This design comes from an exercise in tuning for small area on the open sky130 flow, not from production work.
Only simulation tests tie the RTL to the original design; equivalence was not proved.
The series may have gaps, and a smaller design here may also do less where the tests do not look.

## flow/design.v in outline (module list and top-level ports)
// module fir_filter: 4239 lines
// module fir_fa: 4 lines
// module fir_ha: 4 lines
module fir_filter (
    input fir_clk,
    input rst_active_low,
    input signed [29:0] data_in,
    output signed [61:0] data_out
);
  // ...
==> flow/run.sh <==
#!/bin/bash
# synth_recipe.tcl (not shown) runs the flow's synth.tcl, then flattens the netlist and writes it again
# the make line also repeats each setting of config.mk as NAME=value (left out here)
make -C /OpenROAD-flow-scripts/flow DESIGN_CONFIG=/design/flow/config.mk WORK_HOME=/design/flow/orfs CLKGATE_MAP_FILE= SYNTH_SCRIPT=/design/flow/synth_recipe.tcl finish
==> flow/config.mk <==
export PLATFORM = sky130hd
export DESIGN_NAME = fir_filter
export DESIGN_NICKNAME = fir_filter
export VERILOG_FILES = /design/flow/design.v
export SDC_FILE = /design/flow/constraint.sdc
export NUM_CORES = 8
export LEC_CHECK = 0
export CAP_MARGIN = 35
export CORE_MARGIN = 2
export CORE_UTILIZATION = 40
export SLEW_MARGIN = 35
export SYNTH_HIERARCHICAL = 1
==> flow/constraint.sdc <==
create_clock -name core_clock -period 10.0 [get_ports {fir_clk}]
set_input_delay 2.0000 -clock core_clock [delete_from_list [all_inputs] [get_ports {fir_clk}]]
set_output_delay 2.0000 -clock core_clock [all_outputs]
set_load 0.01 [all_outputs]
Figure 1. Clock wires, drivers and flops (run 1).
(1 px per um)
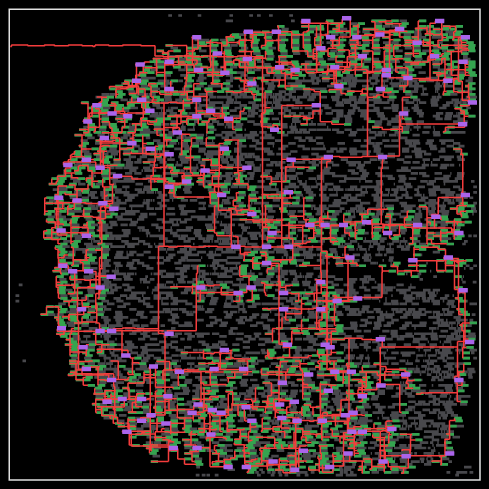
cells driving clock nets -> purple  # count 172
flip-flops -> green  # count 1629
clock wires -> red  # length 20.7 mm
flops lie = all over the die
routed clock nets = 173
Worst-Skew Late Latency: 0.85 ns
clock skew: 0.05272 ns

Figure 2. The worst timing path (run 1).
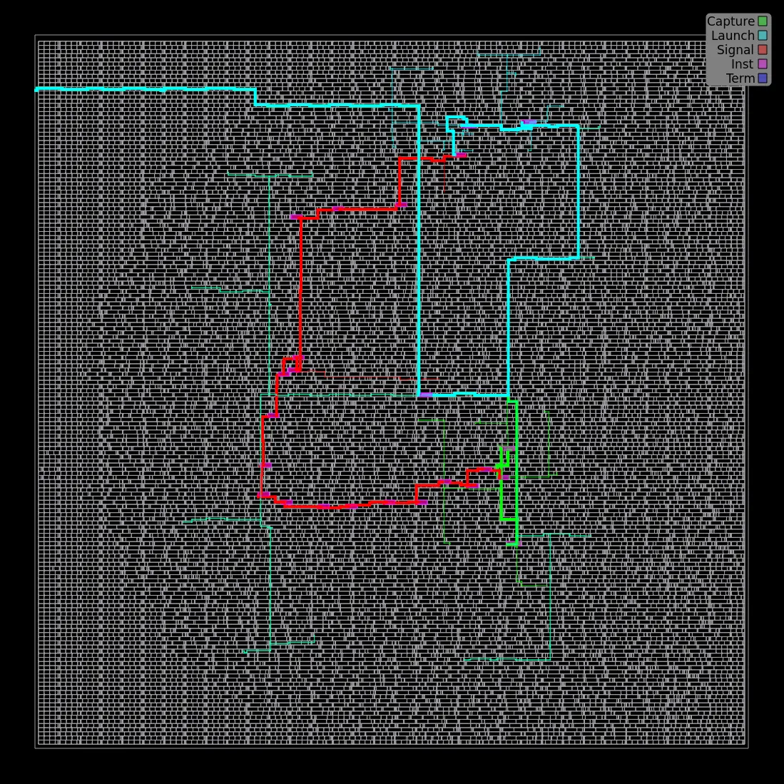
fin worst setup slack: 1.193 ns
Final Core Density: 45.02%
post-route minimum period: 8.807 ns
Final Non-Filler Cells: 8175
setup_tns: 0 ns

Figure 3. Nets reached from selected ports (run 1).
(1 px per um)
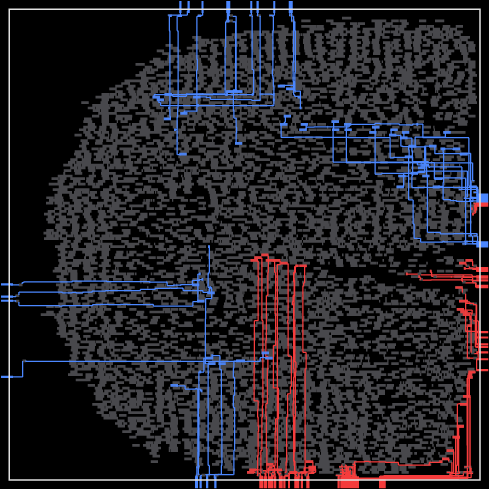
`data_in` -> blue  # bits 30, direction input, end cells 70, buffers 30, wire 5460 um
`data_out` -> red  # bits 62, direction output, end cells 46, buffers 63, wire 4610 um
Port Buffer Count: 92
number of I/O pins: 94

Figure 4. Metal 3 (run 1).
(1 px per um)
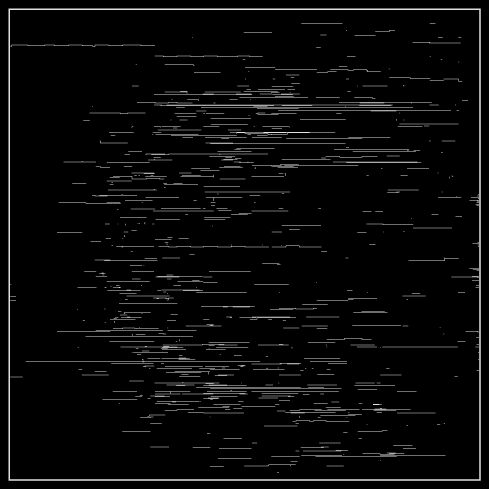
wire length on this layer = 12800 um
main direction = horizontal
final wirelength: 266.4 mm
via count: 38440
met3 Usage GRT: 3.840%

==> results by group, run 1 <==
Cells and area
  • # fillers: 18790
  • Leading cell type in the layout, fill and taps excluded: fa_1
  • Share of post-route cells with drive strength above 1: 5.398%
  • Commonest cells after routing, fill and taps aside: fa_1, dfxtp_1, inv_1
  • Area Growth Syn to Fin: 11.70%

Global routing
  • Initial antenna violation count: 4
  • Vias in the first global route: 45620
  • Tot GR Track Use: 25.19%

Route
  • WL/cell: 32.59 um
  • Pre-Repair DR Iteration Count: 7
  • Via density: 4.702
  • Antenna Nets Post-Route: 0

Worst setup path
  • CP max-delay cell: fa_1
  • CP Max Fanout: 3
  • Crit path kind: reg2reg
  • Crit path max-delay family: adder cells
  • Worst r2r path cells: 17
  • WP depth: 17
  • Worst R2R Setup Slack: 1.19 ns
  • Critical Path, Cell by Cell: fa_1 > fa_1 > fa_1 > fa_1 > fa_1 > fa_1 > fa_1 > fa_1 > fa_1 > fa_1 > fa_1 > fa_1 > fa_1 > fa_1 > fa_1 > fa_1 > fa_1
  • CP Capture Type: flip-flop
  • Buf/Inv on CP: 0
  • Critical Path Source Type: flip-flop
  • Required @ worst endpoint: 10.72 ns

Synthesis
  • Synthesized Nets: 7657
  • Mapped cell area: 86590 sq um
  • Synth Register Bits: 1629
  • Cells after Synth: 4977
  • YS warnings: 7
  • Post-synthesis sequential area ratio: 37.66%
  • Netlist cell types: 8

Floorplanning
  • Die Ht: 469.3 um
  • Core ar.: 214800 sq um
  • Initial Util: 40.31%

Timing
  • Fmax: 113.5 MHz
  • Hold Slack: 0.3213 ns
  • Slew HR: 43.70%
  • Unrepaired setup endpoints after global routing: false
  • Final cycle utilization of the critical path: 88.07%
  • Hold Fails Final Rpt: 0

Worst hold path
  • Hold WC Path Type: reg2reg

Place
  • HPWL Detailed: 241.1 mm
  • Placed Instances: 7859

Clock tree
  • Cts hold-fix bufs: 0
  • CTS H-Tree Depth: 4
  • Reg clk slew, reported paths: 0.07 ns
  • Setup Buffers After CTS: 0
  • Root buffer cell: clkbuf_16

Flow run
  • Maxcap violations: 0

Run status
  • Status: timing/DRC/antenna clean
## run 1: cells by family (layout without fill, tap and decap cells)
| kind of cell | after synthesis | in the layout | share of synthesized area [%] |
|---|---|---|---|
| DFF | 1629 | 1629 | 37.66 |
| buffers and inverters | 690 | 1048 | 3.203 |
| xor gates and xnor gates | 10 | 10 | 0.1170 |
| adders and majority gates | 2648 | 2648 | 59.02 |
| other | 0 | 2 | 0 |
## run 1: layout make-up
| class | instances | area (sq um) | share of cell area (%) |
|---|---|---|---|
| repair buffers | 93 | 928.4 | 0.9598 |
| inverters | 641 | 2406 | 2.488 |
| well taps | 2838 | 3551 | 3.671 |
| clock inverters | 80 | 1106 | 1.144 |
| diodes | 2 | 5.005 | 0.005174 |
| clock buffers | 234 | 4910 | 5.076 |
| multi-input cells | 2658 | 51210 | 52.94 |
| flip-flops and latches | 1629 | 32610 | 33.72 |
## run 1: worst reg2reg max path: cells and delay by family, from the launching register on
family	cells	cell delay [ns]
adders and majority gates	17	8.25
DFF	1	0.41
## run 1: routing by layer
metal	vias up	share of wire (%)	GRT usage [%]
li1	15200	-	-
met1	21830	44	36.07
met2	1123	48	40.27
met3	282	4.8	3.840
met5	-	0	0
met4	0	2.8	6.796
## run 1: stage by stage
stage | cell area, sq um | setup WS, ns | util [%]
final | 96720 | 1.193 | 45.02
after global placement | 90700 | 1.245 | 42.22
after CTS | 96720 | 1.188 | 45.02
after detailed placement | 90700 | 1.194 | 42.22
after floorplan | 86590 | 2.085 | -
after global routing | 96720 | 1.065 | 45.02
## run 1: cell usage after synthesis
cell | instances | area [sq um]
fa_1 | 2394 | 47930
dfxtp_1 | 1629 | 32610
inv_1 | 641 | 2406
ha_1 | 254 | 3178
buf_4 | 49 | 367.9
xor2_1 | 6 | 52.55
xnor2_1 | 3 | 26.28
xnor3_1 | 1 | 22.52
## Run 2: large edit since run 1, in outline
flow/design.v: 4247 -> 3261 lines; modules unchanged: 2
  fir_filter: edited, 4239 -> 3253 lines
==> flow/flow/run.sh (new file) <==
#!/bin/bash
set -e
export CTS_ARGS="-sink_clustering_enable -repair_clock_nets -dont_use_dummy_load -sink_clustering_size 30 -sink_clustering_max_diameter 65 -buf_list sky130_fd_sc_hd__clkbuf_16"
export BUFFER_PORTS_ARGS="-buffer_cell sky130_fd_sc_hd__buf_1"
bash standard.sh > standard_flow.log 2>&1
==> flow/standard.sh (new file) <==
#!/bin/bash
# synth_recipe.tcl (not shown) runs the flow's synth.tcl, then flattens the netlist and writes it again
# the make line also repeats each setting of config.mk as NAME=value (left out here)
make -C /OpenROAD-flow-scripts/flow DESIGN_CONFIG=/design/flow/config.mk WORK_HOME=/design/flow/orfs CLKGATE_MAP_FILE= SYNTH_SCRIPT=/design/flow/synth_recipe.tcl "${@:-finish}"
--- a/flow/config.mk
+++ b/flow/config.mk
@@ -8,5 +8,8 @@
 export CAP_MARGIN = 35
 export CORE_MARGIN = 2
-export CORE_UTILIZATION = 40
+export CORE_UTILIZATION = 65
+export CTS_BUF_LIST = sky130_fd_sc_hd__clkbuf_16
+export CTS_CLUSTER_DIAMETER = 60
+export CTS_CLUSTER_SIZE = 30
 export SLEW_MARGIN = 35
 export SYNTH_HIERARCHICAL = 1
removed: flow/run.sh
Figure 5. Clock wires, drivers and flops (run 2).
(1.5 px per um)
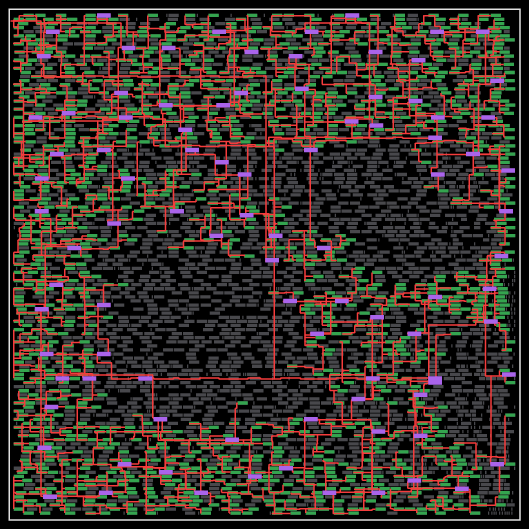
cells driving clock nets -> purple  # count 94
clock wires -> red  # length 15300 um
flip-flops -> green  # count 1521
routed clock nets = 95

Figure 6. The worst timing path (run 2).
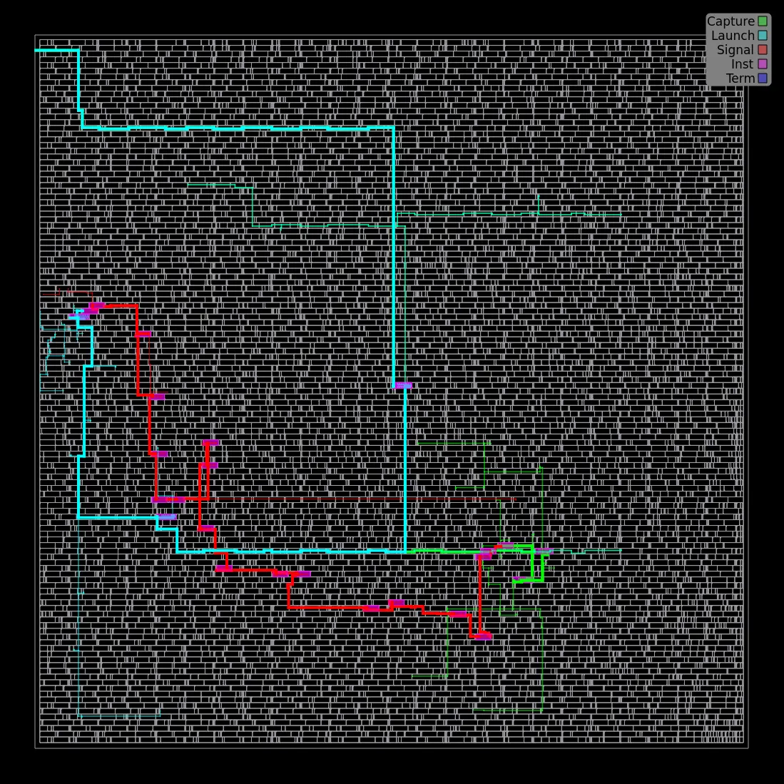
Final Core Density: 69.01%
Final Non-Filler Cells: 5650
fin worst setup slack: 0.4754 ns
post-route minimum period: 9.525 ns

==> results by group, run 2 <==
Floorplanning
  • Die Ht: 339.5 um
  • Number of I/O pins: 94
  • Core ar.: 112000 sq um
  • Initial Util: 65.31%

Synthesis
  • Netlist cell types: 10
  • Most frequent cell after synthesis: fa_1
  • Post-synthesis sequential area ratio: 41.62%
  • Area leader, netlist: fa_1
  • Synth Register Bits: 1521
  • YS warnings: 7
  • Post-synth top area share: 54.34%
  • Post-synth EDFFs: 0
  • Cells after Synth: 4020
  • Top cells by area, synth: fa_1, dfxtp_1, inv_1, ha_1, buf_4
  • Async set-reset flop share out of synthesis: 0%
  • Synthesized Nets: 6120

Timing
  • Hold Fails Final Rpt: 0
  • Fmax: 105.0 MHz
  • Slew HR: 57.99%
  • Unrepaired setup endpoints after global routing: false
  • Clock skew: 0.09330 ns
  • Setup_tns: 0 ns
  • Final cycle utilization of the critical path: 95.25%

Clock tree
  • Cts hold-fix bufs: 0
  • Setup Buffers After CTS: 0
  • Reg clk slew, reported paths: 0.10 ns
  • CTS H-Tree Depth: 3
  • Worst-Skew Late Latency: 0.73 ns
  • Root buffer cell: clkbuf_16

Route
  • Via count: 30350
  • Pre-Repair DR Iteration Count: 5
  • Final wirelength: 179.2 mm
  • Via density: 5.372

Worst setup path
  • CP Capture Type: flip-flop
  • WP depth: 18
  • Buf/Inv on CP: 0
  • Crit path max-delay family: adder cells
  • Critical Path Source Type: flip-flop
  • CP Max Fanout: 3
  • Crit path kind: reg2reg
  • Worst r2r path cells: 18
  • Worst R2R Setup Slack: 0.48 ns

Global routing
  • Tot GR Track Use: 33.55%
  • Initial antenna violation count: 1
  • Vias in the first global route: 36880

Cells and area
  • Leading cell type in the layout, fill and taps excluded: fa_1
  • Commonest cells after routing, fill and taps aside: fa_1, dfxtp_1, inv_1

Worst hold path
  • Hold WC Path Type: reg2reg

Place
  • HPWL Detailed: 162.0 mm
  • Port Buffer Count: 92

Run status
  • Status: timing/DRC/antenna clean
## run 2: layer usage
metal	GRT usage (%)	share of wire (%)
met2	52.09	47
met5	0	0
met4	7.375	2.5
met1	50.88	44
met3	6.334	6.4
## run 2: cell families after synthesis
kind of cell,share of synthesized area (%)
flip-flops,41.62
XOR/XNOR,0.2069
adder cells (fa/ha/maj),55.74
buffers and inverters,2.437
## run 2: worst reg2reg max path, delay by kind of cell, from the launching register on
family / cells / cell delay (ns)
flip-flops: 1 / 0.42
adder cells (fa/ha/maj): 18 / 8.99
## run 2: layout make-up
class	count	area [sq um]
flip-flops and latches	1521	30450
inverters	359	1348
multi-input cells	2082	40940
repair buffers	92	345.3
well taps	1500	1877
fillers	7583	34720
diodes	2	5.005
clock buffers	94	2352
## run 2: through the flow
step                      cells  setup slack, ns  hold WS [ns]  area, sq um
after CTS                  5648           0.4771        0.2704        77310
after detailed placement   5554           0.5177        0.3121        74950
after floorplan            4020            1.395        0.3096        73170
after global placement     5554           0.5499        0.3103        74950
final                      5650           0.4754        0.2696        77320
after global routing       5648           0.2464        0.2616        77310
Figure 7. Metal 3 (run 2).
(1.5 px per um)
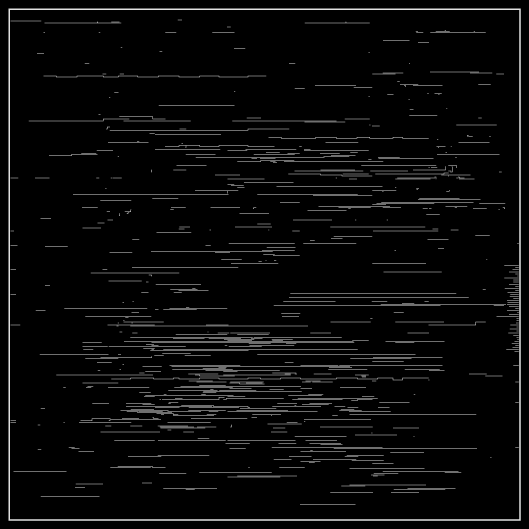

## Run 3: what changed since run 2
==> flow/flow/run.sh (replaced) <==
#!/bin/bash
set -e
export CTS_ARGS="-sink_clustering_enable -repair_clock_nets -dont_use_dummy_load -sink_clustering_size 25 -sink_clustering_max_diameter 75 -buf_list sky130_fd_sc_hd__clkbuf_16"
export BUFFER_PORTS_ARGS="-buffer_cell sky130_fd_sc_hd__buf_1"
bash standard.sh > standard_flow.log 2>&1
Figure 8. Metal 3 (run 3).
(1.5 px per um)
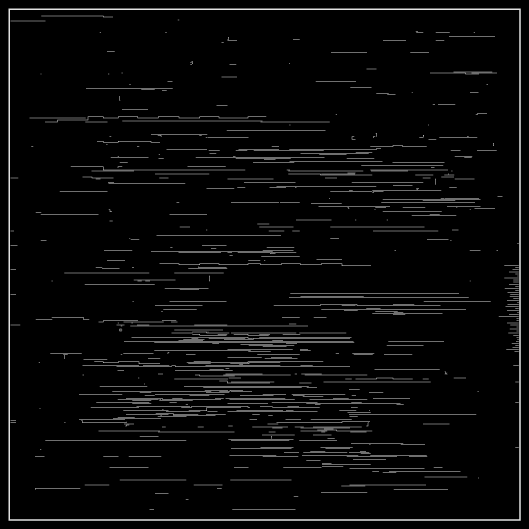
longest straight run = 153 um
nets with wire on the layer = 442

==> results by group, run 3 <==
Route
  • WL/cell: 31.66 um
  • Antenna Nets Post-Route: 0
  • Pre-Repair DR Iteration Count: 5
  • Final wirelength: 178.4 mm
  • Via density: 5.355

Synthesis
  • Post-synthesis sequential area ratio: 41.62%
  • Netlist cell types: 10
  • Post-synth EDFFs: 0
  • Synthesized Nets: 6120
  • Post-synth top area share: 54.34%
  • Async set-reset flop share out of synthesis: 0%
  • Synth cell count leaders: fa_1, dfxtp_1, inv_1, ha_1, buf_4
  • Synth Register Bits: 1521
  • Top_reg_cell synth: dfxtp_1
  • YS warnings: 7
  • Cells after Synth: 4020
  • Top cells by area, synth: fa_1, dfxtp_1, inv_1, ha_1, buf_4
  • Area leader, netlist: fa_1
  • Most frequent cell after synthesis: fa_1

Global routing
  • Initial antenna violation count: 2
  • Vias in the first global route: 36680
  • Tot GR Track Use: 33.43%

Timing
  • Tightest Pin Transition: 0.6082 ns
  • Hold Fails Final Rpt: 0
  • Post-route minimum period: 9.577 ns
  • Slew HR: 59.41%
  • Setup_tns: 0 ns
  • Fin worst setup slack: 0.4229 ns
  • Unrepaired setup endpoints after global routing: false
  • Final cycle utilization of the critical path: 95.77%
  • Hold Slack: 0.2907 ns

Floorplanning
  • Number of I/O pins: 94
  • Initial Util: 65.31%

Run status
  • Status: timing/DRC/antenna clean

Clock tree
  • Setup Buffers After CTS: 0
  • Clk buf depth: 3
  • CTS H-Tree Depth: 3
  • Cts hold-fix bufs: 0
  • Reg clk slew, reported paths: 0.09 ns
  • Root buffer cell: clkbuf_16

Cells and area
  • Area Growth Syn to Fin: 5.192%
  • Commonest cells after routing, fill and taps aside: fa_1, dfxtp_1, inv_1
  • Leading cell type in the layout, fill and taps excluded: fa_1
  • Share of post-route cells with drive strength above 1: 2.008%

Place
  • HPWL Detailed: 162.0 mm
  • Dpl ws: 0.5177 ns
  • Port Buffer Count: 92

Worst setup path
  • Worst R2R Setup Slack: 0.42 ns
  • Worst r2r path cells: 18
  • Crit path kind: reg2reg
  • Critical Path Source Type: flip-flop
  • CP Max Fanout: 3
  • CP Capture Type: flip-flop
  • Required @ worst endpoint: 10.54 ns

Worst hold path
  • Hold WC Path Type: reg2reg

Flow run
  • Maxcap violations: 0
Figure 9. Clock wires, drivers and flops (run 3).
(1.5 px per um)
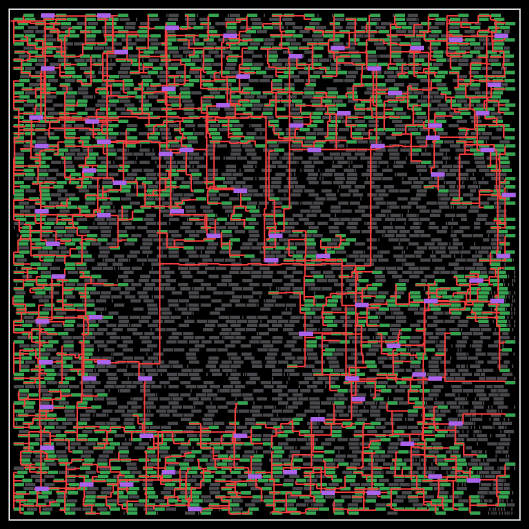
flip-flops -> green  # count 1521
cells driving clock nets -> purple  # count 80
clock wires -> red  # length 14900 um
flops lie = all over the die
Worst-Skew Late Latency: 0.72 ns
clock skew: 0.08313 ns

run 3: layer usage:
| layer | global-route usage (%) | share of wire (%) |
|---|---|---|
| met5 | 0 | 0 |
| met3 | 5.740 | 6.2 |
| met1 | 50.87 | 44 |
| met4 | 8.223 | 2.8 |
| met2 | 51.73 | 47 |
run 3: worst max-delay path: stages, from the launching register on:
cell and delay (ns):
dfxtp_1 0.43, fa_1 0.55, fa_1 0.50, fa_1 0.46
fa_1 0.45, fa_1 0.54, fa_1 0.73, fa_1 0.54
fa_1 0.46, fa_1 0.46, fa_1 0.47, fa_1 0.45
fa_1 0.49, fa_1 0.46, fa_1 0.47, fa_1 0.46
fa_1 0.59, fa_1 0.45, fa_1 0.45
run 3: kinds of logic (layout without fill, tap and decap cells):
family / count (synthesis) / after routing / synth area share, %
fa+ha+maj: 2068 / 2068 / 55.74
flops: 1521 / 1521 / 41.62
buf+inv: 417 / 531 / 2.437
xor+xnor: 14 / 14 / 0.2069
other cells: 0 / 1 / 0
run 3: through the flow:
stage | std cells | utilization [%] | cell area (sq um)
2_1_floorplan | 4020 | - | 73170
5_1_grt | 5634 | 68.69 | 76960
4_1_cts | 5634 | 68.69 | 76960
3_5_place_dp | 5554 | 66.90 | 74950
6_report | 5635 | 68.70 | 76970
3_3_place_gp | 5554 | 66.90 | 74950
run 3: area by class of cell:
type | instances | area (sq um)
Multi-Input combinational cell | 2082 | 40940
Fill cell | 7616 | 35070
Sequential cell | 1521 | 30450
Clock buffer | 80 | 2002
Tap cell | 1500 | 1877
Inverter | 359 | 1348
Timing Repair Buffer | 92 | 345.3
Antenna cell | 1 | 2.502
## Run 4: what changed since run 3
==> flow/flow/run.sh (replaced) <==
#!/bin/bash
# The standard layout (standard.sh), with two changes:
#  - clock tree: no dummy load cells (they only balance capacitance), clusters
#    of at most 25 flip-flops within 75 um, each driven by a clkbuf_16;
#  - port buffers: buf_1 instead of the default (each port still gets one).
set -e
export CTS_ARGS="-sink_clustering_enable -repair_clock_nets -dont_use_dummy_load -sink_clustering_size 25 -sink_clustering_max_diameter 75 -buf_list sky130_fd_sc_hd__clkbuf_16"
export BUFFER_PORTS_ARGS="-buffer_cell sky130_fd_sc_hd__buf_1"
bash standard.sh > standard_flow.log 2>&1
Figure 10. The worst timing path (run 4).
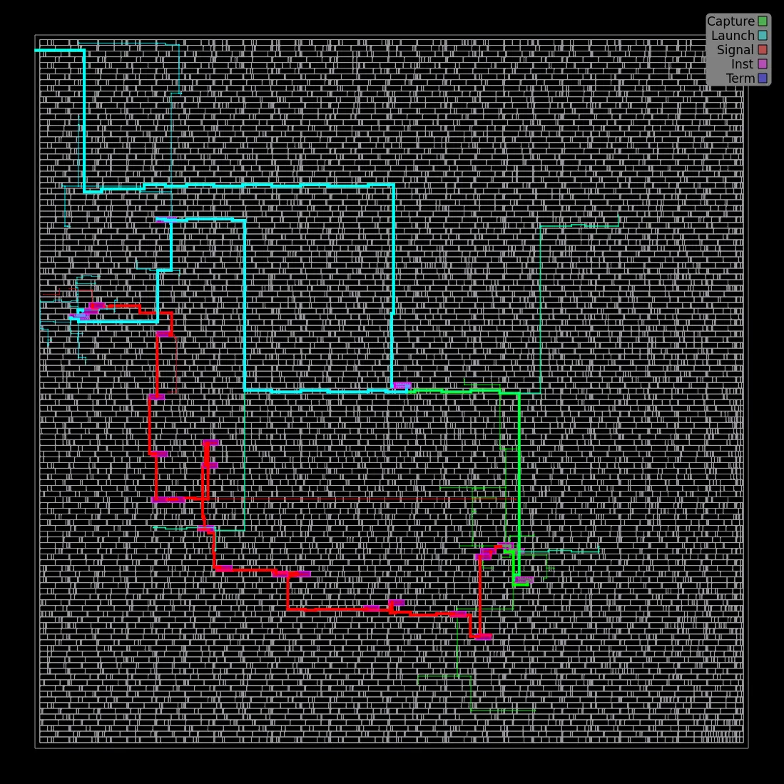
post-route minimum period: 9.577 ns
Final Core Density: 68.70%
fin worst setup slack: 0.4229 ns

==> results by group, run 4 <==
Cells and area
  • Share of post-route cells with drive strength above 1: 2.008%
  • Final Non-Filler Cells: 5635
  • Leading cell type in the layout, fill and taps excluded: fa_1
  • Commonest cells after routing, fill and taps aside: fa_1, dfxtp_1, inv_1

Worst setup path
  • Critical Path, Cell by Cell: fa_1 > fa_1 > fa_1 > fa_1 > fa_1 > fa_1 > fa_1 > fa_1 > fa_1 > fa_1 > fa_1 > fa_1 > fa_1 > fa_1 > fa_1 > fa_1 > fa_1 > fa_1
  • Worst r2r path cells: 18
  • CP max-delay cell: fa_1
  • Critical Path Source Type: flip-flop
  • Required @ worst endpoint: 10.54 ns
  • Crit path kind: reg2reg
  • CP Capture Type: flip-flop
  • CP Max Fanout: 3

Timing
  • Unrepaired setup endpoints after global routing: false
  • Fmax: 104.4 MHz
  • Hold Fails Final Rpt: 0
  • Slew HR: 59.41%
  • Tightest Pin Transition: 0.6082 ns

Flow run
  • Maxcap violations: 0

Synthesis
  • Async set-reset flop share out of synthesis: 0%
  • Most frequent cell after synthesis: fa_1
  • Synth Register Bits: 1521
  • YS warnings: 7
  • Netlist cell types: 10
  • Post-synth EDFFs: 0
  • Post-synthesis sequential area ratio: 41.62%

Floorplanning
  • Core ar.: 112000 sq um
  • Initial Util: 65.31%
  • Die Ht: 339.5 um

Route
  • Via count: 30170
  • Via density: 5.355
  • Antenna Nets Post-Route: 0
  • WL/cell: 31.66 um
  • Final wirelength: 178.4 mm
  • Pre-Repair DR Iteration Count: 5

Global routing
  • Initial antenna violation count: 2
  • Vias in the first global route: 36680

Clock tree
  • Clk buf depth: 3
  • Setup Buffers After CTS: 0
  • Cts hold-fix bufs: 0

Worst hold path
  • Hold WC Path Type: reg2reg

Place
  • Port Buffer Count: 92
  • Placed Instances: 5554

Run status
  • Status: timing/DRC/antenna clean
Figure 11. Sizing map (run 4).
(1.5 px per um)
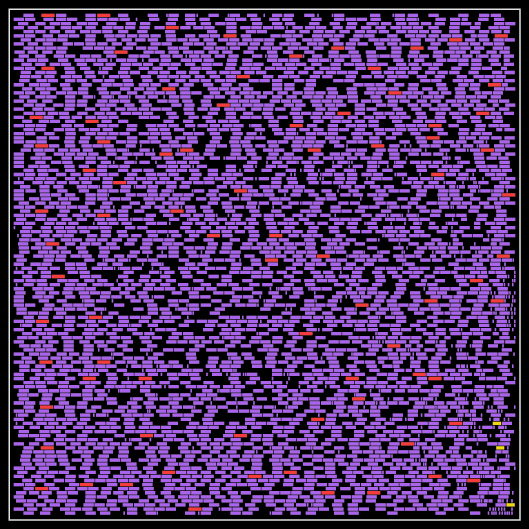
drive 1 or less -> purple  # cells 4051
drive 6 and up -> red  # cells 80
drive 2 -> yellow  # cells 3
Non-clk bufs: 92
design area: 76970 sq um
Area Growth Syn to Fin: 5.192%

[run 4: cell counts in the layout (fill, tap and decap cells not counted)]
No cell type changed its count.
[run 4: layer usage]
metal | global-route usage [%] | wire [um] | part of all wire [%]
met5 | 0 | 0 | 0
met4 | 8.223 | 4918 | 2.8
met3 | 5.740 | 11110 | 6.2
met2 | 51.73 | 84220 | 47
met1 | 50.87 | 78180 | 44
[run 4: critical path: cells and delay by family, from the launching register on]
kind	cells	cell delay, ns
flops	1	0.43
fa+ha+maj	18	8.98
[run 4: cell type report]
class | count | area [sq um]
clock buffer | 80 | 2002
fill | 7616 | 35070
sequential | 1521 | 30450
timing repair buffer | 92 | 345.3
multi-input combinational | 2082 | 40940
antenna | 1 | 2.502
tap | 1500 | 1877
inverter | 359 | 1348
[run 4: through the flow]
step / area, sq um / setup WS, ns / hold slack, ns / util (%)
finish: 76970 / 0.4229 / 0.2907 / 68.70
global route: 76960 / 0.2150 / 0.2944 / 68.69
CTS: 76960 / 0.4420 / 0.2863 / 68.69
detailed placement: 74950 / 0.5177 / 0.3121 / 66.90
global placement: 74950 / 0.5499 / 0.3103 / 66.90
floorplan: 73170 / 1.395 / 0.3096 / -
[run 4: cell families after synthesis]
| logic type | Yosys count | synth area share, % |
|---|---|---|
| adders and majority gates | 2068 | 55.74 |
| DFF | 1521 | 41.62 |
| buffers and inverters | 417 | 2.437 |
| xor gates and xnor gates | 14 | 0.2069 |
Figure 12. Nets reached from selected ports (run 4).
(1.5 px per um)
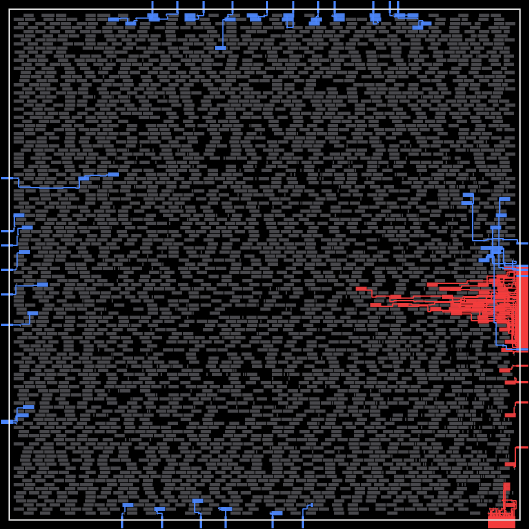

## Run 5: what changed since run 4
==> flow/flow/run.sh (replaced) <==
#!/bin/bash
# The standard layout (standard.sh), with two changes:
#  - clock tree: no dummy load cells (they only balance capacitance), clusters
#    of at most 25 flip-flops within 75 um, each driven by a clkbuf_16;
#  - port buffers: buf_1 instead of the default (each port still gets one).
set -e
export CTS_ARGS="-sink_clustering_enable -repair_clock_nets -dont_use_dummy_load -sink_clustering_size 28 -sink_clustering_max_diameter 70 -buf_list sky130_fd_sc_hd__clkbuf_16"
export BUFFER_PORTS_ARGS="-buffer_cell sky130_fd_sc_hd__buf_1"
bash standard.sh > standard_flow.log 2>&1
--- a/flow/config.mk
+++ b/flow/config.mk
@@ -7,7 +7,7 @@
 export LEC_CHECK = 0
 export CAP_MARGIN = 35
 export CORE_MARGIN = 2
-export CORE_UTILIZATION = 65
+export CORE_UTILIZATION = 70
 export CTS_BUF_LIST = sky130_fd_sc_hd__clkbuf_16
 export CTS_CLUSTER_DIAMETER = 60
 export CTS_CLUSTER_SIZE = 30
Figure 13. Nets reached from selected ports (run 5).
(1.5 px per um)
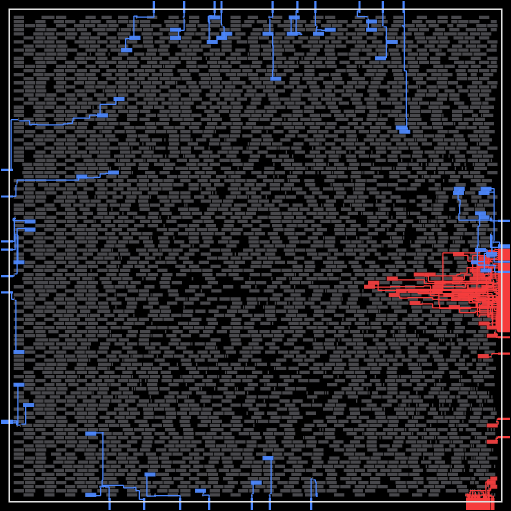
`data_in` -> blue  # bits 30, direction input, end cells 47, buffers 30, wire 1290 um
`data_out` -> red  # bits 62, direction output, end cells 46, buffers 62, wire 1660 um

Figure 14. Sizing map (run 5).
(1.5 px per um)
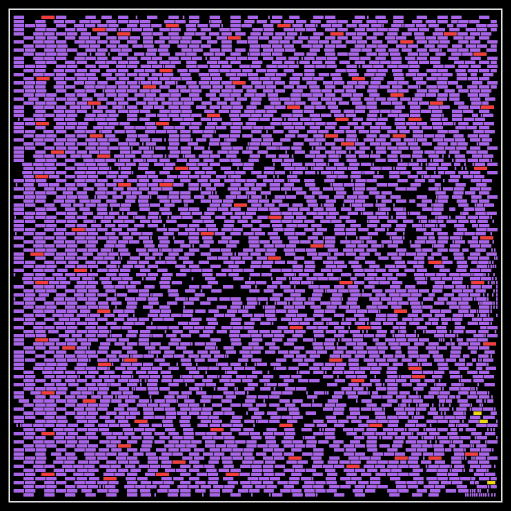
drive 6 and up -> red  # cells 80
drive 2 -> yellow  # cells 3
drive 1 or less -> purple  # cells 4051

==> results by group, run 5 <==
Run status
  • Status: timing/DRC/antenna clean

Worst setup path
  • Max stage delay on crit path: 0.73 ns
  • Worst R2R Setup Slack: 0.38 ns

Cells and area
  • Area Growth Syn to Fin: 4.983%
  • Share of post-route cells with drive strength above 1: 2.008%
  • Leading cell type in the layout, fill and taps excluded: fa_1
  • Design area: 76810 sq um

Place
  • HPWL Detailed: 158.7 mm

Clock tree
  • Setup Buffers After CTS: 0
  • Cts hold-fix bufs: 0
  • Worst-Skew Late Latency: 0.74 ns

Timing
  • Slew HR: 56.46%
  • Post-route minimum period: 9.624 ns
  • Tightest Pin Transition: 0.6523 ns
  • Hold Slack: 0.3122 ns

Synthesis
  • Synthesized Nets: 6120
  • Post-synth top area share: 54.34%
  • Mapped cell area: 73170 sq um
  • Synth cell count leaders: fa_1, dfxtp_1, inv_1, ha_1, buf_4
  • YS warnings: 7
  • Top cells by area, synth: fa_1, dfxtp_1, inv_1, ha_1, buf_4
  • Async set-reset flop share out of synthesis: 0%

Route
  • Via density: 5.664
  • Antenna Nets Post-Route: 0
  • Via count: 31230
  • Pre-Repair DR Iteration Count: 5

Floorplanning
  • Initial Util: 70.59%
[run 5: cell types whose count changed in the layout (fill, tap and decap cells not counted)]
cell / before / now
diode_2: 1 / 0
[run 5: logic make-up (layout without fill, tap and decap cells)]
group,after synthesis,after routing,share of synthesized area [%]
xor+xnor,14,14,0.2069
flops,1521,1521,41.62
fa+ha+maj,2068,2068,55.74
buf+inv,417,531,2.437
[run 5: layout make-up]
| type | count | area (sq um) |
|---|---|---|
| inverters | 359 | 1348 |
| clock buffers | 80 | 2002 |
| fillers | 6039 | 26830 |
| flip-flops and latches | 1521 | 30450 |
| repair buffers | 92 | 345.3 |
| multi-input cells | 2082 | 40940 |
| well taps | 1380 | 1727 |
[run 5: per-layer routing]
| layer | GRT usage [%] | share of wire [%] | vias to the layer above |
|---|---|---|---|
| met5 | 0 | 0.025 | - |
| met4 | 10.41 | 3.3 | 6 |
| met3 | 8.914 | 8.4 | 280 |
| met2 | 56.60 | 47 | 1320 |
| met1 | 54.15 | 41 | 17590 |
| li1 | - | - | 12030 |
[run 5: worst reg2reg max path: cells and delay by family (launching register included)]
| family | cells | cell delay, ns |
|---|---|---|
| DFF | 1 | 0.36 |
| adders and majority gates | 18 | 9.08 |
Figure 15. The worst timing path (run 5).
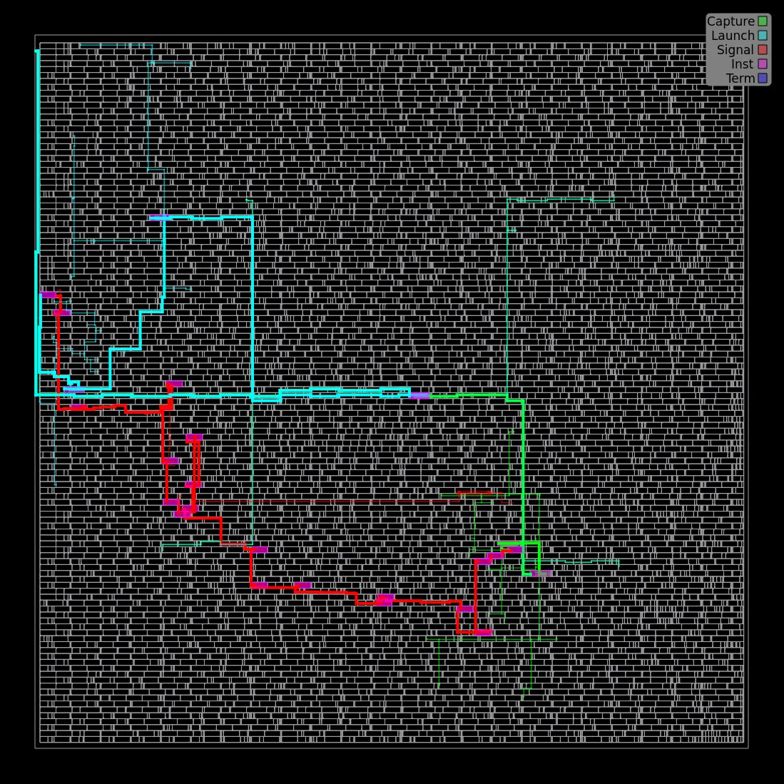

--- run 6: outline of the changes from run 5 ---
flow/design.v: 3261 -> 3200 lines; modules unchanged: 2
  fir_filter: edited, 3253 -> 3192 lines
==> flow/flow/run.sh (replaced) <==
#!/bin/bash
# The standard layout (standard.sh), with two changes:
#  - clock tree: no dummy load cells (they only balance capacitance), clusters
#    of at most 25 flip-flops within 75 um, each driven by a clkbuf_16;
#  - port buffers: buf_1 instead of the default (each port still gets one).
set -e
export CTS_ARGS="-sink_clustering_enable -repair_clock_nets -dont_use_dummy_load -sink_clustering_size 20 -sink_clustering_max_diameter 60 -buf_list sky130_fd_sc_hd__clkbuf_8"
export BUFFER_PORTS_ARGS="-buffer_cell sky130_fd_sc_hd__buf_1"
bash standard.sh > standard_flow.log 2>&1
--- a/flow/config.mk
+++ b/flow/config.mk
@@ -8,5 +8,5 @@
 export CAP_MARGIN = 35
 export CORE_MARGIN = 2
-export CORE_UTILIZATION = 70
+export CORE_UTILIZATION = 65
 export CTS_BUF_LIST = sky130_fd_sc_hd__clkbuf_16
 export CTS_CLUSTER_DIAMETER = 60
Figure 16. The worst timing path (run 6).
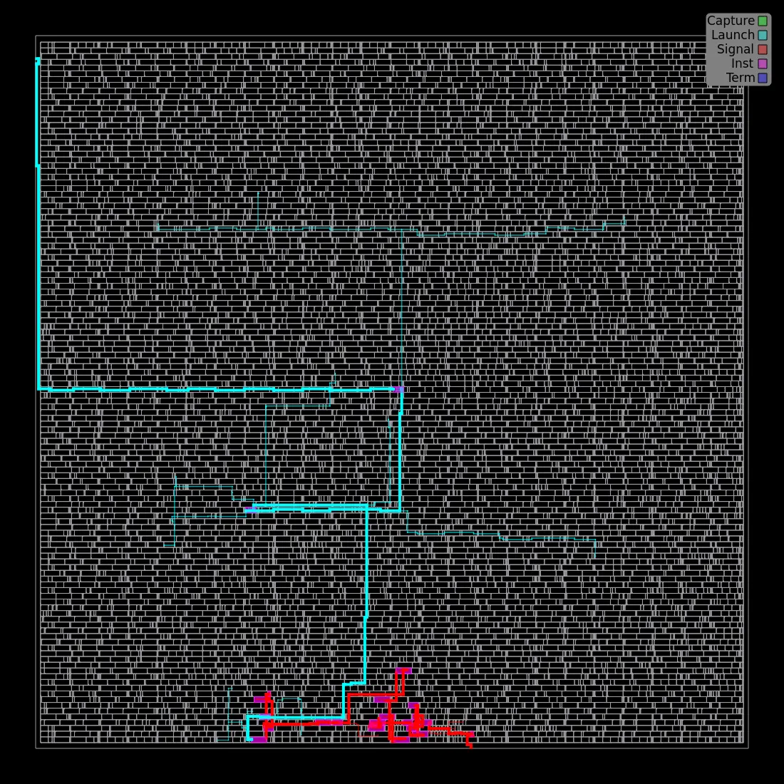
post-route minimum period: 9.385 ns
fin worst setup slack: 0.6147 ns

==> results by group, run 6 <==
Run status
  • Status: timing/DRC/antenna clean

Synthesis
  • Synth Register Bits: 1494
  • Synth cell count leaders: fa_1, dfxtp_1, inv_1, ha_1, buf_4
  • YS warnings: 7
  • Netlist cell types: 8
  • Top_reg_cell synth: dfxtp_1
  • Synthesized Nets: 6065
  • Mapped cell area: 72360 sq um
  • Top cells by area, synth: fa_1, dfxtp_1, inv_1, ha_1, buf_4
  • Post-synth EDFFs: 0
  • Area leader, netlist: fa_1

Worst setup path
  • Worst r2r path cells: 18
  • Required @ worst endpoint: 8.00 ns

Route
  • Pre-Repair DR Iteration Count: 7
  • WL/cell: 30.94 um

Cells and area
  • Share of post-route cells with drive strength above 1: 2.551%
  • Design area: 75570 sq um
  • Leading cell type in the layout, fill and taps excluded: fa_1

Place
  • Placed Instance Area: 74120 sq um
  • Dpl ws: 0.7195 ns
  • Port Buffer Count: 92
  • HPWL Detailed: 155.8 mm

Clock tree
  • Root buffer cell: clkbuf_8
  • Reg clk slew, reported paths: 0.09 ns

Timing
  • Slew HR: 62.35%
  • Hold Fails Final Rpt: 0
  • Final cycle utilization of the critical path: 93.85%
  • Fmax: 106.6 MHz

Flow run
  • Maxcap violations: 0

Worst hold path
  • Hold WC Path Type: reg2reg
Figure 17. Metal 3 (run 6).
(1.5 px per um)
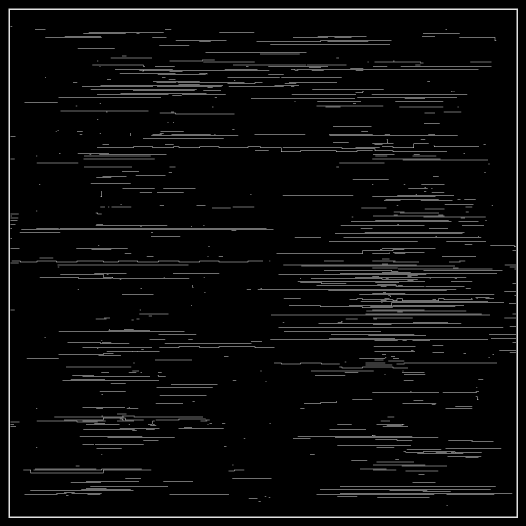
main direction = horizontal
wire length on this layer = 13500 um
share of all routed wire = 7.8%
nets with wire on the layer = 435
longest straight run = 168 um
via count: 30300
final wirelength: 173.5 mm

[run 6: cell types whose count changed in the layout (fill, tap and decap cells not counted), sizes merged]
cell    before   now
xnor2        6     7
clkbuf      80   104
xor2         7     4
dfxtp     1521  1494
ha          82    78
inv        359   360
diode        0     5
fa        1986  1976
[run 6: metrics by stage]
stage	hold slack [ns]	instances
finish	0.2453	5609
CTS	0.2347	5604
global route	0.2527	5608
detailed placement	0.3121	5500
floorplan	0.3096	3979
global placement	0.3106	5500
[run 6: layout make-up]
| class | count | area, sq um |
|---|---|---|
| Fill cell | 7344 | 34940 |
| Clock buffer | 104 | 1431 |
| Sequential cell | 1494 | 29910 |
| Antenna cell | 5 | 12.51 |
| Inverter | 360 | 1351 |
| Timing Repair Buffer | 92 | 345.3 |
| Tap cell | 1488 | 1862 |
| Multi-Input combinational cell | 2066 | 40660 |
[run 6: cells by family (layout without fill, tap and decap cells)]
| group | Yosys count | after routing | share of synthesized area (%) |
|---|---|---|---|
| adders and majority gates | 2054 | 2054 | 56.02 |
| DFF | 1494 | 1494 | 41.34 |
| buffers and inverters | 419 | 556 | 2.480 |
| xor gates and xnor gates | 12 | 12 | 0.1643 |
| other | 0 | 5 | 0 |
[run 6: critical path, stage by stage (launching register included)]
cell     delay (ns)
dfxtp_1        0.38
inv_1          0.07
fa_1           0.48
ha_1           0.38
fa_1           0.50
ha_1           0.37
fa_1           0.42
fa_1           0.49
fa_1           0.41
fa_1           0.39
fa_1           0.39
fa_1           0.40
ha_1           0.23
fa_1           0.38
ha_1           0.22
ha_1           0.21
xor2_1         0.17
xnor2_2        0.49
buf_1          0.21
[run 6: metal layers]
layer | track usage, % | vias up | share of wire (%)
li1 | - | 11950 | -
met4 | 9.087 | 0 | 3.2
met2 | 53.18 | 1020 | 49
met3 | 8.868 | 262 | 7.8
met5 | 0 | - | 0
met1 | 45.35 | 17060 | 40
Figure 18. Nets reached from selected ports (run 6).
(1.5 px per um)
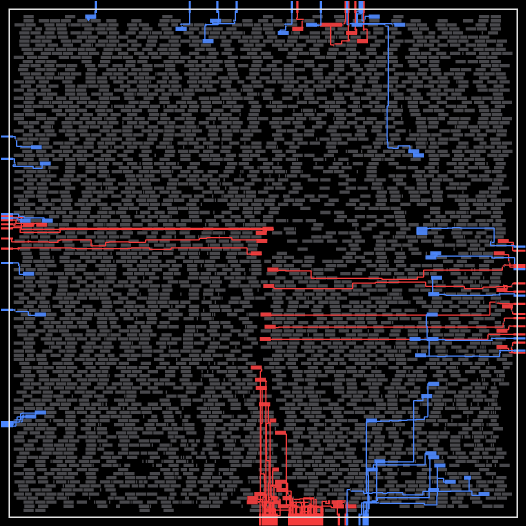

## Run 7: what changed since run 6
==> flow/flow/run.sh (replaced) <==
#!/bin/bash
# The standard layout (standard.sh), with two changes:
#  - clock tree: no dummy load cells (they only balance capacitance), clusters
#    of at most 25 flip-flops within 75 um, each driven by a clkbuf_16;
#  - port buffers: buf_1 instead of the default (each port still gets one).
set -e
export CTS_ARGS="-sink_clustering_enable -repair_clock_nets -dont_use_dummy_load -sink_clustering_size 16 -sink_clustering_max_diameter 50 -buf_list sky130_fd_sc_hd__clkbuf_8"
export BUFFER_PORTS_ARGS="-buffer_cell sky130_fd_sc_hd__buf_1"
bash standard.sh > standard_flow.log 2>&1
Figure 19. Nets reached from selected ports (run 7).
(1.5 px per um)
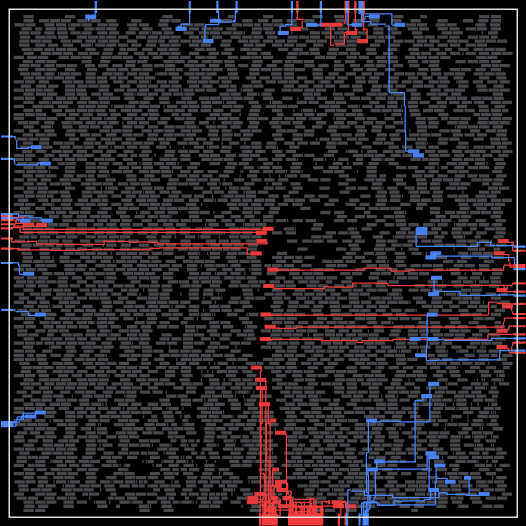
`data_out` -> red  # bits 62, direction output, end cells 46, buffers 62, wire 2830 um
`data_in` -> blue  # bits 30, direction input, end cells 42, buffers 30, wire 1540 um

Figure 20. Metal 3 (run 7).
(1.5 px per um)
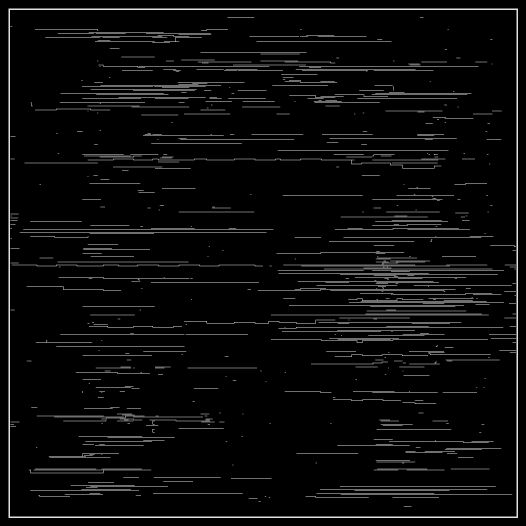
nets with wire on the layer = 416
share of all routed wire = 7.9%
main direction = horizontal
longest straight run = 167 um
wire length on this layer = 13700 um
final wirelength: 174.1 mm
via count: 30370
met3 Usage GRT: 9.298%

==> results by group, run 7 <==
Floorplanning
  • Die Ht: 337.6 um

Place
  • Port Buffer Count: 92
  • HPWL Detailed: 155.8 mm

Worst setup path
  • CP dominant cell by count: fa_1
  • Max stage delay on crit path: 0.51 ns
  • Worst R2R Setup Slack: 0.65 ns
  • CP Capture Type: output pin
  • Crit path kind: reg2out
  • CP Max Fanout: 17

Synthesis
  • Synth cell count leaders: fa_1, dfxtp_1, inv_1, ha_1, buf_4
  • Mapped cell area: 72360 sq um
  • Async set-reset flop share out of synthesis: 0%
  • Cells after Synth: 3979
  • Area leader, netlist: fa_1
  • Top_reg_cell synth: dfxtp_1
  • Post-synth EDFFs: 0
  • YS warnings: 7
  • Synthesized Nets: 6065
  • Synth Register Bits: 1494
  • Post-synth top area share: 54.67%
  • Most frequent cell after synthesis: fa_1
  • Top cells by area, synth: fa_1, dfxtp_1, inv_1, ha_1, buf_4
  • Netlist cell types: 8

Run status
  • Status: timing/DRC/antenna clean

Cells and area
  • Share of post-route cells with drive strength above 1: 3.373%
  • Leading cell type in the layout, fill and taps excluded: fa_1
  • Commonest cells after routing, fill and taps aside: fa_1, dfxtp_1, inv_1
  • # fillers: 7290
  • Final Core Density: 68.81%

Timing
  • Tightest Pin Transition: 0.5623 ns
  • Clock skew: 0.1068 ns
  • Slew Viols, Final: 0
  • Unrepaired setup endpoints after global routing: false
  • Fmax: 106.6 MHz
  • Post-route minimum period: 9.385 ns
  • Slew HR: 62.33%
  • Final cycle utilization of the critical path: 93.85%
  • Hold Fails Final Rpt: 0
  • Setup_tns: 0 ns

Global routing
  • Tot GR Track Use: 33.25%
  • Initial antenna violation count: 1
  • Vias in the first global route: 38730

Route
  • Antenna Nets Post-Route: 0
  • Via density: 5.381
  • WL/cell: 30.86 um
  • Pre-Repair DR Iteration Count: 5

Clock tree
  • Root buffer cell: clkbuf_8
  • Clk buf depth: 3
  • Cts hold-fix bufs: 0
  • Reg clk slew, reported paths: 0.09 ns
  • CTS H-Tree Depth: 4

Worst hold path
  • Hold WC Path Type: reg2reg

Flow run
  • Maxcap violations: 0
-- run 7: cell count changes in the layout (fill, tap and decap cells not counted) --
cell	before	now
clkbuf_8	104	139
diode_2	5	4
-- run 7: worst max-delay path, delay by kind of cell, from the launching register on --
kind                     cells  cell delay [ns]
adder cells (fa/ha/maj)     14             5.28
XOR/XNOR                     2             0.66
flip-flops                   1             0.36
buffers and inverters        2             0.30
-- run 7: per-layer routing --
| metal | GRT usage (%) | share of wire, % | wire (um) | vias up |
|---|---|---|---|---|
| met1 | 45.39 | 40 | 69590 | 17050 |
| met4 | 9.712 | 3.2 | 5614 | 0 |
| li1 | - | - | - | 12020 |
| met2 | 53.28 | 49 | 85280 | 1000 |
| met3 | 9.298 | 7.8 | 13670 | 296 |
| met5 | 0 | 0 | 0 | - |
-- run 7: per-stage QoR --
step           cells  worst slack, ns  hold slack [ns]  instance area [sq um]
6_report        5643           0.6152           0.2668                  76050
5_1_grt         5640           0.3171           0.2779                  76040
4_1_cts         5639           0.2666           0.2674                  76030
3_5_place_dp    5500           0.7195           0.3121                  74120
3_3_place_gp    5500           0.7829           0.3106                  74120
2_1_floorplan   3979            1.496           0.3096                  72360
-- run 7: layout make-up --
type	count	area (sq um)	area share, %
Timing Repair Buffer	92	345.3	0.4541
Tap cell	1488	1862	2.448
Antenna cell	4	10.01	0.01316
Clock buffer	139	1913	2.516
Sequential cell	1494	29910	39.33
Multi-Input combinational cell	2066	40660	53.46
Inverter	360	1351	1.777
-- run 7: logic make-up after synthesis --
kind of cell	synth area share, %
adder cells (fa/ha/maj)	56.02
flip-flops	41.34
buffers and inverters	2.480
XOR/XNOR	0.1643
Figure 21. Sizing map (run 7).
(1.5 px per um)
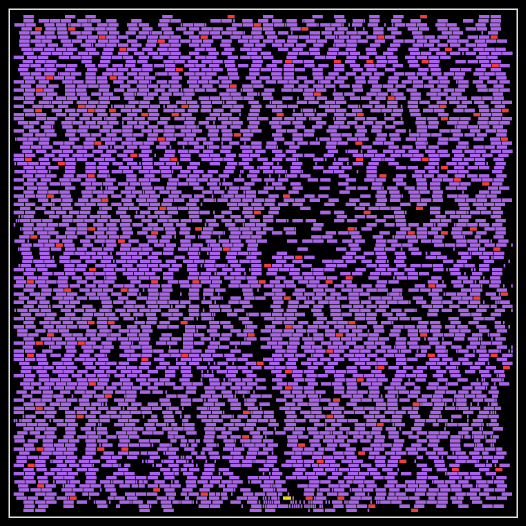

## Run 8: what changed since run 7
==> flow/flow/run.sh (replaced) <==
#!/bin/bash
# The standard layout (standard.sh), with two changes:
#  - clock tree: no dummy load cells (they only balance capacitance), clusters
#    of at most 25 flip-flops within 75 um, each driven by a clkbuf_16;
#  - port buffers: buf_1 instead of the default (each port still gets one).
set -e
export CTS_ARGS="-sink_clustering_enable -repair_clock_nets -dont_use_dummy_load -sink_clustering_size 25 -sink_clustering_max_diameter 75 -buf_list sky130_fd_sc_hd__clkbuf_16"
export BUFFER_PORTS_ARGS="-buffer_cell sky130_fd_sc_hd__buf_1"
bash standard.sh > standard_flow.log 2>&1
Figure 22. Sizing map (run 8).
(1.5 px per um)
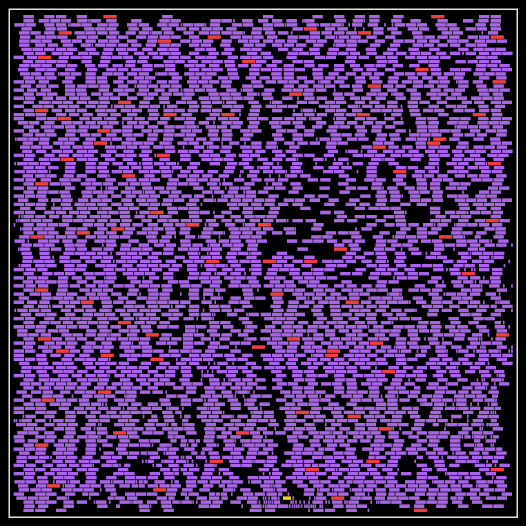
drive 6 and up -> red  # cells 78
drive 1 or less -> purple  # cells 4011
drive 2 -> yellow  # cells 1
design area: 76080 sq um
Area Growth Syn to Fin: 5.146%
fin worst setup slack: 0.6967 ns

Figure 23. Clock wires, drivers and flops (run 8).
(1.5 px per um)
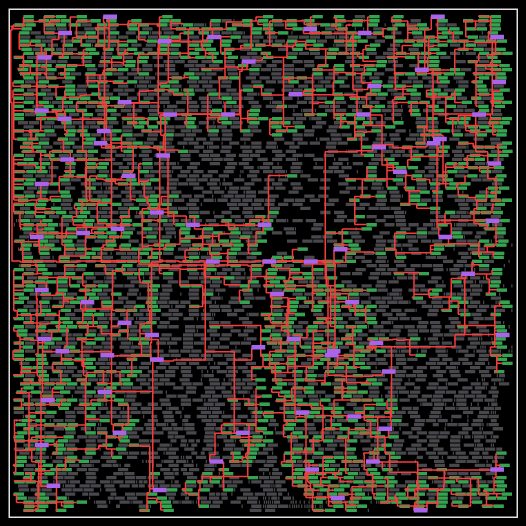
clock wires -> red  # length 15000 um
flip-flops -> green  # count 1494
cells driving clock nets -> purple  # count 78
routed clock nets = 79
flops lie = all over the die
Worst-Skew Late Latency: 0.71 ns

==> results by group, run 8 <==
Cells and area
  • # fillers: 7278
  • Commonest cells after routing, fill and taps aside: fa_1, dfxtp_1, inv_1
  • Share of post-route cells with drive strength above 1: 1.932%
  • Reg area: 29910 sq um

Worst setup path
  • Critical Path, Cell by Cell: fa_1 > fa_1 > fa_1 > fa_1 > fa_1 > fa_1 > inv_1 > fa_1 > fa_1 > fa_1 > fa_1 > fa_1 > fa_1 > fa_1 > fa_1 > fa_1 > fa_1 > fa_1
  • Worst r2r path cells: 18
  • CP Max Fanout: 2
  • Critical Path Source Type: flip-flop
  • CP max-delay cell: fa_1
  • WP depth: 18
  • Max stage delay on crit path: 0.70 ns
  • Crit path max-delay family: adder cells
  • Crit path kind: reg2reg
  • Required @ worst endpoint: 10.53 ns

Synthesis
  • Post-synth top area share: 54.67%
  • Post-synth EDFFs: 0
  • Most frequent cell after synthesis: fa_1
  • Cells after Synth: 3979
  • Mapped cell area: 72360 sq um
  • YS warnings: 7
  • Synthesized Nets: 6065

Route
  • Met3 wire length: 13.50 mm
  • Via density: 5.414
  • Met2 routed WL: 86.18 mm
  • Antenna Nets Post-Route: 0
  • Via count: 30200
  • Wl on met1: 69.25 mm
  • Pre-Repair DR Iteration Count: 5

Timing
  • Unrepaired setup endpoints after global routing: false
  • Post-route minimum period: 9.303 ns
  • Slew Viols, Final: 0
  • Tightest Pin Transition: 0.5565 ns
  • Clock skew: 0.1101 ns
  • Setup_tns: 0 ns

Place
  • HPWL Detailed: 155.8 mm

Floorplanning
  • Die Ht: 337.6 um
  • Initial Util: 65.47%
  • Number of I/O pins: 94

Clock tree
  • Setup Buffers After CTS: 0
  • Cts hold-fix bufs: 0
  • Root buffer cell: clkbuf_16
  • CTS H-Tree Depth: 3

Global routing
  • Vias in the first global route: 38340

Run status
  • Status: timing/DRC/antenna clean
[run 8: cell counts after synthesis]
Identical to the previous run, type by type.
[run 8: final cells by class]
cell class | count | share of cell area, %
repair buffers | 92 | 0.4539
multi-input cells | 2066 | 53.44
inverters | 360 | 1.776
well taps | 1488 | 2.447
clock buffers | 78 | 2.566
flip-flops and latches | 1494 | 39.31
[run 8: routing by layer]
layer / vias to the layer above / global-route usage [%]
met2: 974 / 53.74
li1: 11910 / -
met5: - / 0
met3: 242 / 8.684
met1: 17080 / 45.58
met4: 0 / 9.097
[run 8: worst register-to-register path, delay by kind of cell, from the launching register on]
kind	cells	cell delay [ns]
fa+ha+maj	17	8.78
buf+inv	1	0.06
flops	1	0.34
[run 8: logic make-up after synthesis]
logic type / synth area share (%)
fa+ha+maj: 56.02
flops: 41.34
buf+inv: 2.480
xor+xnor: 0.1643
[run 8: stage by stage]
step	instance area [sq um]	hold slack, ns	utilization, %	cells
6_report	76080	0.2961	68.84	5578
5_1_grt	76080	0.3163	68.84	5578
3_5_place_dp	74120	0.3121	67.07	5500
4_1_cts	76070	0.2947	68.83	5578
3_3_place_gp	74120	0.3106	67.07	5500
2_1_floorplan	72360	0.3096	-	3979
Figure 24. The worst timing path (run 8).
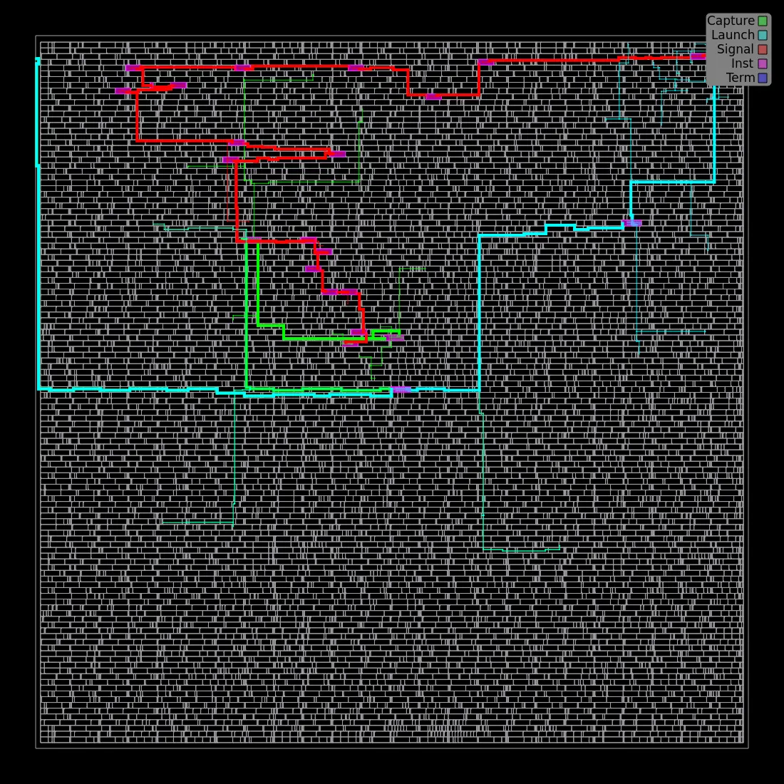

## Run 9: what changed since run 8
==> flow/flow/run.sh (replaced) <==
#!/bin/bash
# The standard layout (standard.sh), with two changes:
#  - clock tree: no dummy load cells (they only balance capacitance), clusters
#    of at most 25 flip-flops within 75 um, each driven by a clkbuf_16;
#  - port buffers: buf_1 instead of the default (each port still gets one).
set -e
export CTS_ARGS="-sink_clustering_enable -repair_clock_nets -dont_use_dummy_load -sink_clustering_size 18 -sink_clustering_max_diameter 55 -buf_list sky130_fd_sc_hd__clkbuf_8"
export BUFFER_PORTS_ARGS="-buffer_cell sky130_fd_sc_hd__buf_1"
bash standard.sh > standard_flow.log 2>&1
Figure 25. The worst timing path (run 9).
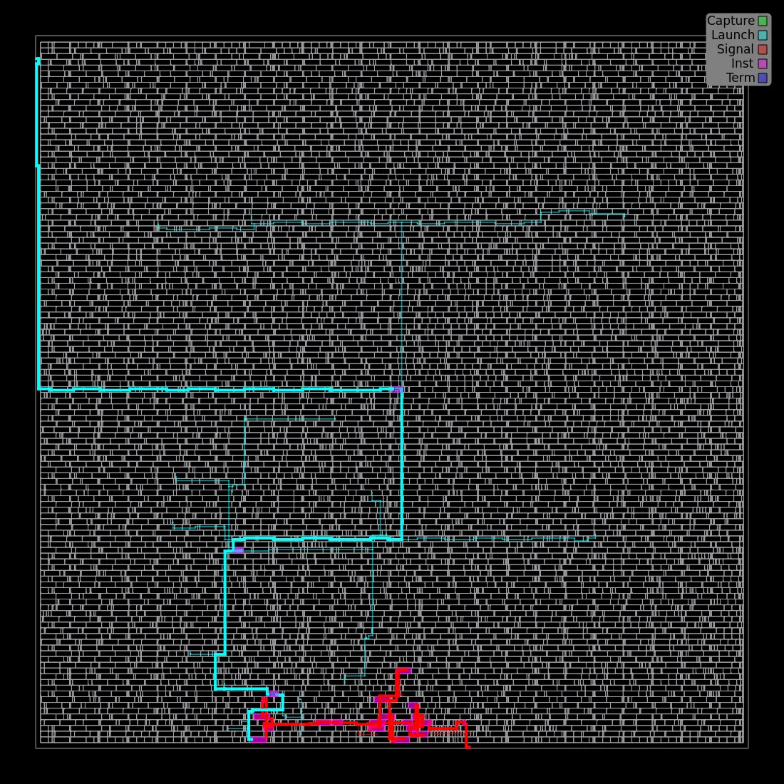
Final Core Density: 68.56%
post-route minimum period: 9.392 ns

Figure 26. Nets reached from selected ports (run 9).
(1.5 px per um)
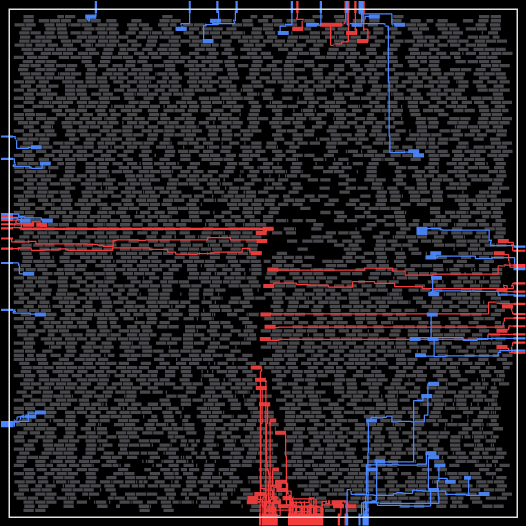
`data_in` -> blue  # bits 30, direction input, end cells 42, buffers 30, wire 1560 um
`data_out` -> red  # bits 62, direction output, end cells 46, buffers 62, wire 2860 um

==> results by group, run 9 <==
Worst setup path
  • CP Max Fanout: 17
  • Max stage delay on crit path: 0.50 ns
  • Worst r2r path cells: 18
  • Required @ worst endpoint: 8.00 ns
  • Critical Path, Cell by Cell: inv_1 > fa_1 > ha_1 > fa_1 > ha_1 > fa_1 > fa_1 > fa_1 > fa_1 > fa_1 > fa_1 > ha_1 > fa_1 > ha_1 > ha_1 > xor2_1 > xnor2_2 > buf_1
  • CP Capture Type: output pin
  • CP max-delay cell: fa_1
  • Critical Path Source Type: flip-flop
  • Crit path kind: reg2out

Run status
  • Status: timing/DRC/antenna clean

Floorplanning
  • Core ar.: 110500 sq um
  • Initial Util: 65.47%
  • Die Ht: 337.6 um
  • Number of I/O pins: 94

Cells and area
  • Area Growth Syn to Fin: 4.719%
  • Final Non-Filler Cells: 5621
  • Share of post-route cells with drive strength above 1: 2.905%
  • Commonest cells after routing, fill and taps aside: fa_1, dfxtp_1, inv_1
  • # fillers: 7343

Timing
  • Clock skew: 0.1125 ns
  • Final cycle utilization of the critical path: 93.92%
  • Fmax: 106.5 MHz
  • Hold Fails Final Rpt: 0
  • Slew Viols, Final: 0
  • Setup_tns: 0 ns
  • Slew HR: 62.63%
  • Tightest Pin Transition: 0.5578 ns

Synthesis
  • Top cells by area, synth: fa_1, dfxtp_1, inv_1, ha_1, buf_4
  • Post-synth EDFFs: 0
  • YS warnings: 7
  • Synth cell count leaders: fa_1, dfxtp_1, inv_1, ha_1, buf_4
  • Synth Register Bits: 1494
  • Post-synthesis sequential area ratio: 41.34%
  • Top_reg_cell synth: dfxtp_1
  • Area leader, netlist: fa_1
  • Async set-reset flop share out of synthesis: 0%
  • Post-synth top area share: 54.67%
  • Most frequent cell after synthesis: fa_1
  • Synthesized Nets: 6065

Route
  • Antenna Nets Post-Route: 0
  • WL/cell: 30.98 um
  • Via count: 30310
  • Via density: 5.393
  • Final wirelength: 174.2 mm

Clock tree
  • Setup Buffers After CTS: 0
  • Cts hold-fix bufs: 0
  • Root buffer cell: clkbuf_8
  • Reg clk slew, reported paths: 0.08 ns
  • CTS H-Tree Depth: 3

Worst hold path
  • Hold WC Path Type: reg2reg

Place
  • Placed Instances: 5500
  • Port Buffer Count: 92

Global routing
  • Tot GR Track Use: 33.13%
  • GR met2 Demand/Resource: 53.22%
==> run 9: cells by family (layout without fill, tap and decap cells) <==
logic type	Yosys count	count (layout)	share of synthesized area, %
xor gates and xnor gates	12	12	0.1643
other	0	2	0
buffers and inverters	419	571	2.480
DFF	1494	1494	41.34
adders and majority gates	2054	2054	56.02
==> run 9: worst max-delay path, delay by kind of cell, from the launching register on <==
kind | cells | cell delay (ns)
xor+xnor | 2 | 0.66
fa+ha+maj | 14 | 5.29
buf+inv | 2 | 0.30
flops | 1 | 0.37
==> run 9: final cells by class <==
type	instances	area, sq um	share of cell area (%)
timing repair buffer	92	345.3	0.4558
antenna	2	5.005	0.006605
tap	1488	1862	2.457
inverter	360	1351	1.783
sequential	1494	29910	39.47
multi-input combinational	2066	40660	53.66
clock buffer	119	1638	2.162
==> run 9: per-stage QoR <==
stage               hold WS, ns  util (%)  area, sq um  setup WS, ns
floorplan                0.3096         -        72360         1.496
global placement         0.3106     67.07        74120        0.7829
detailed placement       0.3121     67.07        74120        0.7195
CTS                      0.2535     68.55        75760        0.2578
global route             0.2640     68.56        75770        0.2953
finish                   0.2679     68.56        75770        0.6078
==> run 9: metal layers <==
metal	up-vias	share of wire [%]
met4	0	3.3
met3	288	7.9
met1	17060	40
li1	11980	-
met2	983	49
met5	-	0
## Run 10: what changed since run 9
==> flow/flow/run.sh (replaced) <==
#!/bin/bash
# The standard layout (standard.sh), with two changes:
#  - clock tree: no dummy load cells (they only balance capacitance), clusters
#    of at most 18 flip-flops within 55 um, each driven by a clkbuf_8
#    (CTS_ARGS replaces the CTS_* settings in config.mk);
#  - port buffers: buf_1 instead of the default (each port still gets one).
set -e
export CTS_ARGS="-sink_clustering_enable -repair_clock_nets -dont_use_dummy_load -sink_clustering_size 18 -sink_clustering_max_diameter 55 -buf_list sky130_fd_sc_hd__clkbuf_8"
export BUFFER_PORTS_ARGS="-buffer_cell sky130_fd_sc_hd__buf_1"
bash standard.sh > standard_flow.log 2>&1
Figure 27. Metal 3 (run 10).
(1.5 px per um)
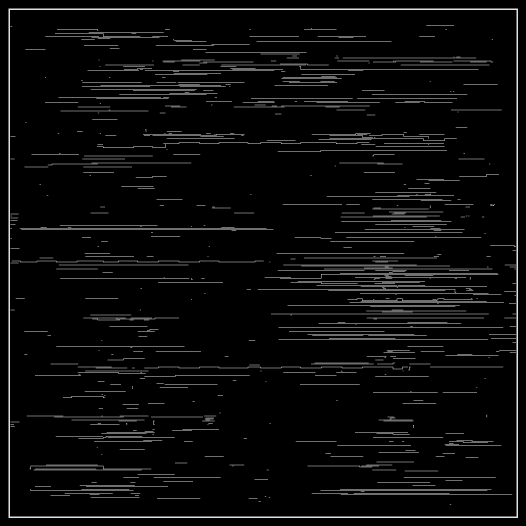
share of all routed wire = 7.9%
main direction = horizontal
nets with wire on the layer = 415
longest straight run = 168 um
wire length on this layer = 13800 um
final wirelength: 174.2 mm
via count: 30310

==> results by group, run 10 <==
Synthesis
  • YS warnings: 7
  • Top_reg_cell synth: dfxtp_1
  • Async set-reset flop share out of synthesis: 0%
  • Cells after Synth: 3979
  • Netlist cell types: 8

Worst setup path
  • Worst r2r path cells: 18
  • Required @ worst endpoint: 8.00 ns
  • Crit path kind: reg2out
  • CP Capture Type: output pin

Clock tree
  • Setup Buffers After CTS: 0
  • Reg clk slew, reported paths: 0.08 ns
  • Root buffer cell: clkbuf_8

Global routing
  • Tot GR Track Use: 33.13%
  • Vias in the first global route: 38610

Timing
  • Unrepaired setup endpoints after global routing: false
  • Clock skew: 0.1125 ns

Floorplanning
  • Number of I/O pins: 94
  • Initial Util: 65.47%
  • Die Ht: 337.6 um

Route
  • Met3 wire length: 13.76 mm
  • WL/cell: 30.98 um
  • Met2 routed WL: 85.33 mm

Run status
  • Status: timing/DRC/antenna clean

Cells and area
  • Final Core Density: 68.56%

Flow run
  • Maxcap violations: 0

Place
  • HPWL Detailed: 155.8 mm
Figure 28. Sizing map (run 10).
(1.5 px per um)
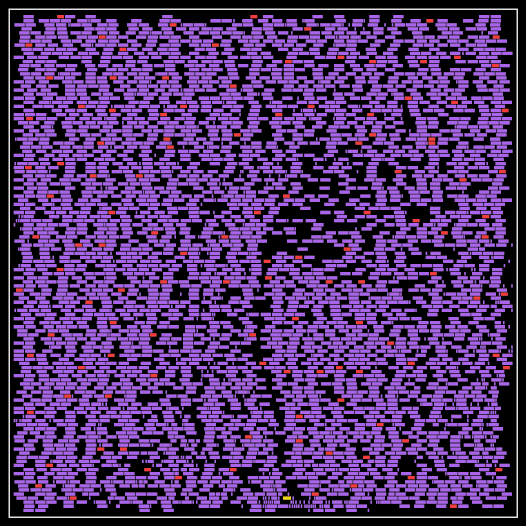
drive 2 -> yellow  # cells 1
drive 1 or less -> purple  # cells 4011
drive 6 and up -> red  # cells 119
Area Growth Syn to Fin: 4.719%
design area: 75770 sq um
fin worst setup slack: 0.6078 ns

## run 10: metal layers
| layer | vias to the layer above | GRT usage, % |
|---|---|---|
| met5 | - | 0 |
| met4 | 0 | 9.409 |
| met3 | 288 | 9.269 |
| met2 | 983 | 53.22 |
| met1 | 17060 | 45.22 |
| li1 | 11980 | - |
## run 10: cell families (layout without fill, tap and decap cells)
| kind of cell | Yosys count | in the layout | synth area share (%) |
|---|---|---|---|
| adder cells (fa/ha/maj) | 2054 | 2054 | 56.02 |
| XOR/XNOR | 12 | 12 | 0.1643 |
| other | 0 | 2 | 0 |
| flip-flops | 1494 | 1494 | 41.34 |
| buffers and inverters | 419 | 571 | 2.480 |
## run 10: critical path: stages (launching register included)
cell and delay (ns):
dfxtp_1 0.37, inv_1 0.08, fa_1 0.48, ha_1 0.38
fa_1 0.50, ha_1 0.38, fa_1 0.43, fa_1 0.49
fa_1 0.41, fa_1 0.39, fa_1 0.39, fa_1 0.40
ha_1 0.23, fa_1 0.38, ha_1 0.22, ha_1 0.21
xor2_1 0.17, xnor2_2 0.49, buf_1 0.22
## run 10: stage by stage
| step | instances | setup WS (ns) |
|---|---|---|
| finish | 5621 | 0.6078 |
| floorplan | 3979 | 1.496 |
| CTS | 5619 | 0.2578 |
| global route | 5621 | 0.2953 |
| global placement | 5500 | 0.7829 |
| detailed placement | 5500 | 0.7195 |
## run 10: final cells by class
class                           count  area, sq um
Fill cell                        7343        34750
Sequential cell                  1494        29910
Timing Repair Buffer               92        345.3
Multi-Input combinational cell   2066        40660
Clock buffer                      119         1638
Inverter                          360         1351
Tap cell                         1488         1862
Antenna cell                        2        5.005

==> gallery <==
Clock wires, drivers and flops.
(1.5 px per um)
(a)
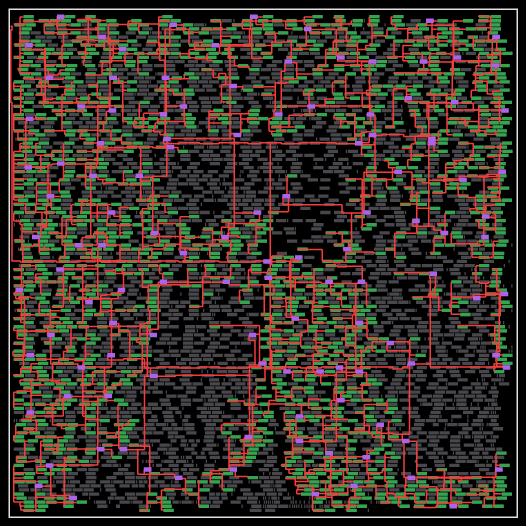
(b)
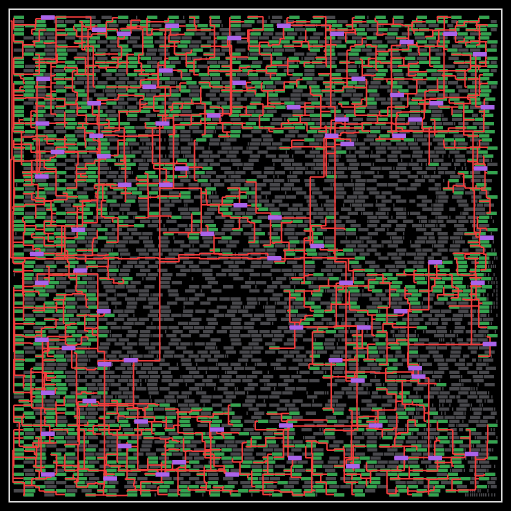
run 9 -> (a)
run 5 -> (b)

Key to (b):
flip-flops -> green  # count 1521
cells driving clock nets -> purple  # count 80
clock wires -> red  # length 15300 um
flops lie = all over the die

-- static timing again, ports no longer ideal --
The flow's constraints put no driver on any port. The routed layouts listed below were extracted and timed again, unchanged, in two steps.
Step 1, drivers: a clkbuf_16 drives fir_clk and a buf_2 each remaining input, both assumed.
Step 2, shift: input delay + t, output delay - t, t = (earliest + latest rising clock arrival at the registers) / 2. This alone moves slack from input paths to output paths.
Three values: no drivers, after step 1, after step 2; two values: the first two.
| run | t, ns | setup slack, ns | worst hold slack (ns) | worst data-port slew with drivers (ns) |
|---|---|---|---|---|
| run 1 | 0.920 | 1.193 / 1.193 / 1.193 | 0.321 / 0.321 / 0.321 | 0.04 |
| run 2 | 0.764 | 0.475 / 0.475 / 0.475 | 0.270 / 0.270 / 0.270 | 0.04 |
| run 3 | 0.758 | 0.423 / 0.423 / 0.423 | 0.291 / 0.291 / 0.291 | 0.04 |
| run 4 | 0.758 | 0.423 / 0.423 / 0.423 | 0.291 / 0.291 / 0.291 | 0.04 |
| run 5 | 0.752 | 0.376 / 0.376 / 0.376 | 0.312 / 0.312 / 0.312 | 0.05 |
| run 6 | 0.829 | 0.615 / 0.548 / 0.696 | 0.245 / 0.245 / 0.245 | 0.05 |
| run 7 | 0.877 | 0.615 / 0.548 / 0.649 | 0.267 / 0.267 / 0.267 | 0.04 |
| run 8 | 0.729 | 0.697 / 0.686 / 0.697 | 0.296 / 0.296 / 0.296 | 0.04 |
| run 9 | 0.858 | 0.608 / 0.540 / 0.708 | 0.268 / 0.268 / 0.268 | 0.04 |
| run 10 | 0.858 | 0.608 / 0.540 / 0.708 | 0.268 / 0.268 / 0.268 | 0.04 |
After both steps setup and hold are still met in every run listed.
